Source: an optimization exercise on an open RTL-to-GDS flow (aim: small area, a short achievable clock period and few clock cycles). Production flows keep margins and buffers that such runs may drop.
Where RTL was checked, it was by simulation tests only, not by an equivalence proof against the original.
Some runs may be left out. An edit can pass the tests and still lose a function that they never use.
For runs 4 to 7, only the layout was checked, not whether the RTL still works.

==> flow/design.v <==
`timescale 1 ns / 1 ps
module freqcalccore_v1_0_S00_AXI #
	(
		parameter integer FHT_B = 7,
		parameter integer FHT_N = 2 ** FHT_B,
		parameter IDLE = 3'b000,
		parameter PRELOAD = 3'b001,
		parameter PREMULT_1 = 3'b010,
		parameter PREMULT_2 = 3'b011,
		parameter ACCUMULATION = 3'b100,
		parameter SQUARING = 3'b101,
		parameter CONVERSION = 3'b110,
		parameter FIND_MAX = 3'b111,
		parameter integer PDM_DIV = 2,
		parameter integer SAMPLE_DIV = 256,
		parameter integer C_S_AXI_DATA_WIDTH	= 32,
		parameter integer C_S_AXI_ADDR_WIDTH	= 4
	)
	(
		input wire pdm_data,
		output wire pdm_clk,
		output wire pdm_lrsel,
		output wire led0,
		output wire led1,
		input wire  S_AXI_ACLK,
		input wire  S_AXI_ARESETN,
		input wire [C_S_AXI_ADDR_WIDTH-1 : 0] S_AXI_AWADDR,
		input wire [2 : 0] S_AXI_AWPROT,
		input wire  S_AXI_AWVALID,
		output wire  S_AXI_AWREADY,
		input wire [C_S_AXI_DATA_WIDTH-1 : 0] S_AXI_WDATA,
		input wire [(C_S_AXI_DATA_WIDTH/8)-1 : 0] S_AXI_WSTRB,
		input wire  S_AXI_WVALID,
		output wire  S_AXI_WREADY,
		output wire [1 : 0] S_AXI_BRESP,
		output wire  S_AXI_BVALID,
		input wire  S_AXI_BREADY,
		input wire [C_S_AXI_ADDR_WIDTH-1 : 0] S_AXI_ARADDR,
		input wire [2 : 0] S_AXI_ARPROT,
		input wire  S_AXI_ARVALID,
		output wire  S_AXI_ARREADY,
		output wire [C_S_AXI_DATA_WIDTH-1 : 0] S_AXI_RDATA,
		output wire [1 : 0] S_AXI_RRESP,
		output wire  S_AXI_RVALID,
		input wire  S_AXI_RREADY
	);
    localparam [767:0] CLS_TBL = 768'hb6db6cb2cb2caebaebaaaaaaa68a279a59659248e28a181f79e79e79d75d75c71c6da69a6596186175d65955144d245040f3cf3cf38e38e34d34c30c2cb28a2492081c61440c2040000000000000000000000000000000000000000000000000;
    localparam [1151:0] THR_TBL = 1152'h31ffcd8ff3a7fcfaff42dfd4fff63ffdcfff7fffe9ffffffffffffffffffffffffffffffffffffffffffffffffffffe9fff7fffdcfff63ffd4fff42dfcfaff3a7fcd8ff31ffcb7bf29dfc96ed21ab0766b198a855e81169835650949024e30528814a10518414600518014600518014600518414a10528824e30949035651169855e8198a8766b21ab096ed29dfcb7bf;
    function ge6;
        input [5:0] a;
        input [5:0] b;
        integer n;
        reg r;
        begin
            r = 1'b1;
            for (n = 0; n < 6; n = n + 1)
                r = (a[n] & ~b[n]) | (~(a[n] ^ b[n]) & r);
            ge6 = r;
        end
    endfunction
    wire clk = S_AXI_ACLK;
    wire rstn = S_AXI_ARESETN;
    reg bvalid, rvalid;
    reg [1:0] raddr;
    reg [5:0] out_k;         
    reg [17:0] out_amp;      
    reg [5:0] cache_k;       
    reg [17:0] cache_amp;
    wire wr_hs = S_AXI_AWVALID & S_AXI_WVALID & ~bvalid;
    wire rd_hs = S_AXI_ARVALID & ~rvalid;
    wire wr_nz = (S_AXI_WSTRB[0] & (|S_AXI_WDATA[7:0])) | (S_AXI_WSTRB[1] & (|S_AXI_WDATA[15:8])) |
                 (S_AXI_WSTRB[2] & (|S_AXI_WDATA[23:16])) | (S_AXI_WSTRB[3] & (|S_AXI_WDATA[31:24]));
    wire start = wr_hs & (S_AXI_AWADDR[3:2] == 2'd3) & wr_nz;
    assign S_AXI_AWREADY = ~bvalid;
    assign S_AXI_WREADY  = ~bvalid;
    assign S_AXI_BVALID  = bvalid;
    assign S_AXI_BRESP   = 2'b00;
    assign S_AXI_ARREADY = ~rvalid;
    assign S_AXI_RVALID  = rvalid;
    assign S_AXI_RRESP   = 2'b00;
    assign S_AXI_RDATA   = (raddr == 2'd1) ? {23'd0, out_k, 3'd0} :
                           (raddr == 2'd2) ? {14'd0, out_amp} : 32'd0;
    always @(posedge clk) begin
        if (!rstn) begin
            bvalid <= 1'b0;
            rvalid <= 1'b0;
            out_k <= 6'd0;
            out_amp <= 18'd0;
        end else begin
            if (wr_hs) bvalid <= 1'b1;
            else if (S_AXI_BREADY) bvalid <= 1'b0;
            if (rd_hs) rvalid <= 1'b1;
            else if (S_AXI_RREADY) rvalid <= 1'b0;
            if (start) begin
                out_k <= cache_k;
                out_amp <= cache_amp;
            end
        end
    end
    always @(posedge clk) if (rd_hs) raddr <= S_AXI_ARADDR[3:2];
    reg [7:0] cnt;           
    reg [6:0] acc;           
    wire bnd = (cnt == 8'd255);
    assign pdm_clk = ~cnt[0];
    assign led0 = ~cnt[0];
    assign led1 = pdm_data;
    assign pdm_lrsel = 1'b0;
    always @(posedge clk) begin
        if (!rstn) cnt <= 8'd0;
        else cnt <= cnt + 8'd1;
        if (cnt[0]) acc <= bnd ? 7'd0 : acc + {6'd0, pdm_data};
    end
    reg [767:0] ring;
    reg [5:0] hold;
    reg pending, clr;
    reg [6:0] ptr;
    wire ins = pending & (ptr[3:0] == 4'd15);
    wire [6:0] ptr1 = ptr + 7'd1;
    wire [2:0] wsel = ins ? ptr1[6:4] : ptr[6:4];
    always @(posedge clk) begin
        if (!rstn) begin
            pending <= 1'b0;
            clr <= 1'b0;
            ptr <= 7'd0;
        end else begin
            clr <= ins;
            if (bnd) pending <= 1'b1;
            else if (ins) pending <= 1'b0;
            if (!clr) ptr <= ptr1;
        end
        if (bnd) hold <= CLS_TBL[6*acc +: 6];
    end
    genvar gq;
    generate
        for (gq = 0; gq < 128; gq = gq + 1) begin : g_ring
            if ((gq % 16) == 0) begin : g_ins
                wire here = (ins | clr) & (wsel == (gq / 16));
                always @(posedge clk)
                    ring[6*gq +: 6] <= here ? (ins ? hold : 6'd0) : ring[6*((gq + 127) % 128) +: 6];
            end else begin : g_sh
                always @(posedge clk)
                    ring[6*gq +: 6] <= ring[6*((gq + 127) % 128) +: 6];
            end
        end
    endgenerate
    reg run_i;
    reg [3:0] ph_i;
    reg [4:0] lk_i;
    wire go = ~run_i & (cnt[7:2] == 6'd5) & (ptr1[1:0] == 2'd0);
    wire last_i = (ph_i == 4'd11) & (lk_i == 5'd16);
    always @(posedge clk) begin
        if (!rstn) begin
            run_i <= 1'b0;
            ph_i <= 4'd0;
            lk_i <= 5'd0;
        end else if (go) begin
            run_i <= 1'b1;
            ph_i <= 4'd1;
            lk_i <= 5'd0;
        end else if (run_i) begin
            if (last_i) run_i <= 1'b0;
            if (ph_i == 4'd11) begin
                ph_i <= 4'd0;
                lk_i <= lk_i + 5'd1;
            end else begin
                ph_i <= ph_i + 4'd1;
            end
        end
    end
    wire [3:0] ph_n = go ? 4'd0 : ph_i;
    wire [6:0] lk7 = go ? 7'd0 : {2'd0, lk_i};
    wire [6:0] xb = (ph_n[3:2] == 2'd0) ? lk7 :
                    (ph_n[0] ? (7'd0 - lk7) : (7'd1 - lk7));
    reg [111:0] m_r;
    reg xodd_r;
    wire [6:0] Jn = ptr1;
    wire [6:0] Mx = Jn * xb;
    genvar gu;
    generate
        for (gu = 0; gu < 16; gu = gu + 1) begin : g_m
            wire [4:0] ux = gu * xb[4:0];
            always @(posedge clk) m_r[7*gu +: 7] <= Mx - {ux, 2'b00};
        end
    endgenerate
    always @(posedge clk) xodd_r <= xb[0];
    reg [95:0] t_r;
    generate
        for (gu = 0; gu < 16; gu = gu + 1) begin : g_t
            wire [6:0] mu = m_r[7*gu +: 7];
            wire [17:0] th = THR_TBL[18*mu[5:0] +: 18];
            wire ng = (mu >= 7'd49) && (mu <= 7'd111);
            wire [5:0] xa = ring[6*(4*gu) +: 6];
            wire [5:0] xc = ring[6*(4*gu+64) +: 6];
            wire [1:0] fa = {1'b0, ge6(xa, th[17:12])} + {1'b0, ge6(xa, th[11:6])} + {1'b0, ge6(xa, th[5:0])};
            wire [1:0] fc = {1'b0, ge6(xc, th[17:12])} + {1'b0, ge6(xc, th[11:6])} + {1'b0, ge6(xc, th[5:0])};
            wire nc = ng ^ xodd_r;
            always @(posedge clk) begin
                t_r[3*gu +: 3]      <= ng ? (3'd0 - {1'b0, fa}) : {1'b0, fa};
                t_r[3*(gu+16) +: 3] <= nc ? (3'd0 - {1'b0, fc}) : {1'b0, fc};
            end
        end
    endgenerate
    reg run_e1, run_e2;
    reg [3:0] ph_e1, ph_e2;
    reg [4:0] lk_e1, lk_e2;
    always @(posedge clk) begin
        if (!rstn) begin
            run_e1 <= 1'b0;
            run_e2 <= 1'b0;
        end else begin
            run_e1 <= run_i | go;
            run_e2 <= run_e1;
        end
        ph_e1 <= ph_n;
        lk_e1 <= lk7[4:0];
        ph_e2 <= ph_e1;
        lk_e2 <= lk_e1;
    end
    integer i;
    reg signed [7:0] vsum;
    always @(*) begin
        vsum = 8'sd0;
        for (i = 0; i < 32; i = i + 1)
            vsum = vsum + {{5{t_r[3*i+2]}}, t_r[3*i +: 3]};
    end
    reg signed [7:0] vb0, vb1, vb2, vb3, vn0, vm1, vn2, vm3;
    reg signed [8:0] c1, c2;      
    wire item_e2 = run_e2 & ~ph_e2[3];
    always @(posedge clk) begin
        if (item_e2) begin
            case (ph_e2[2:0])
                3'd0: vb0 <= vsum;
                3'd1: vb1 <= vsum;
                3'd2: vb2 <= vsum;
                3'd3: vb3 <= vsum;
                3'd4: vn0 <= vsum;
                3'd5: vm1 <= vsum;
                3'd6: vn2 <= vsum;
                default: vm3 <= vsum;
            endcase
        end
        if (run_e2 && ph_e2 == 4'd10) c1 <= vm1 + vm3;
        if (run_e2 && ph_e2 == 4'd11) c2 <= vb1 - vb3;
    end
    wire gap_e2 = run_e2 & ph_e2[3];
    wire [1:0] g = ph_e2[1:0];
    wire signed [8:0] e_hi = g[1] ? (vb0 - vb2) : (vb0 + vb2);
    wire signed [8:0] o_hi = g[1] ? (vm1 - vm3) : (vb1 + vb3);
    wire signed [9:0] bin1 = g[0] ? (e_hi - o_hi) : (e_hi + o_hi);
    wire signed [8:0] e_lo = g[1] ? (vn0 - vn2) : (vn0 + vn2);
    wire signed [8:0] cc = g[1] ? c2 : c1;
    wire signed [9:0] bin2 = (g == 2'd0 || g == 2'd3) ? (e_lo + cc) : (e_lo - cc);
    wire [5:0] lk6 = {1'b0, lk_e2};
    reg [5:0] k_p;
    reg v_p;
    always @(*) begin
        case (g)
            2'd0: begin k_p = lk6 - 6'd1;  v_p = (lk_e2 >= 5'd9); end
            2'd1: begin k_p = 6'd0 - lk6;  v_p = (lk_e2 >= 5'd2); end   
            2'd2: begin k_p = lk6 + 6'd31; v_p = (lk_e2 >= 5'd1); end
            default: begin k_p = 6'd32 - lk6; v_p = (lk_e2 >= 5'd1); end
        endcase
    end
    reg signed [9:0] b1_r, b2_r;
    reg [5:0] k1_r;
    reg v1_r;
    always @(posedge clk) begin
        if (!rstn) v1_r <= 1'b0;
        else v1_r <= gap_e2 & v_p;
        b1_r <= bin1;
        b2_r <= bin2;
        k1_r <= k_p;
    end
    wire [8:0] a1 = b1_r[9] ? (9'd0 - b1_r[8:0]) : b1_r[8:0];
    wire [8:0] a2 = b2_r[9] ? (9'd0 - b2_r[8:0]) : b2_r[8:0];
    reg [16:0] sq1_r, sq2_r;
    reg signed [10:0] s_r;
    reg [5:0] k2_r;
    reg v2_r;
    always @(posedge clk) begin
        if (!rstn) v2_r <= 1'b0;
        else v2_r <= v1_r;
        sq1_r <= a1 * a1;
        sq2_r <= a2 * a2;
        s_r <= b1_r + b2_r;
        k2_r <= k1_r;
    end
    wire [17:0] p0 = sq1_r + sq2_r;
    wire [53:0] pd;
    assign pd[17:0] = p0;
    assign pd[35:18] = p0 + {{6{s_r[10]}}, s_r, 1'b0} + 18'd2;
    assign pd[53:36] = p0 + {{5{s_r[10]}}, s_r, 2'b00} + 18'd8;
    reg [53:0] mx;
    reg [17:0] mk;
    wire clr_cand = go;
    genvar gd;
    generate
        for (gd = 0; gd < 3; gd = gd + 1) begin : g_c
            wire [17:0] pv = pd[18*gd +: 18];
            wire [17:0] mv = mx[18*gd +: 18];
            wire [5:0] kv = mk[6*gd +: 6];
            wire better = (pv > mv) | ((pv == mv) & (k2_r < kv));
            always @(posedge clk) begin
                if (clr_cand) begin
                    mx[18*gd +: 18] <= 18'd0;
                    mk[6*gd +: 6] <= 6'd0;
                end else if (v2_r & better) begin
                    mx[18*gd +: 18] <= pv;
                    mk[6*gd +: 6] <= k2_r;
                end
            end
        end
    endgenerate
    wire [1:0] dsel = (acc >= 7'd91) ? 2'd2 : (acc >= 7'd46) ? 2'd1 : 2'd0;
    always @(posedge clk) begin
        if (bnd) begin
            cache_k <= mk[6*dsel +: 6];
            cache_amp <= mx[18*dsel +: 18];
        end
    end
endmodule
==> flow/run.sh <==
#!/bin/bash
# synth_recipe.tcl (not shown) runs the flow's synth.tcl, then flattens the netlist and writes it again
# the make line also repeats each setting of config.mk as NAME=value (left out here)
make -C /OpenROAD-flow-scripts/flow DESIGN_CONFIG=/design/flow/config.mk WORK_HOME=/design/flow/orfs CLKGATE_MAP_FILE= SYNTH_SCRIPT=/design/flow/synth_recipe.tcl finish
==> flow/config.mk <==
export PLATFORM = sky130hd
export DESIGN_NAME = freqcalccore_v1_0_S00_AXI
export DESIGN_NICKNAME = freqcalccore_v1_0_S00_AXI
export VERILOG_FILES = /design/flow/design.v
export SDC_FILE = /design/flow/constraint.sdc
export NUM_CORES = 8
export LEC_CHECK = 0
export CAP_MARGIN = 20
export CORE_MARGIN = 2
export CORE_UTILIZATION = 30
export PLACE_DENSITY = 0.45
export SLEW_MARGIN = 20
==> flow/constraint.sdc <==
create_clock -name core_clock -period 12.0 [get_ports {S_AXI_ACLK}]
set_input_delay 2.4000 -clock core_clock [delete_from_list [all_inputs] [get_ports {S_AXI_ACLK}]]
set_output_delay 2.4000 -clock core_clock [all_outputs]
set_load 0.01 [all_outputs]
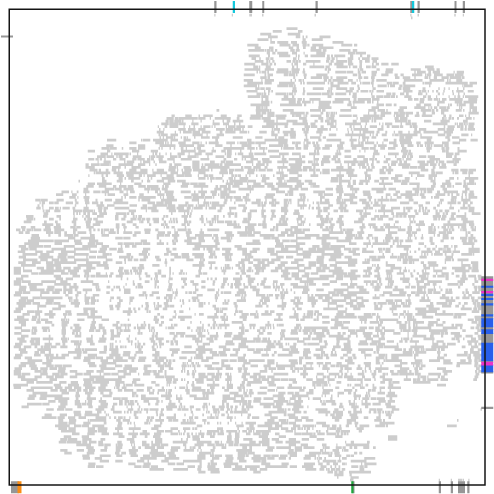
(run_1/pins.png)
(1 px per µm) Pins as bars across the die edge, other pins in grey.
| port | colour | pins | direction | edge |
|---|---|---|---|---|
| S_AXI_WDATA | blue | 32 | input | east |
| S_AXI_RRESP | cyan | 2 | output | north |
| S_AXI_AWPROT | orange | 3 | input | south |
| S_AXI_WSTRB | magenta | 4 | input | east |
| pdm_data | green | 1 | input | south |
all pins by edge: 72 east, 19 south, 11 north, 1 west

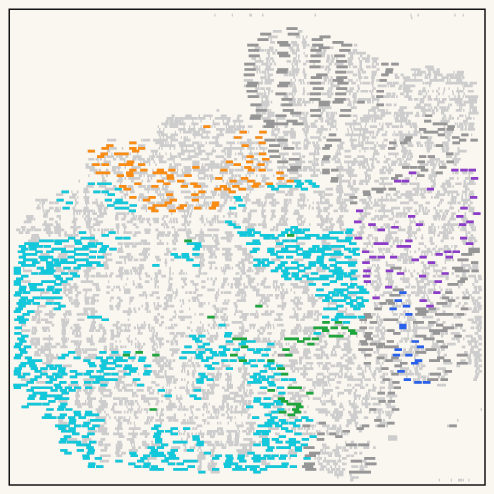
(run_1/registers.png)
(1 px per µm)
| netlist name | colour | placed flops |
|---|---|---|
| m_r | green | 48 |
| mx | purple | 54 |
| t_r | orange | 96 |
| ring | cyan | 768 |
| mk | blue | 18 |

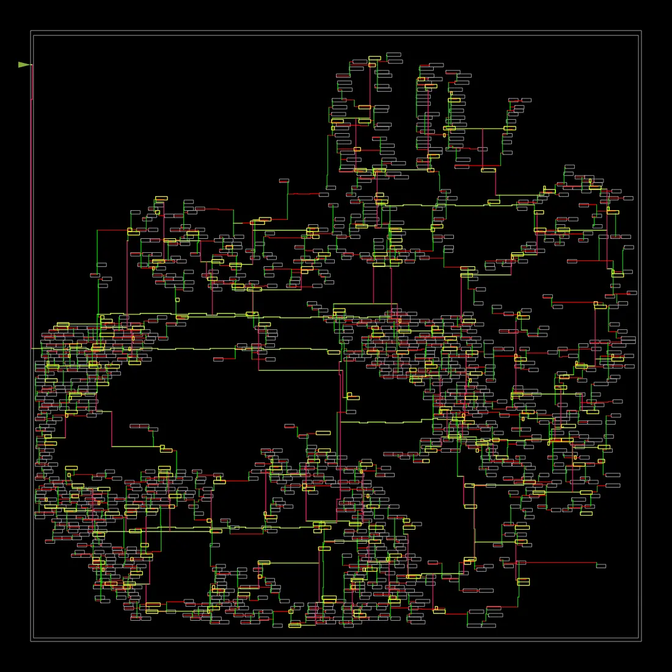
(run_1/final_clocks.png)
TritonCTS Sinks: 1256
worst-skew pair later-pin latency: 810 ps
clock buffer count in the final layout: 197

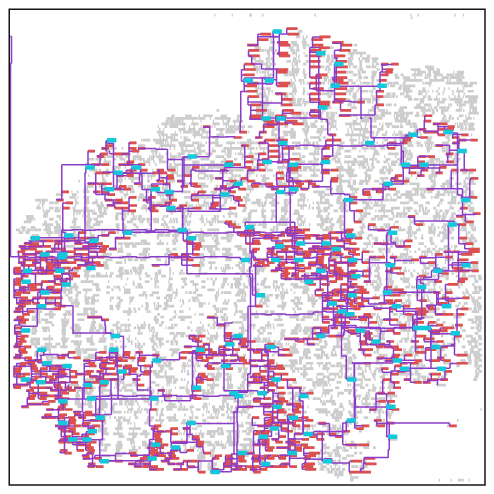
(run_1/clock_map.png)
(1 px per µm)
[clock wires] purple | length: 17400 µm
[flip-flops] red | count: 1256
[cells driving clock nets] cyan | count: 140
flops lie: all over the die
routed clock nets: 141

[run 1: state kept, by name (all words and copies together) (netlist names), 9 cells and up]
name       flops
ring         768
b1_r          10
m_r           48
c2             9
sq2_r         16
t_r           96
s_r           11
c1             9
mk            18
cache_amp     18
mx            54
out_amp       18
sq1_r         16
b2_r          10
[run 1: worst reg2reg max path: stages, from the launching register on]
cell and delay [ps]:
sky130_fd_sc_hd__dfxtp_1 660, sky130_fd_sc_hd__ha_1 270, sky130_fd_sc_hd__nand4_1 620, sky130_fd_sc_hd__nand2_1 390
sky130_fd_sc_hd__ha_1 240, sky130_fd_sc_hd__and2_1 140, sky130_fd_sc_hd__o21ai_0 120, sky130_fd_sc_hd__a21oi_2 590
sky130_fd_sc_hd__nand2_1 160, sky130_fd_sc_hd__fa_1 540, sky130_fd_sc_hd__inv_1 40, sky130_fd_sc_hd__ha_1 260
sky130_fd_sc_hd__inv_1 50, sky130_fd_sc_hd__fa_1 500, sky130_fd_sc_hd__fa_1 550, sky130_fd_sc_hd__inv_1 50
sky130_fd_sc_hd__ha_1 310, sky130_fd_sc_hd__a21oi_1 170, sky130_fd_sc_hd__xnor2_1 170, sky130_fd_sc_hd__xnor2_1 100
sky130_fd_sc_hd__xnor3_1 910, sky130_fd_sc_hd__xor2_4 350, sky130_fd_sc_hd__xnor2_1 140
[run 1: cell type report]
class / instances / area share
antenna: 15 / 0.0004980
clock buffer: 197 / 0.05435
clock inverter: 59 / 0.01199
inverter: 651 / 0.03242
multi-input combinational: 4596 / 0.4875
sequential: 1256 / 0.3498
tap: 2958 / 0.04910
timing repair buffer: 121 / 0.01441
[run 1: cells in the final DEF, fill, tap and decap left out, drive strengths merged, types with 30 or more instances in the layout]
cell type	Yosys	layout
dfxtp	1135	1135
ha	880	880
inv	645	655
nor2	607	607
o21ai	420	420
a21oi	417	417
nand2	364	364
fa	241	241
mux2i	224	224
xnor2	216	216
clkbuf	161	197
o21a	162	162
edfxtp	121	121
a21o	97	97
xor2	96	96
and2	94	94
nor2b	89	89
nand2b	81	81
clkdlybuf4s50	0	72
nand3	59	59
nor3	52	52
o22ai	51	51
buf	60	49
mux2	41	41
clkinv	6	36
a22oi	35	35
o2111ai	32	32
a211oi	30	30
[run 1: cell families after synthesis]
group                    Yosys count  synth area share
multiplexers                     265           0.04075
flip-flops                      1256            0.3972
XOR/XNOR                         313           0.04180
AND/OR/NAND/NOR                 1464            0.1007
buffers and inverters            872           0.05104
other                              1        0.00005651
AO/OA/AOI/OAI                   1410            0.1292
adder cells (fa/ha/maj)         1125            0.2392
[run 1: per-stage QoR]
step                instances
floorplan                6724
detailed placement       9582
global route             9840
global placement         9582
finish                   9853
CTS                      9838
[run 1: final timing paths]
kind                                 from   endpoint  depth (start not counted)
worst max-delay path               ptr[0]    m_r[13]                         22
worst min-delay path            ring[404]  ring[410]                          0
worst max register to register     ptr[0]    m_r[13]                         22
worst min register to register  ring[404]  ring[410]                          0
[run 1: metal layers]
| layer | vias to the layer above | global-route usage | routed length (µm) |
|---|---|---|---|
| li1 | 22870 | - | - |
| met1 | 21920 | 0.2453 | 95700 |
| met2 | 1001 | 0.2894 | 91430 |
| met3 | 304 | 0.03011 | 9563 |
| met4 | 0 | 0.08106 | 9483 |
| met5 | - | 0 | 0 |
==> results.yml, run 1 <==
clocking:
  cts_htree_levels: 4
  cts_max_path_buffers: 3
  path_clk_slew_ps: 70
  post_cts_resized: 0
  setup_buffers_after_cts: 0
  tritoncts: "built"
worst_setup_path:
  setup.worst_path.end_class: "flop"
  startpoint_type: "flop"
  timing.reg2reg.setup_slack_ps: 4520
  criticalPathCategory: "reg -> reg"
  worst_ep_required_ps: 12660
  worst-path-max-fanout: 16
layout:
  nets: 7945
  n_fill_cell: 22180
logic_synthesis:
  synth.cells.most_frequent: "sky130_fd_sc_hd__dfxtp_1 (1135), sky130_fd_sc_hd__ha_1 (880), sky130_fd_sc_hd__inv_1 (629), sky130_fd_sc_hd__nor2_1 (604), sky130_fd_sc_hd__o21ai_0 (420)"
  mappedNetlistArea_mm2: 0.06635
  number_of_enable_type_register_cells_in_the_synthesized_netlist: 121
  dominantRegCellSynth: "sky130_fd_sc_hd__dfxtp_1"
  synth_top_cells_by_area: "sky130_fd_sc_hd__dfxtp_1 (34%), sky130_fd_sc_hd__ha_1 (17%), sky130_fd_sc_hd__fa_1 (7.3%), sky130_fd_sc_hd__edfxtp_1 (5.5%), sky130_fd_sc_hd__inv_1 (3.6%)"
  synth_most_common_cell: "sky130_fd_sc_hd__dfxtp_1"
  syn_area_per_cell_um2: 9.895
route:
  final_antenna_net_count: 1
  wire_per_inst_um: 20.93
  post_drt_via_cell_ratio: 4.679
global_routing:
  overall_track_demand_over_capacity_in_global_routing: 0.1833
  wire_length_of_the_first_global_routing_pass_mm: 303.8
  grt_antenna_before_repair: 11
timing:
  finClkSkew_ps: 49.04
  max_freq_ghz: 0.1337
  final_cycle_utilization_of_the_critical_path: 0.6234
  unrepaired_setup_endpoints_after_global_routing: "no"
  timing.final.setup_violations: 0
  finalSetupTns_ps: 0
  maxSlewHeadroom: 0.2327
  timing.hold.ws_ps: 298.8
outcome:
  status: "failed layout checks"
  violations: "antenna violations"
place:
  place.port_buffers: 73
  dpl_cell_area_mm2: 0.07033
  gpl.final_weighted_congestion: 0.9514
die:
  coreArea_mm2: 0.2197
  die-area_mm2: 0.2250
  floorplan.initialDensity: 0.3020
hold_path:
  worstHoldPathType: "reg -> reg"
Testbench counts for the RTL of run 1, summed over its fixed seeds: cycles 180.
## Run 2: files that changed since run 1, shown whole
==> flow/design.v <==
`timescale 1 ns / 1 ps
module freqcalccore_v1_0_S00_AXI #
	(
		parameter integer FHT_B = 7,
		parameter integer FHT_N = 2 ** FHT_B,
		parameter IDLE = 3'b000,
		parameter PRELOAD = 3'b001,
		parameter PREMULT_1 = 3'b010,
		parameter PREMULT_2 = 3'b011,
		parameter ACCUMULATION = 3'b100,
		parameter SQUARING = 3'b101,
		parameter CONVERSION = 3'b110,
		parameter FIND_MAX = 3'b111,
		parameter integer PDM_DIV = 2,
		parameter integer SAMPLE_DIV = 256,
		parameter integer C_S_AXI_DATA_WIDTH	= 32,
		parameter integer C_S_AXI_ADDR_WIDTH	= 4
	)
	(
		input wire pdm_data,
		output wire pdm_clk,
		output wire pdm_lrsel,
		output wire led0,
		output wire led1,
		input wire  S_AXI_ACLK,
		input wire  S_AXI_ARESETN,
		input wire [C_S_AXI_ADDR_WIDTH-1 : 0] S_AXI_AWADDR,
		input wire [2 : 0] S_AXI_AWPROT,
		input wire  S_AXI_AWVALID,
		output wire  S_AXI_AWREADY,
		input wire [C_S_AXI_DATA_WIDTH-1 : 0] S_AXI_WDATA,
		input wire [(C_S_AXI_DATA_WIDTH/8)-1 : 0] S_AXI_WSTRB,
		input wire  S_AXI_WVALID,
		output wire  S_AXI_WREADY,
		output wire [1 : 0] S_AXI_BRESP,
		output wire  S_AXI_BVALID,
		input wire  S_AXI_BREADY,
		input wire [C_S_AXI_ADDR_WIDTH-1 : 0] S_AXI_ARADDR,
		input wire [2 : 0] S_AXI_ARPROT,
		input wire  S_AXI_ARVALID,
		output wire  S_AXI_ARREADY,
		output wire [C_S_AXI_DATA_WIDTH-1 : 0] S_AXI_RDATA,
		output wire [1 : 0] S_AXI_RRESP,
		output wire  S_AXI_RVALID,
		input wire  S_AXI_RREADY
	);
    localparam [767:0] CLS_TBL = 768'hb6db6cb2cb2caebaebaaaaaaa68a279a59659248e28a181f79e79e79d75d75c71c6da69a6596186175d65955144d245040f3cf3cf38e38e34d34c30c2cb28a2492081c61440c2040000000000000000000000000000000000000000000000000;
    localparam [1151:0] THR_TBL = 1152'h31ffcd8ff3a7fcfaff42dfd4fff63ffdcfff7fffe9ffffffffffffffffffffffffffffffffffffffffffffffffffffe9fff7fffdcfff63ffd4fff42dfcfaff3a7fcd8ff31ffcb7bf29dfc96ed21ab0766b198a855e81169835650949024e30528814a10518414600518014600518014600518414a10528824e30949035651169855e8198a8766b21ab096ed29dfcb7bf;
    function [16:0] sq9;
        input [8:0] a;
        begin
            sq9 = 17'({(a[0] & a[8]), (a[0] & a[7]), (a[0] & a[6]), (a[0] & a[5]), (a[0] & a[4]), (a[0] & a[3]), (a[0] & a[2]), (a[0] & a[1]), 1'b0, a[0]})
                + 17'({(a[1] & a[8]), (a[1] & a[7]), (a[1] & a[6]), (a[1] & a[5]), (a[1] & a[4]), (a[1] & a[3]), (a[1] & a[2]), 1'b0, a[1], 1'b0, 1'b0})
                + 17'({(a[2] & a[8]), (a[2] & a[7]), (a[2] & a[6]), (a[2] & a[5]), (a[2] & a[4]), (a[2] & a[3]), 1'b0, a[2], 1'b0, 1'b0, 1'b0, 1'b0})
                + 17'({(a[3] & a[8]), (a[3] & a[7]), (a[3] & a[6]), (a[3] & a[5]), (a[3] & a[4]), 1'b0, a[3], 1'b0, 1'b0, 1'b0, 1'b0, 1'b0, 1'b0})
                + 17'({(a[4] & a[8]), (a[4] & a[7]), (a[4] & a[6]), (a[4] & a[5]), 1'b0, a[4], 1'b0, 1'b0, 1'b0, 1'b0, 1'b0, 1'b0, 1'b0, 1'b0})
                + 17'({(a[5] & a[8]), (a[5] & a[7]), (a[5] & a[6]), 1'b0, a[5], 1'b0, 1'b0, 1'b0, 1'b0, 1'b0, 1'b0, 1'b0, 1'b0, 1'b0, 1'b0})
                + 17'({(a[6] & a[8]), (a[6] & a[7]), 1'b0, a[6], 1'b0, 1'b0, 1'b0, 1'b0, 1'b0, 1'b0, 1'b0, 1'b0, 1'b0, 1'b0, 1'b0, 1'b0})
                + 17'({(a[7] & a[8]), 1'b0, a[7], 1'b0, 1'b0, 1'b0, 1'b0, 1'b0, 1'b0, 1'b0, 1'b0, 1'b0, 1'b0, 1'b0, 1'b0, 1'b0, 1'b0})
                + 17'({a[8], 1'b0, 1'b0, 1'b0, 1'b0, 1'b0, 1'b0, 1'b0, 1'b0, 1'b0, 1'b0, 1'b0, 1'b0, 1'b0, 1'b0, 1'b0, 1'b0});
        end
    endfunction
    function ge6;
        input [5:0] a;
        input [5:0] b;
        integer n;
        reg r;
        begin
            r = 1'b1;
            for (n = 0; n < 6; n = n + 1)
                r = (a[n] & ~b[n]) | (~(a[n] ^ b[n]) & r);
            ge6 = r;
        end
    endfunction
    wire clk = S_AXI_ACLK;
    wire rstn = S_AXI_ARESETN;
    reg bvalid, rvalid;
    reg [1:0] raddr;
    reg [5:0] out_k;         
    reg [17:0] out_amp;      
    reg [5:0] cache_k;       
    reg [17:0] cache_amp;
    wire wr_hs = S_AXI_AWVALID & S_AXI_WVALID & ~bvalid;
    wire rd_hs = S_AXI_ARVALID & ~rvalid;
    wire wr_nz = (S_AXI_WSTRB[0] & (|S_AXI_WDATA[7:0])) | (S_AXI_WSTRB[1] & (|S_AXI_WDATA[15:8])) |
                 (S_AXI_WSTRB[2] & (|S_AXI_WDATA[23:16])) | (S_AXI_WSTRB[3] & (|S_AXI_WDATA[31:24]));
    wire start = wr_hs & (S_AXI_AWADDR[3:2] == 2'd3) & wr_nz;
    assign S_AXI_AWREADY = ~bvalid;
    assign S_AXI_WREADY  = ~bvalid;
    assign S_AXI_BVALID  = bvalid;
    assign S_AXI_BRESP   = 2'b00;
    assign S_AXI_ARREADY = ~rvalid;
    assign S_AXI_RVALID  = rvalid;
    assign S_AXI_RRESP   = 2'b00;
    assign S_AXI_RDATA   = (raddr == 2'd1) ? {23'd0, out_k, 3'd0} :
                           (raddr == 2'd2) ? {14'd0, out_amp} : 32'd0;
    always @(posedge clk) begin
        if (!rstn) begin
            bvalid <= 1'b0;
            rvalid <= 1'b0;
            out_k <= 6'd0;
            out_amp <= 18'd0;
        end else begin
            if (wr_hs) bvalid <= 1'b1;
            else if (S_AXI_BREADY) bvalid <= 1'b0;
            if (rd_hs) rvalid <= 1'b1;
            else if (S_AXI_RREADY) rvalid <= 1'b0;
            if (start) begin
                out_k <= cache_k;
                out_amp <= cache_amp;
            end
        end
    end
    always @(posedge clk) if (rd_hs) raddr <= S_AXI_ARADDR[3:2];
    reg [7:0] cnt;           
    reg [6:0] acc;           
    wire bnd = (cnt == 8'd255);
    assign pdm_clk = ~cnt[0];
    assign led0 = ~cnt[0];
    assign led1 = pdm_data;
    assign pdm_lrsel = 1'b0;
    always @(posedge clk) begin
        if (!rstn) cnt <= 8'd0;
        else cnt <= cnt + 8'd1;
        if (cnt[0]) acc <= bnd ? 7'd0 : acc + {6'd0, pdm_data};
    end
    reg [767:0] ring;
    reg [5:0] hold;
    reg pending, clr;
    reg [6:0] ptr;
    wire ins = pending & (ptr[3:0] == 4'd15);
    wire [6:0] ptr1 = ptr + 7'd1;
    wire [2:0] wsel = ins ? ptr1[6:4] : ptr[6:4];
    always @(posedge clk) begin
        if (!rstn) begin
            pending <= 1'b0;
            clr <= 1'b0;
            ptr <= 7'd0;
        end else begin
            clr <= ins;
            if (bnd) pending <= 1'b1;
            else if (ins) pending <= 1'b0;
            if (!clr) ptr <= ptr1;
        end
        if (bnd) hold <= CLS_TBL[6*acc +: 6];
    end
    genvar gq;
    generate
        for (gq = 0; gq < 128; gq = gq + 1) begin : g_ring
            if ((gq % 16) == 0) begin : g_ins
                wire here = (ins | clr) & (wsel == (gq / 16));
                always @(posedge clk)
                    ring[6*gq +: 6] <= here ? (ins ? hold : 6'd0) : ring[6*((gq + 127) % 128) +: 6];
            end else begin : g_sh
                always @(posedge clk)
                    ring[6*gq +: 6] <= ring[6*((gq + 127) % 128) +: 6];
            end
        end
    endgenerate
    reg run_i;
    reg [3:0] ph_i;
    reg [4:0] lk_i;
    wire [6:0] ptr2 = ptr + 7'd2;
    wire go = ~run_i & (cnt[7:2] == 6'd5) & (ptr2[1:0] == 2'd0);
    wire last_i = (ph_i == 4'd11) & (lk_i == 5'd16);
    always @(posedge clk) begin
        if (!rstn) begin
            run_i <= 1'b0;
            ph_i <= 4'd0;
            lk_i <= 5'd0;
        end else if (go) begin
            run_i <= 1'b1;
            ph_i <= 4'd1;
            lk_i <= 5'd0;
        end else if (run_i) begin
            if (last_i) run_i <= 1'b0;
            if (ph_i == 4'd11) begin
                ph_i <= 4'd0;
                lk_i <= lk_i + 5'd1;
            end else begin
                ph_i <= ph_i + 4'd1;
            end
        end
    end
    wire [3:0] ph_n = go ? 4'd0 : ph_i;
    wire [6:0] lk7 = go ? 7'd0 : {2'd0, lk_i};
    wire [6:0] xb = (ph_n[3:2] == 2'd0) ? lk7 :
                    (ph_n[0] ? (7'd0 - lk7) : (7'd1 - lk7));
    reg [6:0] jx_r, x_r;
    always @(posedge clk) begin
        jx_r <= ptr2 * xb;
        x_r <= xb;
    end
    reg [111:0] m_r;
    reg xodd_r;
    genvar gu;
    generate
        for (gu = 0; gu < 16; gu = gu + 1) begin : g_m
            wire [4:0] ux = gu * x_r[4:0];
            always @(posedge clk) m_r[7*gu +: 7] <= jx_r - {ux, 2'b00};
        end
    endgenerate
    always @(posedge clk) xodd_r <= x_r[0];
    reg [95:0] t_r;
    generate
        for (gu = 0; gu < 16; gu = gu + 1) begin : g_t
            wire [6:0] mu = m_r[7*gu +: 7];
            wire [17:0] th = THR_TBL[18*mu[5:0] +: 18];
            wire ng = (mu >= 7'd49) && (mu <= 7'd111);
            wire [5:0] xa = ring[6*(4*gu) +: 6];
            wire [5:0] xc = ring[6*(4*gu+64) +: 6];
            wire a2 = ge6(xa, th[11:6]);
            wire c2 = ge6(xc, th[11:6]);
            wire [1:0] fa = {a2, ge6(xa, a2 ? th[5:0] : th[17:12])};
            wire [1:0] fc = {c2, ge6(xc, c2 ? th[5:0] : th[17:12])};
            wire nc = ng ^ xodd_r;
            always @(posedge clk) begin
                t_r[3*gu +: 3]      <= ng ? (3'd0 - {1'b0, fa}) : {1'b0, fa};
                t_r[3*(gu+16) +: 3] <= nc ? (3'd0 - {1'b0, fc}) : {1'b0, fc};
            end
        end
    endgenerate
    reg run_s1, run_e1, run_e2;
    reg [3:0] ph_s1, ph_e1, ph_e2;
    reg [4:0] lk_s1, lk_e1, lk_e2;
    always @(posedge clk) begin
        if (!rstn) begin
            run_s1 <= 1'b0;
            run_e1 <= 1'b0;
            run_e2 <= 1'b0;
        end else begin
            run_s1 <= run_i | go;
            run_e1 <= run_s1;
            run_e2 <= run_e1;
        end
        ph_s1 <= ph_n;
        lk_s1 <= lk7[4:0];
        ph_e1 <= ph_s1;
        lk_e1 <= lk_s1;
        ph_e2 <= ph_e1;
        lk_e2 <= lk_e1;
    end
    integer i;
    reg signed [7:0] vsum;
    always @(*) begin
        vsum = 8'sd0;
        for (i = 0; i < 32; i = i + 1)
            vsum = vsum + {{5{t_r[3*i+2]}}, t_r[3*i +: 3]};
    end
    reg signed [7:0] vsum_r;
    reg run_e3;
    reg [3:0] ph_e3;
    reg [4:0] lk_e3;
    always @(posedge clk) begin
        if (!rstn) run_e3 <= 1'b0;
        else run_e3 <= run_e2;
        ph_e3 <= ph_e2;
        lk_e3 <= lk_e2;
        vsum_r <= vsum;
    end
    reg signed [7:0] vb0, vb1, vb2, vb3, vn0, vm1, vn2, vm3;
    reg signed [8:0] c1, c2;      
    wire item_e3 = run_e3 & ~ph_e3[3];
    always @(posedge clk) begin
        if (item_e3) begin
            case (ph_e3[2:0])
                3'd0: vb0 <= vsum_r;
                3'd1: vb1 <= vsum_r;
                3'd2: vb2 <= vsum_r;
                3'd3: vb3 <= vsum_r;
                3'd4: vn0 <= vsum_r;
                3'd5: vm1 <= vsum_r;
                3'd6: vn2 <= vsum_r;
                default: vm3 <= vsum_r;
            endcase
        end
        if (run_e3 && ph_e3 == 4'd10) c1 <= vm1 + vm3;
        if (run_e3 && ph_e3 == 4'd11) c2 <= vb1 - vb3;
    end
    wire gap_e3 = run_e3 & ph_e3[3];
    wire [1:0] g = ph_e3[1:0];
    wire signed [8:0] e_hi = g[1] ? (vb0 - vb2) : (vb0 + vb2);
    wire signed [8:0] o_hi = g[1] ? (vm1 - vm3) : (vb1 + vb3);
    wire signed [9:0] bin1 = g[0] ? (e_hi - o_hi) : (e_hi + o_hi);
    wire signed [8:0] e_lo = g[1] ? (vn0 - vn2) : (vn0 + vn2);
    wire signed [8:0] cc = g[1] ? c2 : c1;
    wire signed [9:0] bin2 = (g == 2'd0 || g == 2'd3) ? (e_lo + cc) : (e_lo - cc);
    wire [5:0] lk6 = {1'b0, lk_e3};
    reg [5:0] k_p;
    reg v_p;
    always @(*) begin
        case (g)
            2'd0: begin k_p = lk6 - 6'd1;  v_p = (lk_e3 >= 5'd9); end
            2'd1: begin k_p = 6'd0 - lk6;  v_p = (lk_e3 >= 5'd2); end   
            2'd2: begin k_p = lk6 + 6'd31; v_p = (lk_e3 >= 5'd1); end
            default: begin k_p = 6'd32 - lk6; v_p = (lk_e3 >= 5'd1); end
        endcase
    end
    reg [8:0] a1_r, a2_r;
    reg signed [10:0] s1_r;
    reg [5:0] k1_r;
    reg v1_r;
    always @(posedge clk) begin
        if (!rstn) v1_r <= 1'b0;
        else v1_r <= gap_e3 & v_p;
        a1_r <= bin1[9] ? (9'd0 - bin1[8:0]) : bin1[8:0];
        a2_r <= bin2[9] ? (9'd0 - bin2[8:0]) : bin2[8:0];
        s1_r <= bin1 + bin2;
        k1_r <= k_p;
    end
    reg [16:0] sq1_r, sq2_r;
    reg signed [10:0] s_r;
    reg [5:0] k2_r;
    reg v2_r;
    always @(posedge clk) begin
        if (!rstn) v2_r <= 1'b0;
        else v2_r <= v1_r;
        sq1_r <= sq9(a1_r);
        sq2_r <= sq9(a2_r);
        s_r <= s1_r;
        k2_r <= k1_r;
    end
    wire [17:0] dl0 = 18'd0;
    wire [17:0] dl1 = {{6{s_r[10]}}, s_r, 1'b0} + 18'd2;
    wire [17:0] dl2 = {{5{s_r[10]}}, s_r, 2'b00} + 18'd8;
    wire [53:0] dl = {dl2, dl1, dl0};
    reg [53:0] mx;
    reg [17:0] mk;
    wire clr_cand = go;
    genvar gd;
    generate
        for (gd = 0; gd < 3; gd = gd + 1) begin : g_c
            wire [17:0] dv = dl[18*gd +: 18];
            wire [17:0] mv = mx[18*gd +: 18];
            wire [5:0] kv = mk[6*gd +: 6];
            wire [17:0] pv = sq1_r + sq2_r + dv;
            wire [18:0] df = {2'b00, sq1_r} + {2'b00, sq2_r} + {dv[17], dv} - {1'b0, mv};
            wire better = ~df[18] & ((df != 19'd0) | (k2_r < kv));    
            always @(posedge clk) begin
                if (clr_cand) begin
                    mx[18*gd +: 18] <= 18'd0;
                    mk[6*gd +: 6] <= 6'd0;
                end else if (v2_r & better) begin
                    mx[18*gd +: 18] <= pv;
                    mk[6*gd +: 6] <= k2_r;
                end
            end
        end
    endgenerate
    wire [1:0] dsel = (acc >= 7'd91) ? 2'd2 : (acc >= 7'd46) ? 2'd1 : 2'd0;
    always @(posedge clk) begin
        if (bnd) begin
            cache_k <= mk[6*dsel +: 6];
            cache_amp <= mx[18*dsel +: 18];
        end
    end
endmodule
==> flow/config.mk <==
export PLATFORM = sky130hd
export DESIGN_NAME = freqcalccore_v1_0_S00_AXI
export DESIGN_NICKNAME = freqcalccore_v1_0_S00_AXI
export VERILOG_FILES = /design/flow/design.v
export SDC_FILE = /design/flow/constraint.sdc
export NUM_CORES = 8
export LEC_CHECK = 0
export ABC_CLOCK_PERIOD_IN_PS = 5000
export CAP_MARGIN = 20
export CORE_MARGIN = 2
export CORE_UTILIZATION = 40
export PLACE_DENSITY = 0.6
export SETUP_SLACK_MARGIN = 5
export SLEW_MARGIN = 20
==> run 2 against run 1 <==
The run now finishes clean. Synthesized cell count up 1.6%. Non-clock buffer count rose by 31. Clock skew fell by 14 ps. Fmax increased by 13%. Critical path type unchanged. Highest routed layer is now met5.
==> results.yml, run 2 <==
route:
  wire_per_inst_um: 21.81
  post_drt_via_cell_ratio: 5.414
  final_antenna_net_count: 0
worst_setup_path:
  worst-path-max-fanout: 69
  criticalPathCategory: "reg -> reg"
  r2r-start: "m_r[2]"
  worst_ep_required_ps: 12620
  setup.worst_path.end_class: "flop"
  crit_start: "m_r[2]"
clocking:
  tritoncts_num_sinks: 1305
  setup_buffers_after_cts: 0
  clk-insertion-delay-late_ps: 800
  tritoncts: "built"
  cts_max_path_buffers: 3
timing:
  timing.final.setup_violations: 0
  maxSlewHeadroom: 0.08325
  unrepaired_setup_endpoints_after_global_routing: "no"
  timing.hold.ws_ps: 306.9
  finalSetupTns_ps: 0
  max_freq_ghz: 0.1514
  final_cycle_utilization_of_the_critical_path: 0.5503
outcome:
  status: "timing/DRC/antenna clean"
logic_synthesis:
  number_of_enable_type_register_cells_in_the_synthesized_netlist: 121
  syn_area_per_cell_um2: 9.905
  dominantRegCellSynth: "sky130_fd_sc_hd__dfxtp_1"
  synth_top_cells_by_area: "sky130_fd_sc_hd__dfxtp_1 (35%), sky130_fd_sc_hd__ha_1 (13%), sky130_fd_sc_hd__fa_1 (6.2%), sky130_fd_sc_hd__edfxtp_1 (5.4%), sky130_fd_sc_hd__mux2i_1 (3.5%)"
  synth.cells.most_frequent: "sky130_fd_sc_hd__dfxtp_1 (1184), sky130_fd_sc_hd__ha_1 (726), sky130_fd_sc_hd__nor2_1 (551), sky130_fd_sc_hd__inv_1 (501), sky130_fd_sc_hd__nand2_1 (454)"
  mappedNetlistArea_mm2: 0.06749
layout:
  nets: 7858
  layout.cells.most_common_list: "sky130_fd_sc_hd__dfxtp_1 (1178), sky130_fd_sc_hd__ha_1 (726), sky130_fd_sc_hd__nor2_1 (550)"
  n_fill_cell: 15740
  largest_registers: "ring (768), t_r (96), mx (54)"
  top_register: "ring"
die:
  die-area_mm2: 0.1720
  floorplan.initialDensity: 0.4032
  coreArea_mm2: 0.1674
hold_path:
  worstHoldPathType: "reg -> reg"
global_routing:
  wire_length_of_the_first_global_routing_pass_mm: 293.6
place:
  place.port_buffers: 73
  gpl.final_weighted_congestion: 1.007
Testbench counts for the RTL of run 2, summed over its fixed seeds: cycles 180.
==> run 2: cell count changes after synthesis, moves of 53 or more <==
cell,change
sky130_fd_sc_hd__ha_1,-154
sky130_fd_sc_hd__inv_1,-128
sky130_fd_sc_hd__o21ai_0,-122
sky130_fd_sc_hd__nand2_1,+90
sky130_fd_sc_hd__o21a_1,-89
sky130_fd_sc_hd__nand3_1,+53
sky130_fd_sc_hd__nor2_1,-53
==> run 2: cells by family (layout without fill, tap and decap cells) <==
group / after synthesis / in the layout / synth area share
AO/OA/AOI/OAI: 1427 / 1427 / 0.1395
other: 1 / 27 / 0.00005556
AND/OR/NAND/NOR: 1730 / 1730 / 0.1209
multiplexers: 320 / 320 / 0.05028
adder cells (fa/ha/maj): 935 / 935 / 0.1966
XOR/XNOR: 329 / 329 / 0.04269
buffers and inverters: 767 / 911 / 0.04497
flip-flops: 1305 / 1305 / 0.4050
==> run 2: cell type report <==
type,count,area share
diodes,8,0.0002659
inverters,508,0.02532
multi-input cells,4760,0.4947
repair buffers,152,0.01765
clock buffers,183,0.05204
flip-flops and latches,1305,0.3631
clock inverters,68,0.01030
well taps,2204,0.03662
==> run 2: stage by stage <==
| stage | instance area [µm²] | setup slack [ps] | std cells |
|---|---|---|---|
| 2_1_floorplan | 67560 | 6110 | 6832 |
| 3_3_place_gp | 70550 | 5501 | 8927 |
| 3_5_place_dp | 70560 | 5472 | 8927 |
| 4_1_cts | 75250 | 5410 | 9178 |
| 5_1_grt | 75280 | 5006 | 9180 |
| 6_report | 75300 | 5396 | 9188 |
==> run 2: metal layers <==
| metal | vias to the layer above | global-route usage | wire, µm |
|---|---|---|---|
| met1 | 23740 | 0.3120 | 90070 |
| met5 | - | 0 | 61 |
| li1 | 23810 | - | - |
| met2 | 1772 | 0.3331 | 83690 |
| met4 | 10 | 0.09978 | 8838 |
| met3 | 418 | 0.05921 | 17690 |
==> run 2: worst max-delay path: cells and delay by family, from the launching register on <==
family,cells,cell delay [ps]
adder cells (fa/ha/maj),4,1680
flip-flops,1,310
multiplexers,1,330
AO/OA/AOI/OAI,10,2580
buffers and inverters,2,1200
AND/OR/NAND/NOR,3,270
==> run 2: path summary, 6_finish.rpt <==
path	to	slack (ps)	depth (start not counted)
setup / recovery	t_r[55]	5400	20
hold / removal	ring[267]	310	0
setup reg to reg	t_r[55]	5400	20
hold reg to reg	ring[267]	310	0
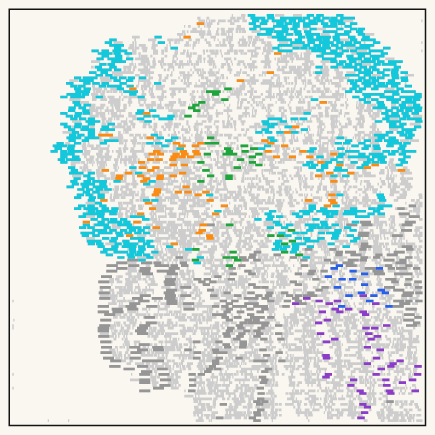
(run_2/registers.png)
(1 px per µm)
| netlist name | colour | placed flops |
|---|---|---|
| ring | cyan | 768 |
| mk | blue | 18 |
| m_r | green | 48 |
| t_r | orange | 96 |
| mx | purple | 54 |

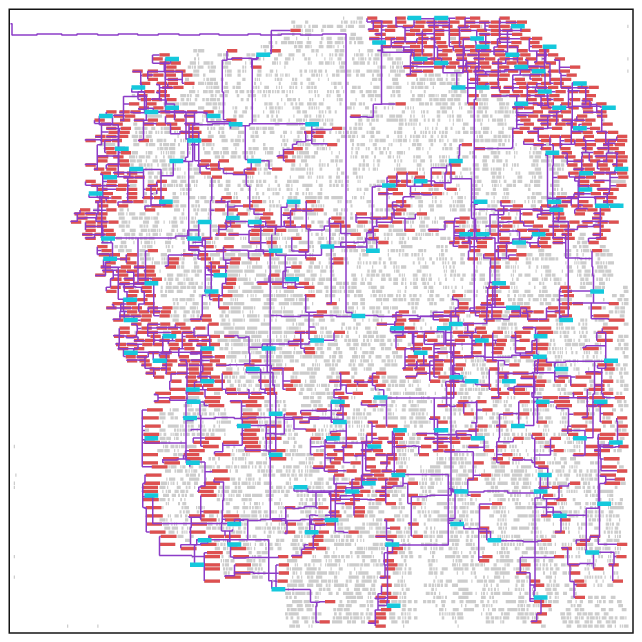
(run_2/clock_map.png)
(1.5 px per µm)
[clock wires] purple | length: 15600 µm
[flip-flops] red | count: 1305
[cells driving clock nets] cyan | count: 138
routed clock nets: 139
flops lie: all over the die

==> run 3, diff against run 2 <==
--- a/flow/config.mk
+++ b/flow/config.mk
@@ -6,9 +6,7 @@
 export NUM_CORES = 8
 export LEC_CHECK = 0
-export ABC_CLOCK_PERIOD_IN_PS = 5000
 export CAP_MARGIN = 20
 export CORE_MARGIN = 2
 export CORE_UTILIZATION = 40
 export PLACE_DENSITY = 0.6
-export SETUP_SLACK_MARGIN = 5
 export SLEW_MARGIN = 20
==> run 3 against run 2 <==
Still clean. Synthesized cell count did not move. Utilization unchanged. Clock skew did not move. Setup slack did not move. Clock-buffer cell count is the same. Synthesized area unchanged. Hold slack is the same. Non-clock buffer count stayed put. Sequential share of layout area unchanged. Cell area stayed put. Critical endpoint unchanged. Largest cell class unchanged. Highest routed layer unchanged.
==> results.yml, run 3 <==
clocking:
  tritoncts: "built"
  post_cts_resized: 0
  cts_htree_levels: 4
  path_clk_slew_ps: 60
  clk-insertion-delay-late_ps: 800
  cts_max_path_buffers: 3
  tritoncts_num_sinks: 1305
  setup_buffers_after_cts: 0
worst_setup_path:
  setup.worst_path.end_class: "flop"
  worst_r2r_endpoint: "t_r[55]"
  startpoint_type: "flop"
  worst_ep_required_ps: 12620
  criticalPathCategory: "reg -> reg"
  timing.reg2reg.setup_slack_ps: 5400
  r2r.worst_path.cells: 20
  r2r-start: "m_r[2]"
  worst-path-max-fanout: 69
timing:
  timing.hold.ws_ps: 306.9
  unrepaired_setup_endpoints_after_global_routing: "no"
  timing.final.setup_violations: 0
  maxSlewHeadroom: 0.08325
  report.final.slew_viol_count: 0
  final_cycle_utilization_of_the_critical_path: 0.5503
  finalSetupTns_ps: 0
  max_freq_ghz: 0.1514
layout:
  area_growth_syn_to_layout_pct: 11.57
  layout.cells.non_filler: 9188
  largest_register_ff_count: 768
  top_register: "ring"
  largest_registers: "ring (768), t_r (96), mx (54)"
  layout.cells.most_common_list: "sky130_fd_sc_hd__dfxtp_1 (1178), sky130_fd_sc_hd__ha_1 (726), sky130_fd_sc_hd__nor2_1 (550)"
  layout_commonest_cell: "sky130_fd_sc_hd__dfxtp_1"
  n_fill_cell: 15740
logic_synthesis:
  dominantRegCellSynth: "sky130_fd_sc_hd__dfxtp_1"
  mappedNetlistArea_mm2: 0.06749
  synth_most_common_cell: "sky130_fd_sc_hd__dfxtp_1"
  number_of_enable_type_register_cells_in_the_synthesized_netlist: 121
  syn_area_per_cell_um2: 9.905
  synth_top_cells_by_area: "sky130_fd_sc_hd__dfxtp_1 (35%), sky130_fd_sc_hd__ha_1 (13%), sky130_fd_sc_hd__fa_1 (6.2%), sky130_fd_sc_hd__edfxtp_1 (5.4%), sky130_fd_sc_hd__mux2i_1 (3.5%)"
  synth.cells.most_frequent: "sky130_fd_sc_hd__dfxtp_1 (1184), sky130_fd_sc_hd__ha_1 (726), sky130_fd_sc_hd__nor2_1 (551), sky130_fd_sc_hd__inv_1 (501), sky130_fd_sc_hd__nand2_1 (454)"
place:
  placed_cells_incl_taps: 8927
  gpl.final_weighted_congestion: 1.007
  place.port_buffers: 73
hold_path:
  whs_path_depth: 0
  holdCritStartpoint: "ring[261]"
  worstHoldPathType: "reg -> reg"
  timing.hold.worst_endpoint: "ring[267]"
route:
  wire_per_inst_um: 21.81
  post_drt_via_cell_ratio: 5.414
  drc_violation_count_after_routing: 0
  final_antenna_net_count: 0
die:
  coreArea_mm2: 0.1674
  floorplan.initialDensity: 0.4032
outcome:
  status: "timing/DRC/antenna clean"
global_routing:
  wire_length_of_the_first_global_routing_pass_mm: 293.6
  grt_antenna_before_repair: 14
  overall_track_demand_over_capacity_in_global_routing: 0.2268
## run 3: cell type report
type | instances | area [µm²] | share of cell area
Clock buffer | 183 | 3919 | 0.05204
Timing Repair Buffer | 152 | 1329 | 0.01765
Tap cell | 2204 | 2758 | 0.03662
Sequential cell | 1305 | 27340 | 0.3631
Antenna cell | 8 | 20.02 | 0.0002659
Clock inverter | 68 | 775.7 | 0.01030
Inverter | 508 | 1907 | 0.02532
Multi-Input combinational cell | 4760 | 37250 | 0.4947
## run 3: how the worst max path moves through the flow
stage | from | endpoint | slack [ps]
after global placement | ptr[0] | jx_r[6] | 5500
after floorplan | t_r[47] | vsum_r[7] | 6110
after global routing | ptr[0] | jx_r[6] | 5010
after CTS | ptr[0] | jx_r[6] | 5410
final | m_r[2] | t_r[55] | 5400
after detailed placement | ptr[0] | jx_r[6] | 5470
## run 3: cell families after synthesis
kind of cell	Yosys count	share of synthesized area
AOI/OAI and AO/OA	1427	0.1395
xor gates and xnor gates	329	0.04269
adders and majority gates	935	0.1966
buffers and inverters	767	0.04497
DFF	1305	0.4050
muxes	320	0.05028
other	1	0.00005556
and+or+nand+nor	1730	0.1209
## run 3: stage by stage
stage	utilization	instance area, µm²	setup slack [ps]
2_1_floorplan	-	67560	6110
3_3_place_gp	0.4214	70550	5501
3_5_place_dp	0.4215	70560	5472
4_1_cts	0.4495	75250	5410
5_1_grt	0.4497	75280	5006
6_report	0.4498	75300	5396
## run 3: critical path: cells and delay by family, from the launching register on
family,cells,cell delay [ps]
AND/OR/NAND/NOR,3,270
AO/OA/AOI/OAI,10,2580
buffers and inverters,2,1200
adder cells (fa/ha/maj),4,1680
multiplexers,1,330
flip-flops,1,310
## run 3: per-layer routing
| layer | share of wire | up-vias | GRT usage | wire, µm |
|---|---|---|---|---|
| met5 | 0.00030 | - | 0 | 61 |
| met4 | 0.044 | 10 | 0.09978 | 8838 |
| met3 | 0.088 | 418 | 0.05921 | 17690 |
| met2 | 0.42 | 1772 | 0.3331 | 83690 |
| met1 | 0.45 | 23740 | 0.3120 | 90070 |
| li1 | - | 23810 | - | - |
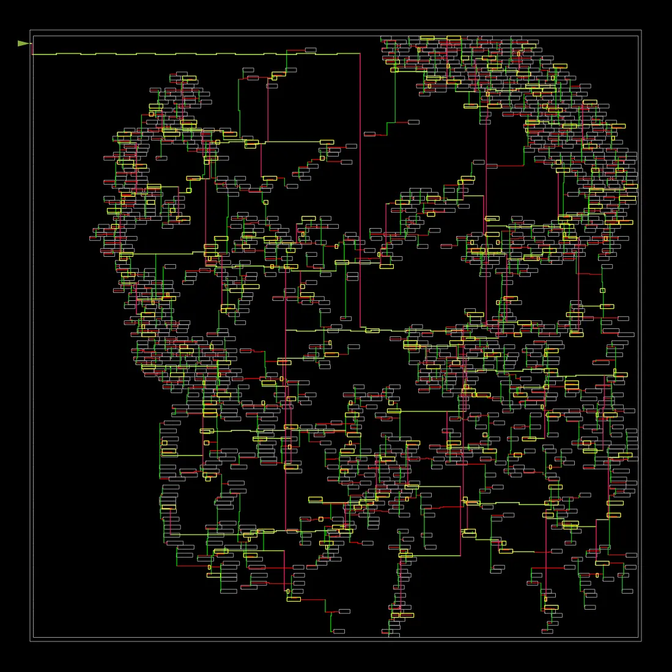
(run_3/final_clocks.png)
clock buffer count in the final layout: 183
number of buffers added by the clock tree synthesis step: 138
total number of sequential cells: 1305

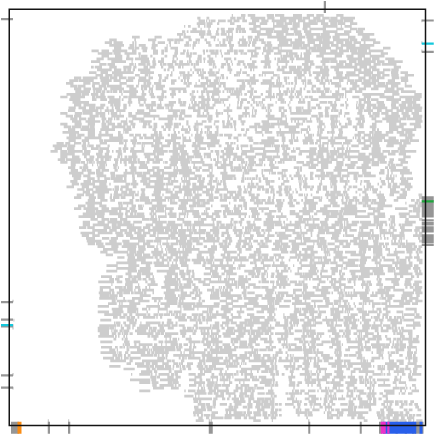
(run_3/pins.png)
(1 px per µm) Pins as bars across the die edge, other pins in grey.
| port | colour | pins | direction | edge |
|---|---|---|---|---|
| S_AXI_WDATA | blue | 32 | input | south |
| pdm_data | green | 1 | input | east |
| S_AXI_AWPROT | orange | 3 | input | south |
| S_AXI_RRESP | cyan | 2 | output | 1 east, 1 west |
| S_AXI_WSTRB | magenta | 4 | input | south |
all pins by edge: 63 south, 32 east, 7 west, 1 north

## Run 4: files that changed since run 3, shown whole
==> flow/design.v <==
`timescale 1 ns / 1 ps
module freqcalccore_v1_0_S00_AXI #
	(
		parameter integer FHT_B = 7,
		parameter integer FHT_N = 2 ** FHT_B,
		parameter IDLE = 3'b000,
		parameter PRELOAD = 3'b001,
		parameter PREMULT_1 = 3'b010,
		parameter PREMULT_2 = 3'b011,
		parameter ACCUMULATION = 3'b100,
		parameter SQUARING = 3'b101,
		parameter CONVERSION = 3'b110,
		parameter FIND_MAX = 3'b111,
		parameter integer PDM_DIV = 2,
		parameter integer SAMPLE_DIV = 256,
		parameter integer C_S_AXI_DATA_WIDTH	= 32,
		parameter integer C_S_AXI_ADDR_WIDTH	= 4
	)
	(
		input wire pdm_data,
		output wire pdm_clk,
		output wire pdm_lrsel,
		output wire led0,
		output wire led1,
		input wire  S_AXI_ACLK,
		input wire  S_AXI_ARESETN,
		input wire [C_S_AXI_ADDR_WIDTH-1 : 0] S_AXI_AWADDR,
		input wire [2 : 0] S_AXI_AWPROT,
		input wire  S_AXI_AWVALID,
		output wire  S_AXI_AWREADY,
		input wire [C_S_AXI_DATA_WIDTH-1 : 0] S_AXI_WDATA,
		input wire [(C_S_AXI_DATA_WIDTH/8)-1 : 0] S_AXI_WSTRB,
		input wire  S_AXI_WVALID,
		output wire  S_AXI_WREADY,
		output wire [1 : 0] S_AXI_BRESP,
		output wire  S_AXI_BVALID,
		input wire  S_AXI_BREADY,
		input wire [C_S_AXI_ADDR_WIDTH-1 : 0] S_AXI_ARADDR,
		input wire [2 : 0] S_AXI_ARPROT,
		input wire  S_AXI_ARVALID,
		output wire  S_AXI_ARREADY,
		output wire [C_S_AXI_DATA_WIDTH-1 : 0] S_AXI_RDATA,
		output wire [1 : 0] S_AXI_RRESP,
		output wire  S_AXI_RVALID,
		input wire  S_AXI_RREADY
	);
    localparam [767:0] CLS_TBL = 768'hb6db6cb2cb2caebaebaaaaaaa68a279a59659248e28a181f79e79e79d75d75c71c6da69a6596186175d65955144d245040f3cf3cf38e38e34d34c30c2cb28a2492081c61440c2040000000000000000000000000000000000000000000000000;
    localparam [1151:0] THR_TBL = 1152'h31ffcd8ff3a7fcfaff42dfd4fff63ffdcfff7fffe9ffffffffffffffffffffffffffffffffffffffffffffffffffffe9fff7fffdcfff63ffd4fff42dfcfaff3a7fcd8ff31ffcb7bf29dfc96ed21ab0766b198a855e81169835650949024e30528814a10518414600518014600518014600518414a10528824e30949035651169855e8198a8766b21ab096ed29dfcb7bf;
    function [16:0] sq9;
        input [8:0] a;
        begin
            sq9 = 17'({(a[0] & a[8]), (a[0] & a[7]), (a[0] & a[6]), (a[0] & a[5]), (a[0] & a[4]), (a[0] & a[3]), (a[0] & a[2]), (a[0] & a[1]), 1'b0, a[0]})
                + 17'({(a[1] & a[8]), (a[1] & a[7]), (a[1] & a[6]), (a[1] & a[5]), (a[1] & a[4]), (a[1] & a[3]), (a[1] & a[2]), 1'b0, a[1], 1'b0, 1'b0})
                + 17'({(a[2] & a[8]), (a[2] & a[7]), (a[2] & a[6]), (a[2] & a[5]), (a[2] & a[4]), (a[2] & a[3]), 1'b0, a[2], 1'b0, 1'b0, 1'b0, 1'b0})
                + 17'({(a[3] & a[8]), (a[3] & a[7]), (a[3] & a[6]), (a[3] & a[5]), (a[3] & a[4]), 1'b0, a[3], 1'b0, 1'b0, 1'b0, 1'b0, 1'b0, 1'b0})
                + 17'({(a[4] & a[8]), (a[4] & a[7]), (a[4] & a[6]), (a[4] & a[5]), 1'b0, a[4], 1'b0, 1'b0, 1'b0, 1'b0, 1'b0, 1'b0, 1'b0, 1'b0})
                + 17'({(a[5] & a[8]), (a[5] & a[7]), (a[5] & a[6]), 1'b0, a[5], 1'b0, 1'b0, 1'b0, 1'b0, 1'b0, 1'b0, 1'b0, 1'b0, 1'b0, 1'b0})
                + 17'({(a[6] & a[8]), (a[6] & a[7]), 1'b0, a[6], 1'b0, 1'b0, 1'b0, 1'b0, 1'b0, 1'b0, 1'b0, 1'b0, 1'b0, 1'b0, 1'b0, 1'b0})
                + 17'({(a[7] & a[8]), 1'b0, a[7], 1'b0, 1'b0, 1'b0, 1'b0, 1'b0, 1'b0, 1'b0, 1'b0, 1'b0, 1'b0, 1'b0, 1'b0, 1'b0, 1'b0})
                + 17'({a[8], 1'b0, 1'b0, 1'b0, 1'b0, 1'b0, 1'b0, 1'b0, 1'b0, 1'b0, 1'b0, 1'b0, 1'b0, 1'b0, 1'b0, 1'b0, 1'b0});
        end
    endfunction
    function ge6;
        input [5:0] a;
        input [5:0] b;
        integer n;
        reg r;
        begin
            r = 1'b1;
            for (n = 0; n < 6; n = n + 1)
                r = (a[n] & ~b[n]) | (~(a[n] ^ b[n]) & r);
            ge6 = r;
        end
    endfunction
    wire clk = S_AXI_ACLK;
    wire rstn = S_AXI_ARESETN;
    reg bvalid, rvalid;
    reg [1:0] raddr;
    reg [5:0] out_k;         
    reg [17:0] out_amp;      
    reg [5:0] cache_k;       
    reg [17:0] cache_amp;
    wire wr_hs = S_AXI_AWVALID & S_AXI_WVALID & ~bvalid;
    wire rd_hs = S_AXI_ARVALID & ~rvalid;
    wire wr_nz = (S_AXI_WSTRB[0] & (|S_AXI_WDATA[7:0])) | (S_AXI_WSTRB[1] & (|S_AXI_WDATA[15:8])) |
                 (S_AXI_WSTRB[2] & (|S_AXI_WDATA[23:16])) | (S_AXI_WSTRB[3] & (|S_AXI_WDATA[31:24]));
    wire start = wr_hs & (S_AXI_AWADDR[3:2] == 2'd3) & wr_nz;
    assign S_AXI_AWREADY = ~bvalid;
    assign S_AXI_WREADY  = ~bvalid;
    assign S_AXI_BVALID  = bvalid;
    assign S_AXI_BRESP   = 2'b00;
    assign S_AXI_ARREADY = ~rvalid;
    assign S_AXI_RVALID  = rvalid;
    assign S_AXI_RRESP   = 2'b00;
    assign S_AXI_RDATA   = (raddr == 2'd1) ? {23'd0, out_k, 3'd0} :
                           (raddr == 2'd2) ? {14'd0, out_amp} : 32'd0;
    always @(posedge clk) begin
        if (!rstn) begin
            bvalid <= 1'b0;
            rvalid <= 1'b0;
            out_k <= 6'd0;
            out_amp <= 18'd0;
        end else begin
            if (wr_hs) bvalid <= 1'b1;
            else if (S_AXI_BREADY) bvalid <= 1'b0;
            if (rd_hs) rvalid <= 1'b1;
            else if (S_AXI_RREADY) rvalid <= 1'b0;
            if (start) begin
                out_k <= cache_k;
                out_amp <= cache_amp;
            end
        end
    end
    always @(posedge clk) if (rd_hs) raddr <= S_AXI_ARADDR[3:2];
    reg [7:0] cnt;           
    reg [6:0] acc;           
    wire bnd = (cnt == 8'd255);
    assign pdm_clk = ~cnt[0];
    assign led0 = ~cnt[0];
    assign led1 = pdm_data;
    assign pdm_lrsel = 1'b0;
    always @(posedge clk) begin
        if (!rstn) cnt <= 8'd0;
        else cnt <= cnt + 8'd1;
        if (cnt[0]) acc <= bnd ? 7'd0 : acc + {6'd0, pdm_data};
    end
    reg [767:0] ring;
    reg [5:0] hold;
    reg pending, clr;
    reg [6:0] ptr;
    wire ins = pending & (ptr[3:0] == 4'd15);
    wire [6:0] ptr1 = ptr + 7'd1;
    wire [2:0] wsel = ins ? ptr1[6:4] : ptr[6:4];
    always @(posedge clk) begin
        if (!rstn) begin
            pending <= 1'b0;
            clr <= 1'b0;
            ptr <= 7'd0;
        end else begin
            clr <= ins;
            if (bnd) pending <= 1'b1;
            else if (ins) pending <= 1'b0;
            if (!clr) ptr <= ptr1;
        end
        if (bnd) hold <= CLS_TBL[6*acc +: 6];
    end
    genvar gq;
    generate
        for (gq = 0; gq < 128; gq = gq + 1) begin : g_ring
            if ((gq % 16) == 0) begin : g_ins
                wire here = (ins | clr) & (wsel == (gq / 16));
                always @(posedge clk)
                    ring[6*gq +: 6] <= here ? (ins ? hold : 6'd0) : ring[6*((gq + 127) % 128) +: 6];
            end else begin : g_sh
                always @(posedge clk)
                    ring[6*gq +: 6] <= ring[6*((gq + 127) % 128) +: 6];
            end
        end
    endgenerate
    localparam [167:0] TPL = 168'hddafd77cd8e97fbcf2d576bcc8805b2cc888c9214f;
    localparam [23:0] FIRST = 24'h041c35;    
    reg run_i;
    reg [4:0] s_i;
    reg [3:0] d_i;
    wire [6:0] ptr2 = ptr + 7'd2;
    wire go = ~run_i & (cnt[7:3] == 5'd2) & (ptr2[2:0] == 3'd0);
    wire wrap_i = (s_i == 5'd23);
    wire last_i = (d_i == 4'd9) & (s_i == 5'd5);
    always @(posedge clk) begin
        if (!rstn) begin
            run_i <= 1'b0;
            s_i <= 5'd0;
            d_i <= 4'd0;
        end else if (go) begin
            run_i <= 1'b1;
            s_i <= 5'd1;
            d_i <= 4'd0;
        end else if (run_i) begin
            if (last_i) run_i <= 1'b0;
            s_i <= wrap_i ? 5'd0 : s_i + 5'd1;
            if (wrap_i) d_i <= d_i + 4'd1;
        end
    end
    wire [4:0] s_n = go ? 5'd0 : s_i;
    wire [3:0] d_n = go ? 4'd0 : d_i;
    wire [6:0] tpl = TPL[7*s_n +: 7];
    wire [2:0] ty_n = tpl[6:4];
    wire lag_n = tpl[0];
    wire [6:0] b7 = {3'd0, d_n};
    reg [6:0] xb;
    always @(*) begin
        case (ty_n)
            3'd0, 3'd2, 3'd4: xb = b7;                   
            3'd1:    xb = 7'd1 - b7;                      
            3'd3:    xb = 7'd16 + b7;                     
            3'd5:    xb = 7'd0 - b7;                      
            3'd6:    xb = 7'd16 - b7;                     
            default: xb = 7'd48 + b7;                     
        endcase
    end
    wire item_n = (run_i | go) & (d_n != 4'd9);
    reg [6:0] jx_r, x_r;
    reg lag_r;
    always @(posedge clk) begin
        jx_r <= (ptr2 - {6'd0, lag_n}) * xb;
        x_r <= xb;
        lag_r <= lag_n;
    end
    reg [55:0] m_r;
    reg xodd_r, lag_s;
    genvar gu;
    generate
        for (gu = 0; gu < 8; gu = gu + 1) begin : g_m
            wire [3:0] ux = gu * x_r[3:0];
            always @(posedge clk) m_r[7*gu +: 7] <= jx_r - {ux, 3'b000};
        end
    endgenerate
    always @(posedge clk) begin
        xodd_r <= x_r[0];
        lag_s <= lag_r;
    end
    reg [47:0] t_r;
    generate
        for (gu = 0; gu < 8; gu = gu + 1) begin : g_t
            wire [6:0] mu = m_r[7*gu +: 7];
            wire [17:0] th = THR_TBL[18*mu[5:0] +: 18];
            wire ng = (mu >= 7'd49) && (mu <= 7'd111);
            wire [5:0] xa = lag_s ? ring[6*(8*gu+1) +: 6] : ring[6*(8*gu) +: 6];
            wire [5:0] xc = lag_s ? ring[6*(8*gu+65) +: 6] : ring[6*(8*gu+64) +: 6];
            wire a2 = ge6(xa, th[11:6]);
            wire c2 = ge6(xc, th[11:6]);
            wire [1:0] fa = {a2, ge6(xa, a2 ? th[5:0] : th[17:12])};
            wire [1:0] fc = {c2, ge6(xc, c2 ? th[5:0] : th[17:12])};
            wire nc = ng ^ xodd_r;
            always @(posedge clk) begin
                t_r[3*gu +: 3]     <= ng ? (3'd0 - {1'b0, fa}) : {1'b0, fa};
                t_r[3*(gu+8) +: 3] <= nc ? (3'd0 - {1'b0, fc}) : {1'b0, fc};
            end
        end
    endgenerate
    reg it_s1, it_e1, it_e2, it_e3;
    reg run_s1, run_e1;
    reg [4:0] s_s1, s_e1, s_e2, s_e3;
    reg [3:0] d_s1, d_e1;
    always @(posedge clk) begin
        if (!rstn) begin
            it_s1 <= 1'b0; it_e1 <= 1'b0; it_e2 <= 1'b0; it_e3 <= 1'b0;
            run_s1 <= 1'b0; run_e1 <= 1'b0;
        end else begin
            it_s1 <= item_n; it_e1 <= it_s1; it_e2 <= it_e1; it_e3 <= it_e2;
            run_s1 <= run_i | go; run_e1 <= run_s1;
        end
        s_s1 <= s_n; s_e1 <= s_s1; s_e2 <= s_e1; s_e3 <= s_e2;
        d_s1 <= d_n; d_e1 <= d_s1;
    end
    integer i;
    reg signed [6:0] vsum;
    always @(*) begin
        vsum = 7'sd0;
        for (i = 0; i < 16; i = i + 1)
            vsum = vsum + {{4{t_r[3*i+2]}}, t_r[3*i +: 3]};
    end
    reg signed [6:0] vsum_r;
    always @(posedge clk) vsum_r <= vsum;
    wire [6:0] tpl3 = TPL[7*s_e3 +: 7];
    wire [2:0] ty3 = tpl3[6:4];
    wire [2:0] r3 = tpl3[3:1];
    wire neg3 = (r3 == 3'd3) | (r3 == 3'd4) | (r3 == 3'd6) | (r3 == 3'd7);
    wire first3 = FIRST[s_e3];
    reg [143:0] ac;      
    wire signed [8:0] vx = {{2{vsum_r[6]}}, vsum_r};
    genvar ga;
    generate
        for (ga = 0; ga < 8; ga = ga + 1) begin : g_acc
            wire signed [8:0] so = ac[18*ga +: 9];
            wire signed [8:0] dn = ac[18*ga+9 +: 9];
            wire signed [8:0] sa = first3 ? 9'sd0 : so;
            wire signed [8:0] da = first3 ? 9'sd0 : dn;
            always @(posedge clk) begin
                if (it_e3 && ty3 == ga) begin
                    ac[18*ga +: 9] <= sa + vx;
                    ac[18*ga+9 +: 9] <= neg3 ? (da - vx) : (da + vx);
                end
            end
        end
    endgenerate
    wire signed [8:0] uS = ac[0 +: 9],   uD = ac[9 +: 9];
    wire signed [8:0] wS = ac[18 +: 9],  wD = ac[27 +: 9];
    wire signed [8:0] tbS = ac[36 +: 9], tbD = ac[45 +: 9];
    wire signed [8:0] tcS = ac[54 +: 9], tcD = ac[63 +: 9];
    wire signed [8:0] obS = ac[72 +: 9], obD = ac[81 +: 9];
    wire signed [8:0] omS = ac[90 +: 9], omD = ac[99 +: 9];
    wire signed [8:0] ocS = ac[108 +: 9], ocD = ac[117 +: 9];
    wire signed [8:0] odS = ac[126 +: 9], odD = ac[135 +: 9];
    reg signed [8:0] c_o1, c_o33, c_t2c, c_o17, c_t2b, c_o113;
    always @(posedge clk) begin
        if (run_e1) begin
            if (s_e1 == 5'd20) c_o1 <= omS;
            if (s_e1 == 5'd21) begin c_o33 <= obD; c_t2c <= tcD; end
            if (s_e1 == 5'd2) c_o17 <= ocS;
            if (s_e1 == 5'd3) begin c_t2b <= tbD; c_o113 <= odD; end
        end
    end
    reg [2:0] pp;      
    always @(*) begin
        case (s_e1)
            5'd12: pp = 3'd1;
            5'd20: pp = 3'd2;
            5'd21: pp = 3'd3;
            5'd0:  pp = 3'd4;
            5'd1:  pp = 3'd5;
            5'd2:  pp = 3'd6;
            5'd3:  pp = 3'd7;
            default: pp = 3'd0;
        endcase
    end
    wire [3:0] own = pp[2] ? (d_e1 - 4'd1) : d_e1;    
    wire [5:0] b6 = {2'd0, own};
    wire bp = pp[2];
    wire signed [8:0] op_u = bp ? uD : uS;
    wire signed [8:0] op_t = bp ? tcS : tbS;
    wire signed [8:0] op_w = bp ? wD : wS;
    wire signed [8:0] op_t2 = bp ? c_t2b : c_t2c;
    reg signed [8:0] op_o, op_c;
    reg ng_t, ng_o, ng_t2, ng_c;
    reg [5:0] k_p;
    reg v_p;
    always @(*) begin
        case (pp)
            3'd1: begin op_o = obS; op_c = c_o1;   ng_t = 1'b0; ng_o = 1'b1; ng_t2 = 1'b0; ng_c = 1'b1; k_p = 6'd0 - b6;  v_p = (own >= 4'd2); end
            3'd2: begin op_o = omD; op_c = c_o33;  ng_t = 1'b1; ng_o = 1'b0; ng_t2 = 1'b1; ng_c = 1'b1; k_p = b6 + 6'd31; v_p = (own >= 4'd1); end
            3'd3: begin op_o = omD; op_c = c_o33;  ng_t = 1'b1; ng_o = 1'b1; ng_t2 = 1'b1; ng_c = 1'b0; k_p = 6'd32 - b6; v_p = (own >= 4'd1); end
            3'd4: begin op_o = odS; op_c = c_o17;  ng_t = 1'b1; ng_o = 1'b0; ng_t2 = 1'b0; ng_c = 1'b1; k_p = b6 + 6'd47; v_p = (own >= 4'd1); end
            3'd5: begin op_o = odS; op_c = c_o17;  ng_t = 1'b1; ng_o = 1'b1; ng_t2 = 1'b0; ng_c = 1'b0; k_p = 6'd16 - b6; v_p = (own >= 4'd1); end
            3'd6: begin op_o = ocD; op_c = c_o113; ng_t = 1'b0; ng_o = 1'b0; ng_t2 = 1'b1; ng_c = 1'b0; k_p = b6 + 6'd15; v_p = (own >= 4'd1); end
            3'd7: begin op_o = ocD; op_c = c_o113; ng_t = 1'b0; ng_o = 1'b1; ng_t2 = 1'b1; ng_c = 1'b1; k_p = 6'd48 - b6; v_p = (own >= 4'd1); end
            default: begin op_o = obS; op_c = c_o1; ng_t = 1'b0; ng_o = 1'b0; ng_t2 = 1'b0; ng_c = 1'b0; k_p = 6'd0; v_p = 1'b0; end
        endcase
    end
    wire [9:0] xt = {op_t[8], op_t} ^ {10{ng_t}};
    wire [9:0] xo = {op_o[8], op_o} ^ {10{ng_o}};
    wire [9:0] xt2 = {op_t2[8], op_t2} ^ {10{ng_t2}};
    wire [9:0] xc = {op_c[8], op_c} ^ {10{ng_c}};
    wire signed [9:0] bin1 = {op_u[8], op_u} + xt + xo + {8'd0, ng_t & ng_o, ng_t ^ ng_o};
    wire signed [9:0] bin2 = {op_w[8], op_w} + xt2 + xc + {8'd0, ng_t2 & ng_c, ng_t2 ^ ng_c};
    wire pair_e1 = run_e1 & (pp != 3'd0) & v_p & (own <= 4'd8);
    reg [8:0] a1_r, a2_r;
    reg signed [10:0] s1_r;
    reg [5:0] k1_r;
    reg v1_r;
    always @(posedge clk) begin
        if (!rstn) v1_r <= 1'b0;
        else v1_r <= pair_e1;
        a1_r <= bin1[9] ? (9'd0 - bin1[8:0]) : bin1[8:0];
        a2_r <= bin2[9] ? (9'd0 - bin2[8:0]) : bin2[8:0];
        s1_r <= bin1 + bin2;
        k1_r <= k_p;
    end
    reg [16:0] sq1_r, sq2_r;
    reg signed [10:0] s_r;
    reg [5:0] k2_r;
    reg v2_r;
    always @(posedge clk) begin
        if (!rstn) v2_r <= 1'b0;
        else v2_r <= v1_r;
        sq1_r <= sq9(a1_r);
        sq2_r <= sq9(a2_r);
        s_r <= s1_r;
        k2_r <= k1_r;
    end
    wire [17:0] dl0 = 18'd0;
    wire [17:0] dl1 = {{6{s_r[10]}}, s_r, 1'b0} + 18'd2;
    wire [17:0] dl2 = {{5{s_r[10]}}, s_r, 2'b00} + 18'd8;
    wire [53:0] dl = {dl2, dl1, dl0};
    reg [53:0] mx;
    reg [17:0] mk;
    wire clr_cand = go;
    genvar gd;
    generate
        for (gd = 0; gd < 3; gd = gd + 1) begin : g_c
            wire [17:0] dv = dl[18*gd +: 18];
            wire [17:0] mv = mx[18*gd +: 18];
            wire [5:0] kv = mk[6*gd +: 6];
            wire [17:0] pv = sq1_r + sq2_r + dv;
            wire [18:0] df = {2'b00, sq1_r} + {2'b00, sq2_r} + {dv[17], dv} - {1'b0, mv};
            wire better = ~df[18] & ((df != 19'd0) | (k2_r < kv));    
            always @(posedge clk) begin
                if (clr_cand) begin
                    mx[18*gd +: 18] <= 18'd0;
                    mk[6*gd +: 6] <= 6'd0;
                end else if (v2_r & better) begin
                    mx[18*gd +: 18] <= pv;
                    mk[6*gd +: 6] <= k2_r;
                end
            end
        end
    endgenerate
    wire [1:0] dsel = (acc >= 7'd91) ? 2'd2 : (acc >= 7'd46) ? 2'd1 : 2'd0;
    always @(posedge clk) begin
        if (bnd) begin
            cache_k <= mk[6*dsel +: 6];
            cache_amp <= mx[18*dsel +: 18];
        end
    end
endmodule
==> run 4 against run 3 <==
Critical path depth is 4 higher. Utilization is 0.16 points higher. Wire length is 20% lower. Still clean.
==> results.yml, run 4 <==
die:
  floorplan.initialDensity: 0.4021
  die-area_mm2: 0.1667
  coreArea_mm2: 0.1626
worst_setup_path:
  criticalPathCategory: "reg -> reg"
  timing.reg2reg.setup_slack_ps: 5130
  worst_r2r_endpoint: "s1_r[10]"
  worst-path-max-fanout: 44
  r2r.worst_path.cells: 24
  startpoint_type: "flop"
  setup.worst_path.end_class: "flop"
  r2r-start: "s_e1[3]"
logic_synthesis:
  number_of_enable_type_register_cells_in_the_synthesized_netlist: 237
  dominantRegCellSynth: "sky130_fd_sc_hd__dfxtp_1"
  synth_most_common_cell: "sky130_fd_sc_hd__dfxtp_1"
  synth.cells.most_frequent: "sky130_fd_sc_hd__dfxtp_1 (1107), sky130_fd_sc_hd__ha_1 (610), sky130_fd_sc_hd__inv_1 (437), sky130_fd_sc_hd__a21oi_1 (420), sky130_fd_sc_hd__nand2_1 (413)"
  syn_area_per_cell_um2: 10.41
  mappedNetlistArea_mm2: 0.06538
timing:
  unrepaired_setup_endpoints_after_global_routing: "no"
  finalSetupTns_ps: 0
  report.final.slew_viol_count: 0
  finClkSkew_ps: 77.10
  fin_ws_ps: 5132
  final_cycle_utilization_of_the_critical_path: 0.5723
  timing.final.setup_violations: 0
  maxSlewHeadroom: 0.1442
clocking:
  tritoncts_num_sinks: 1344
  clk-insertion-delay-late_ps: 820
  tritoncts: "built"
  path_clk_slew_ps: 80
  number_of_buffers_added_by_the_clock_tree_synthesis_step: 141
  setup_buffers_after_cts: 0
place:
  gpl.final_weighted_congestion: 0.9061
layout:
  multi_input_area_mm2: 0.03358
  layout.cells.most_common_list: "sky130_fd_sc_hd__dfxtp_1 (1104), sky130_fd_sc_hd__ha_1 (610), sky130_fd_sc_hd__inv_1 (437)"
  largest_registers: "ring (768), ac (144), mx (54)"
  fin_util: 0.4514
  area_growth_syn_to_layout_pct: 12.24
  largest_register_ff_count: 768
  top_register: "ring"
  n_fill_cell: 15250
global_routing:
  overall_track_demand_over_capacity_in_global_routing: 0.1915
  wire_length_of_the_first_global_routing_pass_mm: 250.4
hold_path:
  whs_path_depth: 0
  timing.hold.worst_endpoint: "ring[180]"
  worstHoldPathType: "reg -> reg"
route:
  final_antenna_net_count: 0
  post_drt_via_cell_ratio: 5.163
  wire_per_inst_um: 18.65
  drc_violation_count_after_routing: 0
outcome:
  status: "timing/DRC/antenna clean"
-- run 4: cell count changes after synthesis, moves of 54 or more --
cell                       before   now
sky130_fd_sc_hd__edfxtp_1     121   237
sky130_fd_sc_hd__dfxtp_1     1184  1107
sky130_fd_sc_hd__ha_1         726   610
sky130_fd_sc_hd__nor2b_1      130    76
sky130_fd_sc_hd__inv_1        501   437
sky130_fd_sc_hd__nor2_1       551   348
sky130_fd_sc_hd__and2_1       113   219
-- run 4: logic make-up after synthesis --
| family | Yosys count | share of synthesized area |
|---|---|---|
| compound gates | 1293 | 0.1256 |
| fa+ha+maj | 784 | 0.1699 |
| buf+inv | 689 | 0.04116 |
| xor+xnor | 399 | 0.05366 |
| flops | 1344 | 0.4478 |
| simple gates | 1436 | 0.1071 |
| other cells | 1 | 0.00005736 |
| mux | 335 | 0.05471 |
-- run 4: worst max path at each step --
stage,end,cells past startpoint,startpoint,slack [ps]
after global routing,s1_r[10],24,s_e1[3],4580
after detailed placement,s1_r[10],24,s_e1[4],5100
after floorplan,s1_r[10],25,s_e1[2],5960
after global placement,s1_r[10],24,s_e1[4],5180
after CTS,s1_r[10],24,s_e1[3],5090
final,s1_r[10],24,s_e1[3],5130
-- run 4: per-stage QoR --
stage,hold WS (ps),std cells,cell area (µm²)
2_1_floorplan,309.6,6299,65450
3_3_place_gp,309.6,8366,68440
3_5_place_dp,311.8,8366,68440
4_1_cts,297.8,8623,73370
5_1_grt,306.6,8623,73380
6_report,297.9,8626,73380
-- run 4: worst max-delay path, cell delays in order, from the launching register on --
cell,delay [ps]
sky130_fd_sc_hd__dfxtp_1,390
sky130_fd_sc_hd__or3_1,130
sky130_fd_sc_hd__buf_4,460
sky130_fd_sc_hd__inv_2,270
sky130_fd_sc_hd__a21oi_1,640
sky130_fd_sc_hd__inv_1,240
sky130_fd_sc_hd__ha_1,240
sky130_fd_sc_hd__nor2_1,230
sky130_fd_sc_hd__inv_2,180
sky130_fd_sc_hd__xnor2_1,240
sky130_fd_sc_hd__fa_1,470
sky130_fd_sc_hd__fa_1,500
sky130_fd_sc_hd__ha_1,230
sky130_fd_sc_hd__fa_1,400
sky130_fd_sc_hd__a21o_1,190
sky130_fd_sc_hd__a21oi_1,220
sky130_fd_sc_hd__o21bai_1,90
sky130_fd_sc_hd__a21oi_1,230
sky130_fd_sc_hd__o21bai_1,90
sky130_fd_sc_hd__a21oi_1,170
sky130_fd_sc_hd__xnor2_1,370
sky130_fd_sc_hd__inv_1,110
sky130_fd_sc_hd__ha_1,370
sky130_fd_sc_hd__nor2b_1,60
sky130_fd_sc_hd__a31o_2,210
-- run 4: final cells by class --
type,instances,share of cell area
diodes,3,0.0001023
clock buffers,197,0.05478
clock inverters,60,0.01248
inverters,448,0.02292
multi-input cells,4266,0.4576
flip-flops and latches,1344,0.3991
well taps,2175,0.03708
repair buffers,133,0.01603
-- run 4: layer usage --
layer  wire length (µm)  track usage
met1              77700       0.2760
met2              70460       0.2955
met3               8334      0.02828
met4               4378      0.05796
met5                  0            0
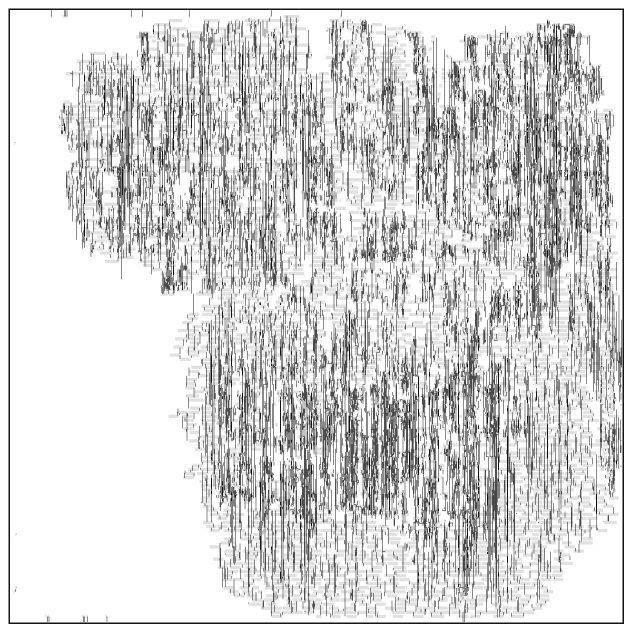
(run_4/met2.png)
(1.5 px per µm)
nets with wire on the layer: 5952
main direction: vertical

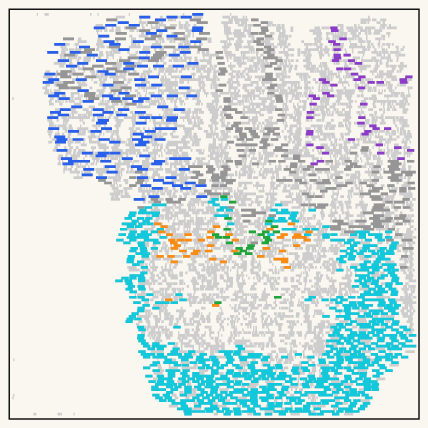
(run_4/registers.png)
(1 px per µm)
| netlist name | colour | placed flops |
|---|---|---|
| t_r | orange | 48 |
| m_r | green | 25 |
| ring | cyan | 768 |
| mx | purple | 54 |
| ac | blue | 144 |

==> run 5, diff against run 4 <==
--- a/flow/design.v
+++ b/flow/design.v
@@ -158,6 +158,7 @@
         end
     endgenerate
-    localparam [167:0] TPL = 168'hddafd77cd8e97fbcf2d576bcc8805b2cc888c9214f;
-    localparam [23:0] FIRST = 24'h041c35;    
+    localparam [167:0] TPL = 168'hddafd77cdcf17fbcf2d576a908805b2c4988d4e14f;
+    localparam [95:0] REG = 96'hdcefdecfb7ab642058139a89;
+    localparam [23:0] FIRSTR = 24'h0f1007;
     reg run_i;
     reg [4:0] s_i;
@@ -166,5 +167,5 @@
     wire go = ~run_i & (cnt[7:3] == 5'd2) & (ptr2[2:0] == 3'd0);
     wire wrap_i = (s_i == 5'd23);
-    wire last_i = (d_i == 4'd9) & (s_i == 5'd5);
+    wire last_i = (d_i == 4'd9) & (s_i == 5'd8);
     always @(posedge clk) begin
         if (!rstn) begin
@@ -263,41 +264,54 @@
     reg signed [6:0] vsum_r;
     always @(posedge clk) vsum_r <= vsum;
-    wire [6:0] tpl3 = TPL[7*s_e3 +: 7];
-    wire [2:0] ty3 = tpl3[6:4];
-    wire [2:0] r3 = tpl3[3:1];
-    wire neg3 = (r3 == 3'd3) | (r3 == 3'd4) | (r3 == 3'd6) | (r3 == 3'd7);
-    wire first3 = FIRST[s_e3];
-    reg [143:0] ac;      
-    wire signed [8:0] vx = {{2{vsum_r[6]}}, vsum_r};
-    genvar ga;
-    generate
-        for (ga = 0; ga < 8; ga = ga + 1) begin : g_acc
-            wire signed [8:0] so = ac[18*ga +: 9];
-            wire signed [8:0] dn = ac[18*ga+9 +: 9];
-            wire signed [8:0] sa = first3 ? 9'sd0 : so;
-            wire signed [8:0] da = first3 ? 9'sd0 : dn;
-            always @(posedge clk) begin
-                if (it_e3 && ty3 == ga) begin
-                    ac[18*ga +: 9] <= sa + vx;
-                    ac[18*ga+9 +: 9] <= neg3 ? (da - vx) : (da + vx);
-                end
-            end
+    wire [3:0] rg3 = REG[4*s_e3 +: 4];
+    wire first3 = FIRSTR[s_e3];
+    wire signed [7:0] vx = {vsum_r[6], vsum_r};
+    reg signed [6:0] iu0, iu4, iw0, iw4, itb2, itb6, itc2, itc6;
+    reg signed [7:0] pb, qb, pm, qm, pc, qc, pd, qd;
+    reg signed [7:0] acc_in;
+    always @(*) begin
+        case (rg3[2:0])
+            3'd0: acc_in = pb;
+            3'd1: acc_in = qb;
+            3'd2: acc_in = pm;
+            3'd3: acc_in = qm;
+            3'd4: acc_in = pc;
+            3'd5: acc_in = qc;
+            3'd6: acc_in = pd;
+            default: acc_in = qd;
+        endcase
+    end
+    wire signed [7:0] acc_out = (first3 ? 8'sd0 : acc_in) + vx;
+    always @(posedge clk) begin
+        if (it_e3) begin
+            case (rg3)
+                4'd0: iu0 <= vsum_r;
+                4'd1: iu4 <= vsum_r;
+                4'd2: iw0 <= vsum_r;
+                4'd3: iw4 <= vsum_r;
+                4'd4: itb2 <= vsum_r;
+                4'd5: itb6 <= vsum_r;
+                4'd6: itc2 <= vsum_r;
+                4'd7: itc6 <= vsum_r;
+                4'd8: pb <= acc_out;
+                4'd9: qb <= acc_out;
+                4'd10: pm <= acc_out;
+                4'd11: qm <= acc_out;
+                4'd12: pc <= acc_out;
+                4'd13: qc <= acc_out;
+                4'd14: pd <= acc_out;
+                default: qd <= acc_out;
+            endcase
         end
-    endgenerate
-    wire signed [8:0] uS = ac[0 +: 9],   uD = ac[9 +: 9];
-    wire signed [8:0] wS = ac[18 +: 9],  wD = ac[27 +: 9];
-    wire signed [8:0] tbS = ac[36 +: 9], tbD = ac[45 +: 9];
-    wire signed [8:0] tcS = ac[54 +: 9], tcD = ac[63 +: 9];
-    wire signed [8:0] obS = ac[72 +: 9], obD = ac[81 +: 9];
-    wire signed [8:0] omS = ac[90 +: 9], omD = ac[99 +: 9];
-    wire signed [8:0] ocS = ac[108 +: 9], ocD = ac[117 +: 9];
-    wire signed [8:0] odS = ac[126 +: 9], odD = ac[135 +: 9];
+    end
     reg signed [8:0] c_o1, c_o33, c_t2c, c_o17, c_t2b, c_o113;
     always @(posedge clk) begin
         if (run_e1) begin
-            if (s_e1 == 5'd20) c_o1 <= omS;
-            if (s_e1 == 5'd21) begin c_o33 <= obD; c_t2c <= tcD; end
-            if (s_e1 == 5'd2) c_o17 <= ocS;
-            if (s_e1 == 5'd3) begin c_t2b <= tbD; c_o113 <= odD; end
+            if (s_e1 == 5'd18) c_o1 <= pm + qm;
+            if (s_e1 == 5'd20) c_o33 <= pb - qb;
+            if (s_e1 == 5'd20) c_t2c <= itc2 - itc6;
+            if (s_e1 == 5'd2) c_o17 <= pc + qc;
+            if (s_e1 == 5'd6) c_t2b <= itb2 - itb6;
+            if (s_e1 == 5'd6) c_o113 <= pd - qd;
         end
     end
@@ -305,11 +319,11 @@
     always @(*) begin
         case (s_e1)
-            5'd12: pp = 3'd1;
-            5'd20: pp = 3'd2;
-            5'd21: pp = 3'd3;
-            5'd0:  pp = 3'd4;
-            5'd1:  pp = 3'd5;
-            5'd2:  pp = 3'd6;
-            5'd3:  pp = 3'd7;
+            5'd13: pp = 3'd1;
+            5'd18: pp = 3'd2;
+            5'd20: pp = 3'd3;
+            5'd0: pp = 3'd4;
+            5'd2: pp = 3'd5;
+            5'd4: pp = 3'd6;
+            5'd6: pp = 3'd7;
             default: pp = 3'd0;
         endcase
@@ -318,44 +332,62 @@
     wire [5:0] b6 = {2'd0, own};
     wire bp = pp[2];
-    wire signed [8:0] op_u = bp ? uD : uS;
-    wire signed [8:0] op_t = bp ? tcS : tbS;
-    wire signed [8:0] op_w = bp ? wD : wS;
-    wire signed [8:0] op_t2 = bp ? c_t2b : c_t2c;
-    reg signed [8:0] op_o, op_c;
-    reg ng_t, ng_o, ng_t2, ng_c;
+    wire [6:0] op_t2 = bp ? itc2 : itb2;
+    wire [6:0] op_t6 = bp ? itc6 : itb6;
+    wire [8:0] op_tt = bp ? c_t2b : c_t2c;
+    reg [7:0] op_p, op_q;
+    reg [8:0] op_c;
+    reg nu, nt, np, nq, nt2, nc;
     reg [5:0] k_p;
     reg v_p;
     always @(*) begin
+        nu = bp;
         case (pp)
-            3'd1: begin op_o = obS; op_c = c_o1;   ng_t = 1'b0; ng_o = 1'b1; ng_t2 = 1'b0; ng_c = 1'b1; k_p = 6'd0 - b6;  v_p = (own >= 4'd2); end
-            3'd2: begin op_o = omD; op_c = c_o33;  ng_t = 1'b1; ng_o = 1'b0; ng_t2 = 1'b1; ng_c = 1'b1; k_p = b6 + 6'd31; v_p = (own >= 4'd1); end
-            3'd3: begin op_o = omD; op_c = c_o33;  ng_t = 1'b1; ng_o = 1'b1; ng_t2 = 1'b1; ng_c = 1'b0; k_p = 6'd32 - b6; v_p = (own >= 4'd1); end
-            3'd4: begin op_o = odS; op_c = c_o17;  ng_t = 1'b1; ng_o = 1'b0; ng_t2 = 1'b0; ng_c = 1'b1; k_p = b6 + 6'd47; v_p = (own >= 4'd1); end
-            3'd5: begin op_o = odS; op_c = c_o17;  ng_t = 1'b1; ng_o = 1'b1; ng_t2 = 1'b0; ng_c = 1'b0; k_p = 6'd16 - b6; v_p = (own >= 4'd1); end
-            3'd6: begin op_o = ocD; op_c = c_o113; ng_t = 1'b0; ng_o = 1'b0; ng_t2 = 1'b1; ng_c = 1'b0; k_p = b6 + 6'd15; v_p = (own >= 4'd1); end
-            3'd7: begin op_o = ocD; op_c = c_o113; ng_t = 1'b0; ng_o = 1'b1; ng_t2 = 1'b1; ng_c = 1'b1; k_p = 6'd48 - b6; v_p = (own >= 4'd1); end
-            default: begin op_o = obS; op_c = c_o1; ng_t = 1'b0; ng_o = 1'b0; ng_t2 = 1'b0; ng_c = 1'b0; k_p = 6'd0; v_p = 1'b0; end
+            3'd1: begin op_p = pb; op_q = qb; op_c = c_o1;   nt = 1'b0; np = 1'b1; nq = 1'b1; nt2 = 1'b0; nc = 1'b1; k_p = 6'd0 - b6;  v_p = (own >= 4'd2); end
+            3'd2: begin op_p = pm; op_q = qm; op_c = c_o33;  nt = 1'b1; np = 1'b0; nq = 1'b1; nt2 = 1'b1; nc = 1'b1; k_p = b6 + 6'd31; v_p = (own >= 4'd1); end
+            3'd3: begin op_p = pm; op_q = qm; op_c = c_o33;  nt = 1'b1; np = 1'b1; nq = 1'b0; nt2 = 1'b1; nc = 1'b0; k_p = 6'd32 - b6; v_p = (own >= 4'd1); end
+            3'd4: begin op_p = pd; op_q = qd; op_c = c_o17;  nt = 1'b1; np = 1'b0; nq = 1'b0; nt2 = 1'b0; nc = 1'b1; k_p = b6 + 6'd47; v_p = (own >= 4'd1); end
+            3'd5: begin op_p = pd; op_q = qd; op_c = c_o17;  nt = 1'b1; np = 1'b1; nq = 1'b1; nt2 = 1'b0; nc = 1'b0; k_p = 6'd16 - b6; v_p = (own >= 4'd1); end
+            3'd6: begin op_p = pc; op_q = qc; op_c = c_o113; nt = 1'b0; np = 1'b0; nq = 1'b1; nt2 = 1'b1; nc = 1'b0; k_p = b6 + 6'd15; v_p = (own >= 4'd1); end
+            3'd7: begin op_p = pc; op_q = qc; op_c = c_o113; nt = 1'b0; np = 1'b1; nq = 1'b0; nt2 = 1'b1; nc = 1'b1; k_p = 6'd48 - b6; v_p = (own >= 4'd1); end
+            default: begin op_p = pb; op_q = qb; op_c = c_o1; nt = 1'b0; np = 1'b0; nq = 1'b0; nt2 = 1'b0; nc = 1'b0; k_p = 6'd0; v_p = 1'b0; end
         endcase
     end
-    wire [9:0] xt = {op_t[8], op_t} ^ {10{ng_t}};
-    wire [9:0] xo = {op_o[8], op_o} ^ {10{ng_o}};
-    wire [9:0] xt2 = {op_t2[8], op_t2} ^ {10{ng_t2}};
-    wire [9:0] xc = {op_c[8], op_c} ^ {10{ng_c}};
-    wire signed [9:0] bin1 = {op_u[8], op_u} + xt + xo + {8'd0, ng_t & ng_o, ng_t ^ ng_o};
-    wire signed [9:0] bin2 = {op_w[8], op_w} + xt2 + xc + {8'd0, ng_t2 & ng_c, ng_t2 ^ ng_c};
+    wire [9:0] e_u0 = {{3{iu0[6]}}, iu0};
+    wire [9:0] e_u4 = {{3{iu4[6]}}, iu4} ^ {10{nu}};
+    wire [9:0] e_t2 = {{3{op_t2[6]}}, op_t2} ^ {10{nt}};
+    wire [9:0] e_t6 = {{3{op_t6[6]}}, op_t6} ^ {10{nt}};
+    wire [9:0] e_p = {{2{op_p[7]}}, op_p} ^ {10{np}};
+    wire [9:0] e_q = {{2{op_q[7]}}, op_q} ^ {10{nq}};
+    wire [9:0] e_w0 = {{3{iw0[6]}}, iw0};
+    wire [9:0] e_w4 = {{3{iw4[6]}}, iw4} ^ {10{nu}};
+    wire [9:0] e_tt = {op_tt[8], op_tt} ^ {10{nt2}};
+    wire [9:0] e_c = {op_c[8], op_c} ^ {10{nc}};
+    wire [2:0] one1 = {2'd0, nu} + {1'b0, nt, 1'b0} + {2'd0, np} + {2'd0, nq};
+    wire [1:0] one2 = {1'b0, nu} + {1'b0, nt2} + {1'b0, nc};
+    wire signed [9:0] bin1 = e_u0 + e_u4 + e_t2 + e_t6 + e_p + e_q + {7'd0, one1};
+    wire signed [9:0] bin2 = e_w0 + e_w4 + e_tt + e_c + {8'd0, one2};
     wire pair_e1 = run_e1 & (pp != 3'd0) & v_p & (own <= 4'd8);
     reg [8:0] a1_r, a2_r;
     reg signed [10:0] s1_r;
     reg [5:0] k1_r;
-    reg v1_r;
+    reg v1_r, va_r;
     always @(posedge clk) begin
-        if (!rstn) v1_r <= 1'b0;
-        else v1_r <= pair_e1;
-        a1_r <= bin1[9] ? (9'd0 - bin1[8:0]) : bin1[8:0];
-        a2_r <= bin2[9] ? (9'd0 - bin2[8:0]) : bin2[8:0];
-        s1_r <= bin1 + bin2;
-        k1_r <= k_p;
+        if (!rstn) begin
+            v1_r <= 1'b0;
+            va_r <= 1'b0;
+        end else begin
+            v1_r <= pair_e1;
+            va_r <= v1_r;
+        end
+        if (pair_e1) begin
+            a1_r <= bin1[9] ? (9'd0 - bin1[8:0]) : bin1[8:0];
+            a2_r <= bin2[9] ? (9'd0 - bin2[8:0]) : bin2[8:0];
+            s1_r <= bin1 + bin2;
+            k1_r <= k_p;
+        end
     end
-    reg [16:0] sq1_r, sq2_r;
+    wire [16:0] sq = sq9(va_r ? a2_r : a1_r);
+    reg [16:0] sqa_r;
+    reg [17:0] p0_r;
     reg signed [10:0] s_r;
     reg [5:0] k2_r;
@@ -363,14 +395,13 @@
     always @(posedge clk) begin
         if (!rstn) v2_r <= 1'b0;
-        else v2_r <= v1_r;
-        sq1_r <= sq9(a1_r);
-        sq2_r <= sq9(a2_r);
+        else v2_r <= va_r;
+        if (v1_r) sqa_r <= sq;
+        p0_r <= sqa_r + sq;
         s_r <= s1_r;
         k2_r <= k1_r;
     end
-    wire [17:0] dl0 = 18'd0;
     wire [17:0] dl1 = {{6{s_r[10]}}, s_r, 1'b0} + 18'd2;
     wire [17:0] dl2 = {{5{s_r[10]}}, s_r, 2'b00} + 18'd8;
-    wire [53:0] dl = {dl2, dl1, dl0};
+    wire [53:0] pd3 = {p0_r + dl2, p0_r + dl1, p0_r};
     reg [53:0] mx;
     reg [17:0] mk;
@@ -379,10 +410,8 @@
     generate
         for (gd = 0; gd < 3; gd = gd + 1) begin : g_c
-            wire [17:0] dv = dl[18*gd +: 18];
+            wire [17:0] pv = pd3[18*gd +: 18];
             wire [17:0] mv = mx[18*gd +: 18];
             wire [5:0] kv = mk[6*gd +: 6];
-            wire [17:0] pv = sq1_r + sq2_r + dv;
-            wire [18:0] df = {2'b00, sq1_r} + {2'b00, sq2_r} + {dv[17], dv} - {1'b0, mv};
-            wire better = ~df[18] & ((df != 19'd0) | (k2_r < kv));    
+            wire better = {pv, ~k2_r} > {mv, ~kv};    
             always @(posedge clk) begin
                 if (clr_cand) begin
--- a/flow/config.mk
+++ b/flow/config.mk
@@ -9,4 +9,5 @@
 export CORE_MARGIN = 2
 export CORE_UTILIZATION = 40
+export CTS_BUF_LIST = sky130_fd_sc_hd__clkbuf_4 sky130_fd_sc_hd__clkbuf_8
 export PLACE_DENSITY = 0.6
 export SLEW_MARGIN = 20
==> run 5 against run 4 <==
Hold slack got worse by 2.9 ps. Critical path depth increased by 4. Wire length fell by 13%. Cell count fell by 10%. Global-route usage shrank 0.70 points. Critical path type unchanged. Largest cell class is now flip-flops and latches.
==> results.yml, run 5 <==
layout:
  layout.cells.non_filler: 7724
  top_register: "ring"
  postLayoutCellArea_mm2: 0.06683
  layout.cells.most_common_list: "sky130_fd_sc_hd__dfxtp_1 (1057), sky130_fd_sc_hd__ha_1 (486), sky130_fd_sc_hd__inv_1 (431)"
  largest_registers: "ring (768), mx (54), t_r (48)"
  area_growth_syn_to_layout_pct: 12.67
  n_fill_cell: 13660
  largest_register_ff_count: 768
worst_setup_path:
  crit_path_top_delay_cell: "sky130_fd_sc_hd__a21oi_2"
  worst_ep_required_ps: 12680
  setup.worst_path.end_class: "flop"
  critical-path-top-cell-by-count: "sky130_fd_sc_hd__fa_1"
  startpoint_type: "flop"
  timing.critical_path.slowest_cell_delay_ps: 600
  criticalPathCategory: "reg -> reg"
clocking:
  tritoncts: "built"
  path_clk_slew_ps: 60
  tritoncts_num_sinks: 1321
  number_of_buffers_added_by_the_clock_tree_synthesis_step: 201
  cts_htree_levels: 4
  post_cts_resized: 0
  cts_max_path_buffers: 3
  setup_buffers_after_cts: 0
hold_path:
  worstHoldPathType: "reg -> reg"
route:
  drc_violation_count_after_routing: 0
  wire_per_inst_um: 18.19
  post_drt_via_cell_ratio: 5.085
outcome:
  status: "timing/DRC/antenna clean"
logic_synthesis:
  mappedNetlistArea_mm2: 0.05931
  synth_top_cells_by_area: "sky130_fd_sc_hd__dfxtp_1 (36%), sky130_fd_sc_hd__edfxtp_1 (13%), sky130_fd_sc_hd__ha_1 (10%), sky130_fd_sc_hd__fa_1 (4.8%), sky130_fd_sc_hd__mux2i_1 (3.8%)"
  syn_area_per_cell_um2: 10.79
  dominantRegCellSynth: "sky130_fd_sc_hd__dfxtp_1"
  number_of_enable_type_register_cells_in_the_synthesized_netlist: 262
  synth_most_common_cell: "sky130_fd_sc_hd__dfxtp_1"
global_routing:
  wire_length_of_the_first_global_routing_pass_mm: 218.0
  overall_track_demand_over_capacity_in_global_routing: 0.1844
  grt_antenna_before_repair: 5
timing:
  timing.final.setup_violations: 0
  report.final.slew_viol_count: 0
  unrepaired_setup_endpoints_after_global_routing: "no"
  final_cycle_utilization_of_the_critical_path: 0.6569
  finalSetupTns_ps: 0
  timing.hold.ws_ps: 295.0
  fin_ws_ps: 4117
  max_freq_ghz: 0.1269
place:
  dpl_cell_area_mm2: 0.06199
  place_ws_ps: 4114
  gpl.final_weighted_congestion: 0.9410
  place.port_buffers: 73
die:
  coreArea_mm2: 0.1475
  floorplan.initialDensity: 0.4021
[run 5: changes by cell type after synthesis, sizes merged, moves of 38 or more]
| cell | before | now |
|---|---|---|
| ha | 610 | 486 |
| xnor2 | 267 | 197 |
| nand2 | 413 | 283 |
| and2 | 219 | 60 |
| a21oi | 420 | 312 |
| nor2 | 349 | 391 |
| clkbuf | 186 | 148 |
| dfxtp | 1107 | 1059 |
| o21bai | 69 | 20 |
[run 5: worst max-delay path, delay by kind of cell (launching register included)]
family | cells | cell delay, ps
flip-flops | 1 | 300
XOR/XNOR | 2 | 290
AND/OR/NAND/NOR | 5 | 900
AO/OA/AOI/OAI | 9 | 2240
buffers and inverters | 6 | 1200
adder cells (fa/ha/maj) | 6 | 2690
[run 5: layout make-up]
class	count	area, µm²	area share
clock inverter	77	967.2	0.01447
clock buffer	298	3782	0.05660
tap	1930	2415	0.03613
multi-input combinational	3541	27820	0.4163
inverter	434	1629	0.02438
antenna	4	10.01	0.0001498
timing repair buffer	119	1131	0.01693
sequential	1321	29070	0.4350
[run 5: logic make-up (layout without fill, tap and decap cells)]
| kind of cell | Yosys count | after routing | share of synthesized area |
|---|---|---|---|
| and+or+nand+nor | 1216 | 1216 | 0.09719 |
| DFF | 1321 | 1321 | 0.4901 |
| other | 1 | 23 | 0.00006323 |
| AOI/OAI and AO/OA | 1032 | 1032 | 0.1120 |
| buffers and inverters | 651 | 928 | 0.04339 |
| adders and majority gates | 630 | 630 | 0.1510 |
| xor gates and xnor gates | 298 | 298 | 0.04413 |
| muxes | 346 | 346 | 0.06217 |
[run 5: worst paths after layout]
path / start / to / slack, ps / cells past startpoint
max reg2reg: s_e1[2] / s1_r[9] / 4120 / 28
min reg2reg: ring[505] / ring[511] / 300 / 0
max: s_e1[2] / s1_r[9] / 4120 / 28
min: ring[505] / ring[511] / 300 / 0
[run 5: layer usage]
| layer | wire (µm) | track usage | part of all wire |
|---|---|---|---|
| met5 | 16 | 0 | 0.00011 |
| met4 | 3994 | 0.06448 | 0.028 |
| met3 | 7675 | 0.03241 | 0.055 |
| met2 | 61230 | 0.2825 | 0.44 |
| met1 | 67570 | 0.2614 | 0.48 |
[run 5: per-stage QoR]
| stage | util |
|---|---|
| after floorplan | - |
| after global placement | 0.4203 |
| after detailed placement | 0.4203 |
| after CTS | 0.4525 |
| after global routing | 0.4531 |
| final | 0.4531 |
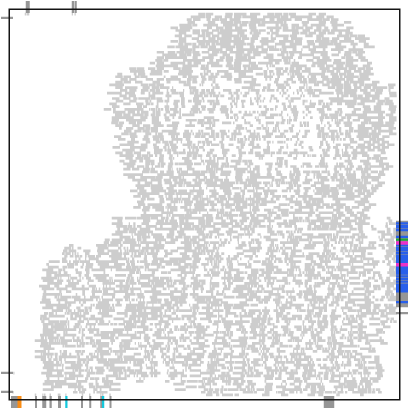
(run_5/pins.png)
(1 px per µm) Pins as bars across the die edge, other pins in grey.
| port | colour | pins | direction | edge |
|---|---|---|---|---|
| pdm_data | green | 1 | input | east |
| S_AXI_AWPROT | orange | 3 | input | south |
| S_AXI_RRESP | cyan | 2 | output | south |
| S_AXI_WSTRB | magenta | 4 | input | east |
| S_AXI_WDATA | blue | 32 | input | east |
all pins by edge: 64 east, 31 south, 5 north, 3 west

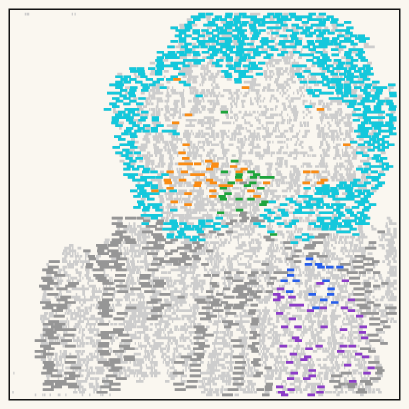
(run_5/registers.png)
(1 px per µm)
| netlist name | colour | placed flops |
|---|---|---|
| mk | blue | 18 |
| t_r | orange | 48 |
| mx | purple | 54 |
| ring | cyan | 768 |
| m_r | green | 25 |

==> run 6, diff against run 5 <==
--- a/flow/design.v
+++ b/flow/design.v
@@ -46,5 +46,5 @@
 	);
     localparam [767:0] CLS_TBL = 768'hb6db6cb2cb2caebaebaaaaaaa68a279a59659248e28a181f79e79e79d75d75c71c6da69a6596186175d65955144d245040f3cf3cf38e38e34d34c30c2cb28a2492081c61440c2040000000000000000000000000000000000000000000000000;
-    localparam [1151:0] THR_TBL = 1152'h31ffcd8ff3a7fcfaff42dfd4fff63ffdcfff7fffe9ffffffffffffffffffffffffffffffffffffffffffffffffffffe9fff7fffdcfff63ffd4fff42dfcfaff3a7fcd8ff31ffcb7bf29dfc96ed21ab0766b198a855e81169835650949024e30528814a10518414600518014600518014600518414a10528824e30949035651169855e8198a8766b21ab096ed29dfcb7bf;
+    localparam [575:0] THR_TBL = 576'hffffffffffffffffffffffe9fff7fffdcfff63ffd4fff42dfcfaff3a7fcd8ff31ffcb7bf29dfc96ed21ab0766b198a855e81169835650949024e30528814a1051841460051801460;
     function [16:0] sq9;
         input [8:0] a;
@@ -164,8 +164,8 @@
     reg [4:0] s_i;
     reg [3:0] d_i;
-    wire [6:0] ptr2 = ptr + 7'd2;
-    wire go = ~run_i & (cnt[7:3] == 5'd2) & (ptr2[2:0] == 3'd0);
+    wire [6:0] ptr3 = ptr + 7'd3;
+    wire go = ~run_i & ~pending & ~clr & (cnt >= 8'd14) & (cnt <= 8'd40) & (ptr3[2:0] == 3'd0);
     wire wrap_i = (s_i == 5'd23);
-    wire last_i = (d_i == 4'd9) & (s_i == 5'd8);
+    wire last_i = (d_i == 4'd9) & (s_i == 5'd9);
     always @(posedge clk) begin
         if (!rstn) begin
@@ -187,5 +187,4 @@
     wire [6:0] tpl = TPL[7*s_n +: 7];
     wire [2:0] ty_n = tpl[6:4];
-    wire lag_n = tpl[0];
     wire [6:0] b7 = {3'd0, d_n};
     reg [6:0] xb;
@@ -201,12 +200,19 @@
     end
     wire item_n = (run_i | go) & (d_n != 4'd9);
+    reg [6:0] xb_x;
+    reg lag_x;
+    always @(posedge clk) begin
+        xb_x <= xb;
+        lag_x <= tpl[0];
+    end
     reg [6:0] jx_r, x_r;
     reg lag_r;
+    wire [6:0] ptr2 = ptr + 7'd2;
     always @(posedge clk) begin
-        jx_r <= (ptr2 - {6'd0, lag_n}) * xb;
-        x_r <= xb;
-        lag_r <= lag_n;
+        jx_r <= (ptr2 - {6'd0, lag_x}) * xb_x;
+        x_r <= xb_x;
+        lag_r <= lag_x;
     end
-    reg [55:0] m_r;
+    reg [47:0] dg_r;      
     reg xodd_r, lag_s;
     genvar gu;
@@ -214,5 +220,9 @@
         for (gu = 0; gu < 8; gu = gu + 1) begin : g_m
             wire [3:0] ux = gu * x_r[3:0];
-            always @(posedge clk) m_r[7*gu +: 7] <= jx_r - {ux, 3'b000};
+            wire [6:0] mu = jx_r - {ux, 3'b000};
+            wire [5:0] uu = mu[5:0] - 6'd16;
+            wire [4:0] dd = (uu == 6'd32) ? 5'd31 : (uu[5] ? (5'd0 - uu[4:0]) : uu[4:0]);
+            wire ng = (mu >= 7'd49) && (mu <= 7'd111);
+            always @(posedge clk) dg_r[6*gu +: 6] <= {ng, dd};
         end
     endgenerate
@@ -224,13 +234,13 @@
     generate
         for (gu = 0; gu < 8; gu = gu + 1) begin : g_t
-            wire [6:0] mu = m_r[7*gu +: 7];
-            wire [17:0] th = THR_TBL[18*mu[5:0] +: 18];
-            wire ng = (mu >= 7'd49) && (mu <= 7'd111);
+            wire [4:0] dd = dg_r[6*gu +: 5];
+            wire ng = dg_r[6*gu+5];
+            wire [17:0] th = THR_TBL[18*dd +: 18];
             wire [5:0] xa = lag_s ? ring[6*(8*gu+1) +: 6] : ring[6*(8*gu) +: 6];
             wire [5:0] xc = lag_s ? ring[6*(8*gu+65) +: 6] : ring[6*(8*gu+64) +: 6];
-            wire a2 = ge6(xa, th[11:6]);
-            wire c2 = ge6(xc, th[11:6]);
-            wire [1:0] fa = {a2, ge6(xa, a2 ? th[5:0] : th[17:12])};
-            wire [1:0] fc = {c2, ge6(xc, c2 ? th[5:0] : th[17:12])};
+            wire a1 = ge6(xa, th[17:12]), a2 = ge6(xa, th[11:6]), a3 = ge6(xa, th[5:0]);
+            wire c1 = ge6(xc, th[17:12]), c2 = ge6(xc, th[11:6]), c3 = ge6(xc, th[5:0]);
+            wire [1:0] fa = {a2, (a1 & ~a2) | a3};
+            wire [1:0] fc = {c2, (c1 & ~c2) | c3};
             wire nc = ng ^ xodd_r;
             always @(posedge clk) begin
@@ -240,18 +250,18 @@
         end
     endgenerate
-    reg it_s1, it_e1, it_e2, it_e3;
-    reg run_s1, run_e1;
-    reg [4:0] s_s1, s_e1, s_e2, s_e3;
-    reg [3:0] d_s1, d_e1;
+    reg it_s0, it_s1, it_e1, it_e2, it_e3;
+    reg run_s0, run_s1, run_e1;
+    reg [4:0] s_s0, s_s1, s_e1, s_e2, s_e3;
+    reg [3:0] d_s0, d_s1, d_e1;
     always @(posedge clk) begin
         if (!rstn) begin
-            it_s1 <= 1'b0; it_e1 <= 1'b0; it_e2 <= 1'b0; it_e3 <= 1'b0;
-            run_s1 <= 1'b0; run_e1 <= 1'b0;
+            it_s0 <= 1'b0; it_s1 <= 1'b0; it_e1 <= 1'b0; it_e2 <= 1'b0; it_e3 <= 1'b0;
+            run_s0 <= 1'b0; run_s1 <= 1'b0; run_e1 <= 1'b0;
         end else begin
-            it_s1 <= item_n; it_e1 <= it_s1; it_e2 <= it_e1; it_e3 <= it_e2;
-            run_s1 <= run_i | go; run_e1 <= run_s1;
+            it_s0 <= item_n; it_s1 <= it_s0; it_e1 <= it_s1; it_e2 <= it_e1; it_e3 <= it_e2;
+            run_s0 <= run_i | go; run_s1 <= run_s0; run_e1 <= run_s1;
         end
-        s_s1 <= s_n; s_e1 <= s_s1; s_e2 <= s_e1; s_e3 <= s_e2;
-        d_s1 <= d_n; d_e1 <= d_s1;
+        s_s0 <= s_n; s_s1 <= s_s0; s_e1 <= s_s1; s_e2 <= s_e1; s_e3 <= s_e2;
+        d_s0 <= d_n; d_s1 <= d_s0; d_e1 <= d_s1;
     end
     integer i;
@@ -365,28 +375,33 @@
     wire [2:0] one1 = {2'd0, nu} + {1'b0, nt, 1'b0} + {2'd0, np} + {2'd0, nq};
     wire [1:0] one2 = {1'b0, nu} + {1'b0, nt2} + {1'b0, nc};
-    wire signed [9:0] bin1 = e_u0 + e_u4 + e_t2 + e_t6 + e_p + e_q + {7'd0, one1};
-    wire signed [9:0] bin2 = e_w0 + e_w4 + e_tt + e_c + {8'd0, one2};
+    wire [2:0] one1a = {2'd0, nu} + {1'b0, nt, 1'b0};
+    wire [1:0] one1b = {1'b0, np} + {1'b0, nq};
+    wire [9:0] x1 = e_u0 + e_u4 + e_t2 + e_t6 + {7'd0, one1a};
+    wire [9:0] x2 = e_p + e_q + {8'd0, one1b};
+    wire [9:0] y2 = e_w0 + e_w4 + e_tt + e_c + {8'd0, one2};
     wire pair_e1 = run_e1 & (pp != 3'd0) & v_p & (own <= 4'd8);
-    reg [8:0] a1_r, a2_r;
-    reg signed [10:0] s1_r;
-    reg [5:0] k1_r;
-    reg v1_r, va_r;
+    reg [9:0] x1_r, x2_r, y2_r, b1_r, b2_r;
+    reg [5:0] k1_r, kb_r;
+    reg v1_r, vb_r;
     always @(posedge clk) begin
         if (!rstn) begin
             v1_r <= 1'b0;
-            va_r <= 1'b0;
+            vb_r <= 1'b0;
         end else begin
             v1_r <= pair_e1;
-            va_r <= v1_r;
+            vb_r <= v1_r;
         end
-        if (pair_e1) begin
-            a1_r <= bin1[9] ? (9'd0 - bin1[8:0]) : bin1[8:0];
-            a2_r <= bin2[9] ? (9'd0 - bin2[8:0]) : bin2[8:0];
-            s1_r <= bin1 + bin2;
-            k1_r <= k_p;
-        end
-    end
-    wire [16:0] sq = sq9(va_r ? a2_r : a1_r);
-    reg [16:0] sqa_r;
+        x1_r <= x1;
+        x2_r <= x2;
+        y2_r <= y2;
+        k1_r <= k_p;
+        b1_r <= x1_r + x2_r;
+        b2_r <= y2_r;
+        kb_r <= k1_r;
+    end
+    wire [8:0] c1m = b1_r[8:0] ^ {9{b1_r[9]}};
+    wire [8:0] c2m = b2_r[8:0] ^ {9{b2_r[9]}};
+    wire [17:0] p0 = sq9(c1m) + sq9(c2m) + (b1_r[9] ? {8'd0, c1m, 1'b1} : 18'd0)
+                                         + (b2_r[9] ? {8'd0, c2m, 1'b1} : 18'd0);
     reg [17:0] p0_r;
     reg signed [10:0] s_r;
@@ -395,9 +410,8 @@
     always @(posedge clk) begin
         if (!rstn) v2_r <= 1'b0;
-        else v2_r <= va_r;
-        if (v1_r) sqa_r <= sq;
-        p0_r <= sqa_r + sq;
-        s_r <= s1_r;
-        k2_r <= k1_r;
+        else v2_r <= vb_r;
+        p0_r <= p0;
+        s_r <= $signed(b1_r) + $signed(b2_r);
+        k2_r <= kb_r;
     end
     wire [17:0] dl1 = {{6{s_r[10]}}, s_r, 1'b0} + 18'd2;
==> run 6 against run 5 <==
Critical path depth shrank 6. Wire length shrank 0.42%. Clock skew shrank 5.3 ps. Via count grew 6.8%. Synthesized cell count grew 9.7%. Largest cell class is now multi-input combinational cells. Highest routed layer unchanged.
==> results.yml, run 6 <==
timing:
  timing.final.setup_violations: 0
  maxSlewHeadroom: 0.2202
  final_cycle_utilization_of_the_critical_path: 0.5355
  max_freq_ghz: 0.1556
  finalSetupTns_ps: 0
  report.final.slew_viol_count: 0
  unrepaired_setup_endpoints_after_global_routing: "no"
clocking:
  tritoncts_num_sinks: 1374
  path_clk_slew_ps: 60
  number_of_buffers_added_by_the_clock_tree_synthesis_step: 215
  post_cts_resized: 0
  cts_max_path_buffers: 3
  cts_htree_levels: 4
  tritoncts: "built"
die:
  die-area_mm2: 0.1646
  coreArea_mm2: 0.1604
route:
  wire_per_inst_um: 16.48
place:
  gpl.final_weighted_congestion: 0.8689
  place.port_buffers: 73
layout:
  area_growth_syn_to_layout_pct: 12.01
  n_fill_cell: 14980
  layout_commonest_cell: "sky130_fd_sc_hd__dfxtp_1"
  largest_register_ff_count: 768
  layout.cells.most_common_list: "sky130_fd_sc_hd__dfxtp_1 (1161), sky130_fd_sc_hd__ha_1 (737), sky130_fd_sc_hd__inv_1 (516)"
worst_setup_path:
  worst_ep_required_ps: 12830
  worst-path-max-fanout: 11
  setup.worst_path.end_class: "flop"
  criticalPathCategory: "reg -> reg"
logic_synthesis:
  synth_most_common_cell: "sky130_fd_sc_hd__dfxtp_1"
  dominantRegCellSynth: "sky130_fd_sc_hd__dfxtp_1"
  mappedNetlistArea_mm2: 0.06455
outcome:
  status: "timing/DRC/antenna clean"
global_routing:
  grt_antenna_before_repair: 8
  overall_track_demand_over_capacity_in_global_routing: 0.1698
[run 6: kinds of logic after synthesis]
family | synth area share
AO/OA/AOI/OAI | 0.1112
adder cells (fa/ha/maj) | 0.1925
buffers and inverters | 0.04695
other | 0.00005810
flip-flops | 0.4589
AND/OR/NAND/NOR | 0.09091
XOR/XNOR | 0.04422
multiplexers | 0.05534
[run 6: through the flow]
step | cell area [µm²] | instances | setup slack (ps)
2_1_floorplan | 64610 | 6045 | 6136
3_3_place_gp | 67200 | 8081 | 5631
3_5_place_dp | 67200 | 8081 | 5560
4_1_cts | 72260 | 8486 | 5540
5_1_grt | 72290 | 8488 | 5195
6_report | 72300 | 8491 | 5574
[run 6: area by class of cell]
type,instances,area [µm²],area share
multi-input combinational,3924,31990,0.4425
sequential,1374,29620,0.4097
clock buffer,324,4115,0.05692
tap,2160,2703,0.03738
inverter,525,1971,0.02726
clock inverter,81,948.4,0.01312
timing repair buffer,99,933.4,0.01291
antenna,4,10.01,0.0001385
[run 6: final timing paths]
check	startpoint	depth (start not counted)	endpoint
worst max-delay path	b1_r[9]	22	p0_r[14]
worst min-delay path	ring[463]	0	ring[469]
worst max register to register	b1_r[9]	22	p0_r[14]
worst min register to register	ring[463]	0	ring[469]
[run 6: routing by layer]
metal  part of all wire  vias to the layer above  global-route usage
met1               0.49                    20010              0.2372
li1                   -                    20960                   -
met4              0.022                        2             0.05491
met2               0.45                      763              0.2673
met5           0.000093                        -                   0
met3              0.041                      199             0.02741
[run 6: worst max-delay path: stages, from the launching register on]
cell and delay [ps]:
sky130_fd_sc_hd__dfxtp_1 620, sky130_fd_sc_hd__ha_1 470, sky130_fd_sc_hd__or2_2 370, sky130_fd_sc_hd__fa_1 490, sky130_fd_sc_hd__fa_1 540, sky130_fd_sc_hd__inv_1 40
sky130_fd_sc_hd__ha_1 310, sky130_fd_sc_hd__ha_1 230, sky130_fd_sc_hd__a21o_1 160, sky130_fd_sc_hd__a21oi_1 220, sky130_fd_sc_hd__xnor2_1 120, sky130_fd_sc_hd__fa_1 490
sky130_fd_sc_hd__inv_1 60, sky130_fd_sc_hd__fa_1 530, sky130_fd_sc_hd__inv_1 40, sky130_fd_sc_hd__ha_1 340, sky130_fd_sc_hd__and2_1 190, sky130_fd_sc_hd__a31o_2 210
sky130_fd_sc_hd__a31oi_1 210, sky130_fd_sc_hd__a21oi_1 170, sky130_fd_sc_hd__a21o_1 210, sky130_fd_sc_hd__a21oi_1 170, sky130_fd_sc_hd__xnor2_1 140
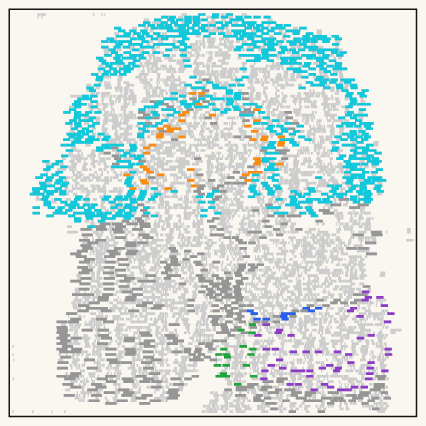
(run_6/registers.png)
(1 px per µm)
| netlist name | colour | placed flops |
|---|---|---|
| mx | purple | 54 |
| t_r | orange | 48 |
| s_r | blue | 11 |
| ring | cyan | 768 |
| mk | green | 18 |
not coloured: 475

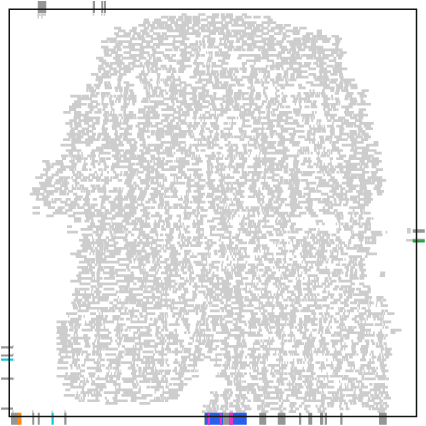
(run_6/pins.png)
(1 px per µm) Pins as bars across the die edge, other pins in grey.
| port | colour | pins | direction | edge |
|---|---|---|---|---|
| pdm_data | green | 1 | input | east |
| S_AXI_WSTRB | magenta | 4 | input | south |
| S_AXI_AWPROT | orange | 3 | input | south |
| S_AXI_WDATA | blue | 32 | input | south |
| S_AXI_RRESP | cyan | 2 | output | 1 south, 1 west |

==> run 7, diff against run 6 <==
==> flow/flow/run.sh (new file) <==
#!/bin/bash
# Own layout flow: the standard flow (standard.sh, unchanged synthesis), with repair_timing
# aiming at a tighter setup margin so that the layout's reg-to-reg and port paths come out
# shorter.  The clock period and the constraints are the design's (constraint.sdc).
set -euo pipefail
MARGIN=$(cat flow/margin.txt 2>/dev/null || echo 6)
bash standard.sh SETUP_SLACK_MARGIN=$MARGIN TNS_END_PERCENT=100 finish > standard_make.log 2>&1
==> flow/flow/margin.txt (new file) <==
6.5
==> flow/standard.sh (new file) <==
#!/bin/bash
# synth_recipe.tcl (not shown) runs the flow's synth.tcl, then flattens the netlist and writes it again
# the make line also repeats each setting of config.mk as NAME=value (left out here)
make -C /OpenROAD-flow-scripts/flow DESIGN_CONFIG=/design/flow/config.mk WORK_HOME=/design/flow/orfs CLKGATE_MAP_FILE= SYNTH_SCRIPT=/design/flow/synth_recipe.tcl "${@:-finish}"
removed: flow/run.sh
==> run 7 against run 6 <==
Wire length grew 0.70%. Flip-flop and latch count is the same. Still clean. First-iteration DRC count grew 3.1%. Clock-buffer cell count shrank 4.
==> results.yml, run 7 <==
outcome:
  status: "timing/DRC/antenna clean"
timing:
  maxSlewHeadroom: 0.2735
  max_freq_ghz: 0.1800
  unrepaired_setup_endpoints_after_global_routing: "yes"
  finClkSkew_ps: 53.00
  report.final.slew_viol_count: 0
  timing.final.setup_violations: 0
  final_cycle_utilization_of_the_critical_path: 0.4628
  finalSetupTns_ps: 0
hold_path:
  whs_path_depth: 0
  holdCritStartpoint: "ring[275]"
route:
  wl_met1_mm: 68.69
  detailroute.wirelength.met2_mm: 62.48
  top_layer_used: "met4"
  post_drt_via_cell_ratio: 4.944
  final_antenna_net_count: 0
  met3_wire_length_mm: 6.175
layout:
  fin_util: 0.4548
  nets: 7123
  multi_input_area_mm2: 0.03246
  layout.cells.most_common_list: "sky130_fd_sc_hd__dfxtp_1 (1156), sky130_fd_sc_hd__ha_1 (705), sky130_fd_sc_hd__inv_1 (511)"
  largest_register_ff_count: 768
  largest_registers: "ring (768), mx (54)"
  n_fill_cell: 14950
  layout_commonest_cell: "sky130_fd_sc_hd__dfxtp_1"
  layout.cells.non_filler: 8517
place:
  place.port_buffers: 73
  gpl.final_weighted_congestion: 0.8663
  placed_cells_incl_taps: 8081
logic_synthesis:
  synth.cells.most_frequent: "sky130_fd_sc_hd__dfxtp_1 (1163), sky130_fd_sc_hd__ha_1 (737), sky130_fd_sc_hd__inv_1 (516), sky130_fd_sc_hd__nor2_1 (426), sky130_fd_sc_hd__a21oi_1 (335)"
  synth_most_common_cell: "sky130_fd_sc_hd__dfxtp_1"
  synth_top_cells_by_area: "sky130_fd_sc_hd__dfxtp_1 (36%), sky130_fd_sc_hd__ha_1 (14%), sky130_fd_sc_hd__edfxtp_1 (9.8%), sky130_fd_sc_hd__fa_1 (5.0%), sky130_fd_sc_hd__xnor2_1 (3.3%)"
worst_setup_path:
  critical-path-top-cell-by-count: "sky130_fd_sc_hd__fa_1"
  setup.worst_path.end_class: "flop"
  r2r-start: "b1_r[9]"
  timing.reg2reg.setup_slack_ps: 6450
  worst_ep_required_ps: 12820
  timing.critical_path.slowest_cell_delay_ps: 580
  worst_r2r_endpoint: "p0_r[15]"
  worst-path-max-fanout: 6
  crit_path_top_delay_cell: "sky130_fd_sc_hd__fa_1"
global_routing:
  wire_length_of_the_first_global_routing_pass_mm: 223.7
  overall_track_demand_over_capacity_in_global_routing: 0.1710
clocking:
  cts_htree_levels: 4
  tritoncts_num_sinks: 1374
  tritoncts: "built"
  cts_max_path_buffers: 3
  number_of_buffers_added_by_the_clock_tree_synthesis_step: 218
  clk-insertion-delay-late_ps: 950
die:
  coreArea_mm2: 0.1604
  die-area_mm2: 0.1646
  floorplan.initialDensity: 0.4024
run 7: changes by cell type in the layout (fill, tap and decap cells not counted), sizes merged:
cell / before / now
clkdlybuf4s50: 72 / 71
clkinv: 53 / 56
inv: 528 / 534
bufinv: 17 / 16
diode: 4 / 3
clkbuf: 324 / 320
buf: 27 / 54
clkinvlp: 8 / 5
run 7: worst max-delay path by stage:
stage | startpoint | to | slack [ps]
floorplan | b1_r[1] | p0_r[14] | 6490
global placement | b1_r[9] | p0_r[17] | 5990
detailed placement | b1_r[0] | p0_r[17] | 6020
CTS | b1_r[9] | p0_r[15] | 6430
global route | b1_r[1] | p0_r[15] | 6260
finish | b1_r[9] | p0_r[15] | 6450
run 7: critical path: cells and delay by family (launching register included):
kind | cells | cell delay, ps
AOI/OAI and AO/OA | 6 | 970
xor gates and xnor gates | 2 | 200
adders and majority gates | 8 | 3420
buffers and inverters | 5 | 320
DFF | 1 | 370
and+or+nand+nor | 2 | 190
run 7: area by class of cell:
class / count / area share
Clock buffer: 320 / 0.05532
Clock inverter: 86 / 0.01346
Sequential cell: 1374 / 0.4063
Timing Repair Buffer: 125 / 0.01576
Inverter: 525 / 0.02705
Multi-Input combinational cell: 3924 / 0.4450
Tap cell: 2160 / 0.03705
Antenna cell: 3 / 0.0001029
run 7: cell families after synthesis:
family,after synthesis,share of synthesized area
DFF,1374,0.4589
and+or+nand+nor,1240,0.09091
AOI/OAI and AO/OA,1115,0.1112
adders and majority gates,897,0.1925
buffers and inverters,747,0.04695
muxes,328,0.05534
xor gates and xnor gates,325,0.04422
other,1,0.00005810
run 7: per-stage QoR:
| stage | setup WS (ps) | area [µm²] | hold slack, ps |
|---|---|---|---|
| floorplan | 6490 | 64690 | 309.5 |
| global placement | 5986 | 67260 | 310.5 |
| detailed placement | 6017 | 67260 | 312.1 |
| CTS | 6434 | 72710 | 306.1 |
| global route | 6260 | 72940 | 311.3 |
| finish | 6446 | 72950 | 309.3 |
run 7: routing by layer:
layer / vias up / global-route usage
li1: 21040 / -
met1: 20000 / 0.2407
met2: 853 / 0.2662
met3: 220 / 0.02729
met4: 0 / 0.05804
met5: - / 0
run 7: repair_timing:
action,CTS,global route
pin swaps,32,28
gates resized for setup,63,33
endpoints found under the setup margin,32,46
setup buffers,19,8
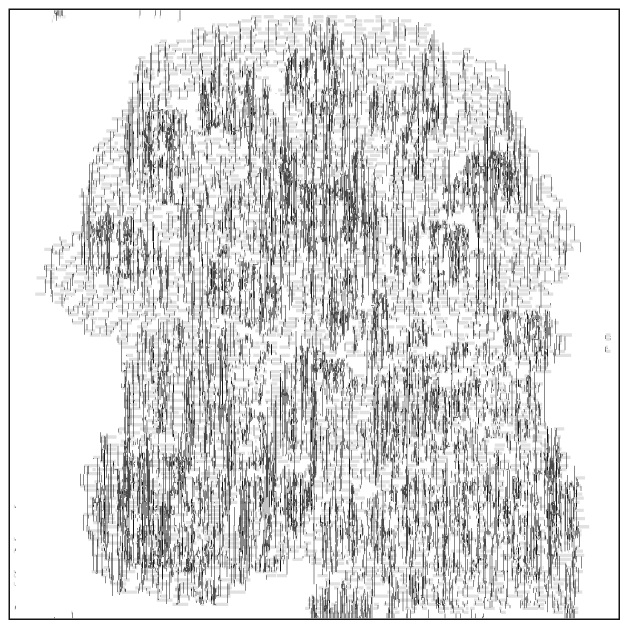
(run_7/met2.png)
(1.5 px per µm)
main direction: vertical
nets with wire on the layer: 5885
wire length on this layer: 62.5 mm
longest straight run: 155 µm
share of all routed wire: 44%

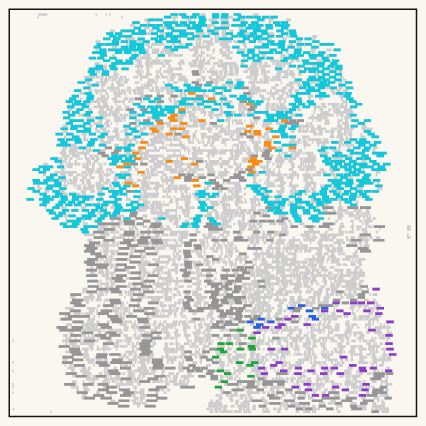
(run_7/registers.png)
(1 px per µm)
| netlist name | colour | placed flops |
|---|---|---|
| t_r | orange | 48 |
| ring | cyan | 768 |
| mk | green | 18 |
| s_r | blue | 11 |
| mx | purple | 54 |
not coloured: 475

==> port drivers added, routing unchanged <==
No port has a modelled driver above. Below, the same layouts with a new extraction and two added sets of constraints. Step 1 sets driving cells, clkbuf_16 on the clock port and buf_2 on the other inputs (assumed; they add their load-dependent delay and slew). Step 2 adds t to the input delays and takes it off the output delays; t is the mean of the earliest and latest rising clock arrival at the registers after step 1. Input paths then give back, and output paths get back, about the clock's delay inside the block. a / b / c = no drivers / after step 1 / after step 2; a / b = the first two.
run | t, ns | setup WS [ns] | worst data-port slew with drivers (ns)
run 1 | 0.869 | 4.519 / 4.519 / 4.519 | 0.08
run 2 | 0.871 | 5.396 / 5.396 / 5.396 | 0.06
run 3 | 0.871 | 5.396 / 5.396 / 5.396 | 0.06
run 4 | 0.848 | 5.132 / 5.132 / 5.132 | 0.04
run 5 | 0.968 | 4.117 / 4.117 / 4.117 | 0.04
run 6 | 0.996 | 5.574 / 5.574 / 5.574 | 0.04
run 7 | 1.000 | 6.446 / 6.446 / 6.446 | 0.04
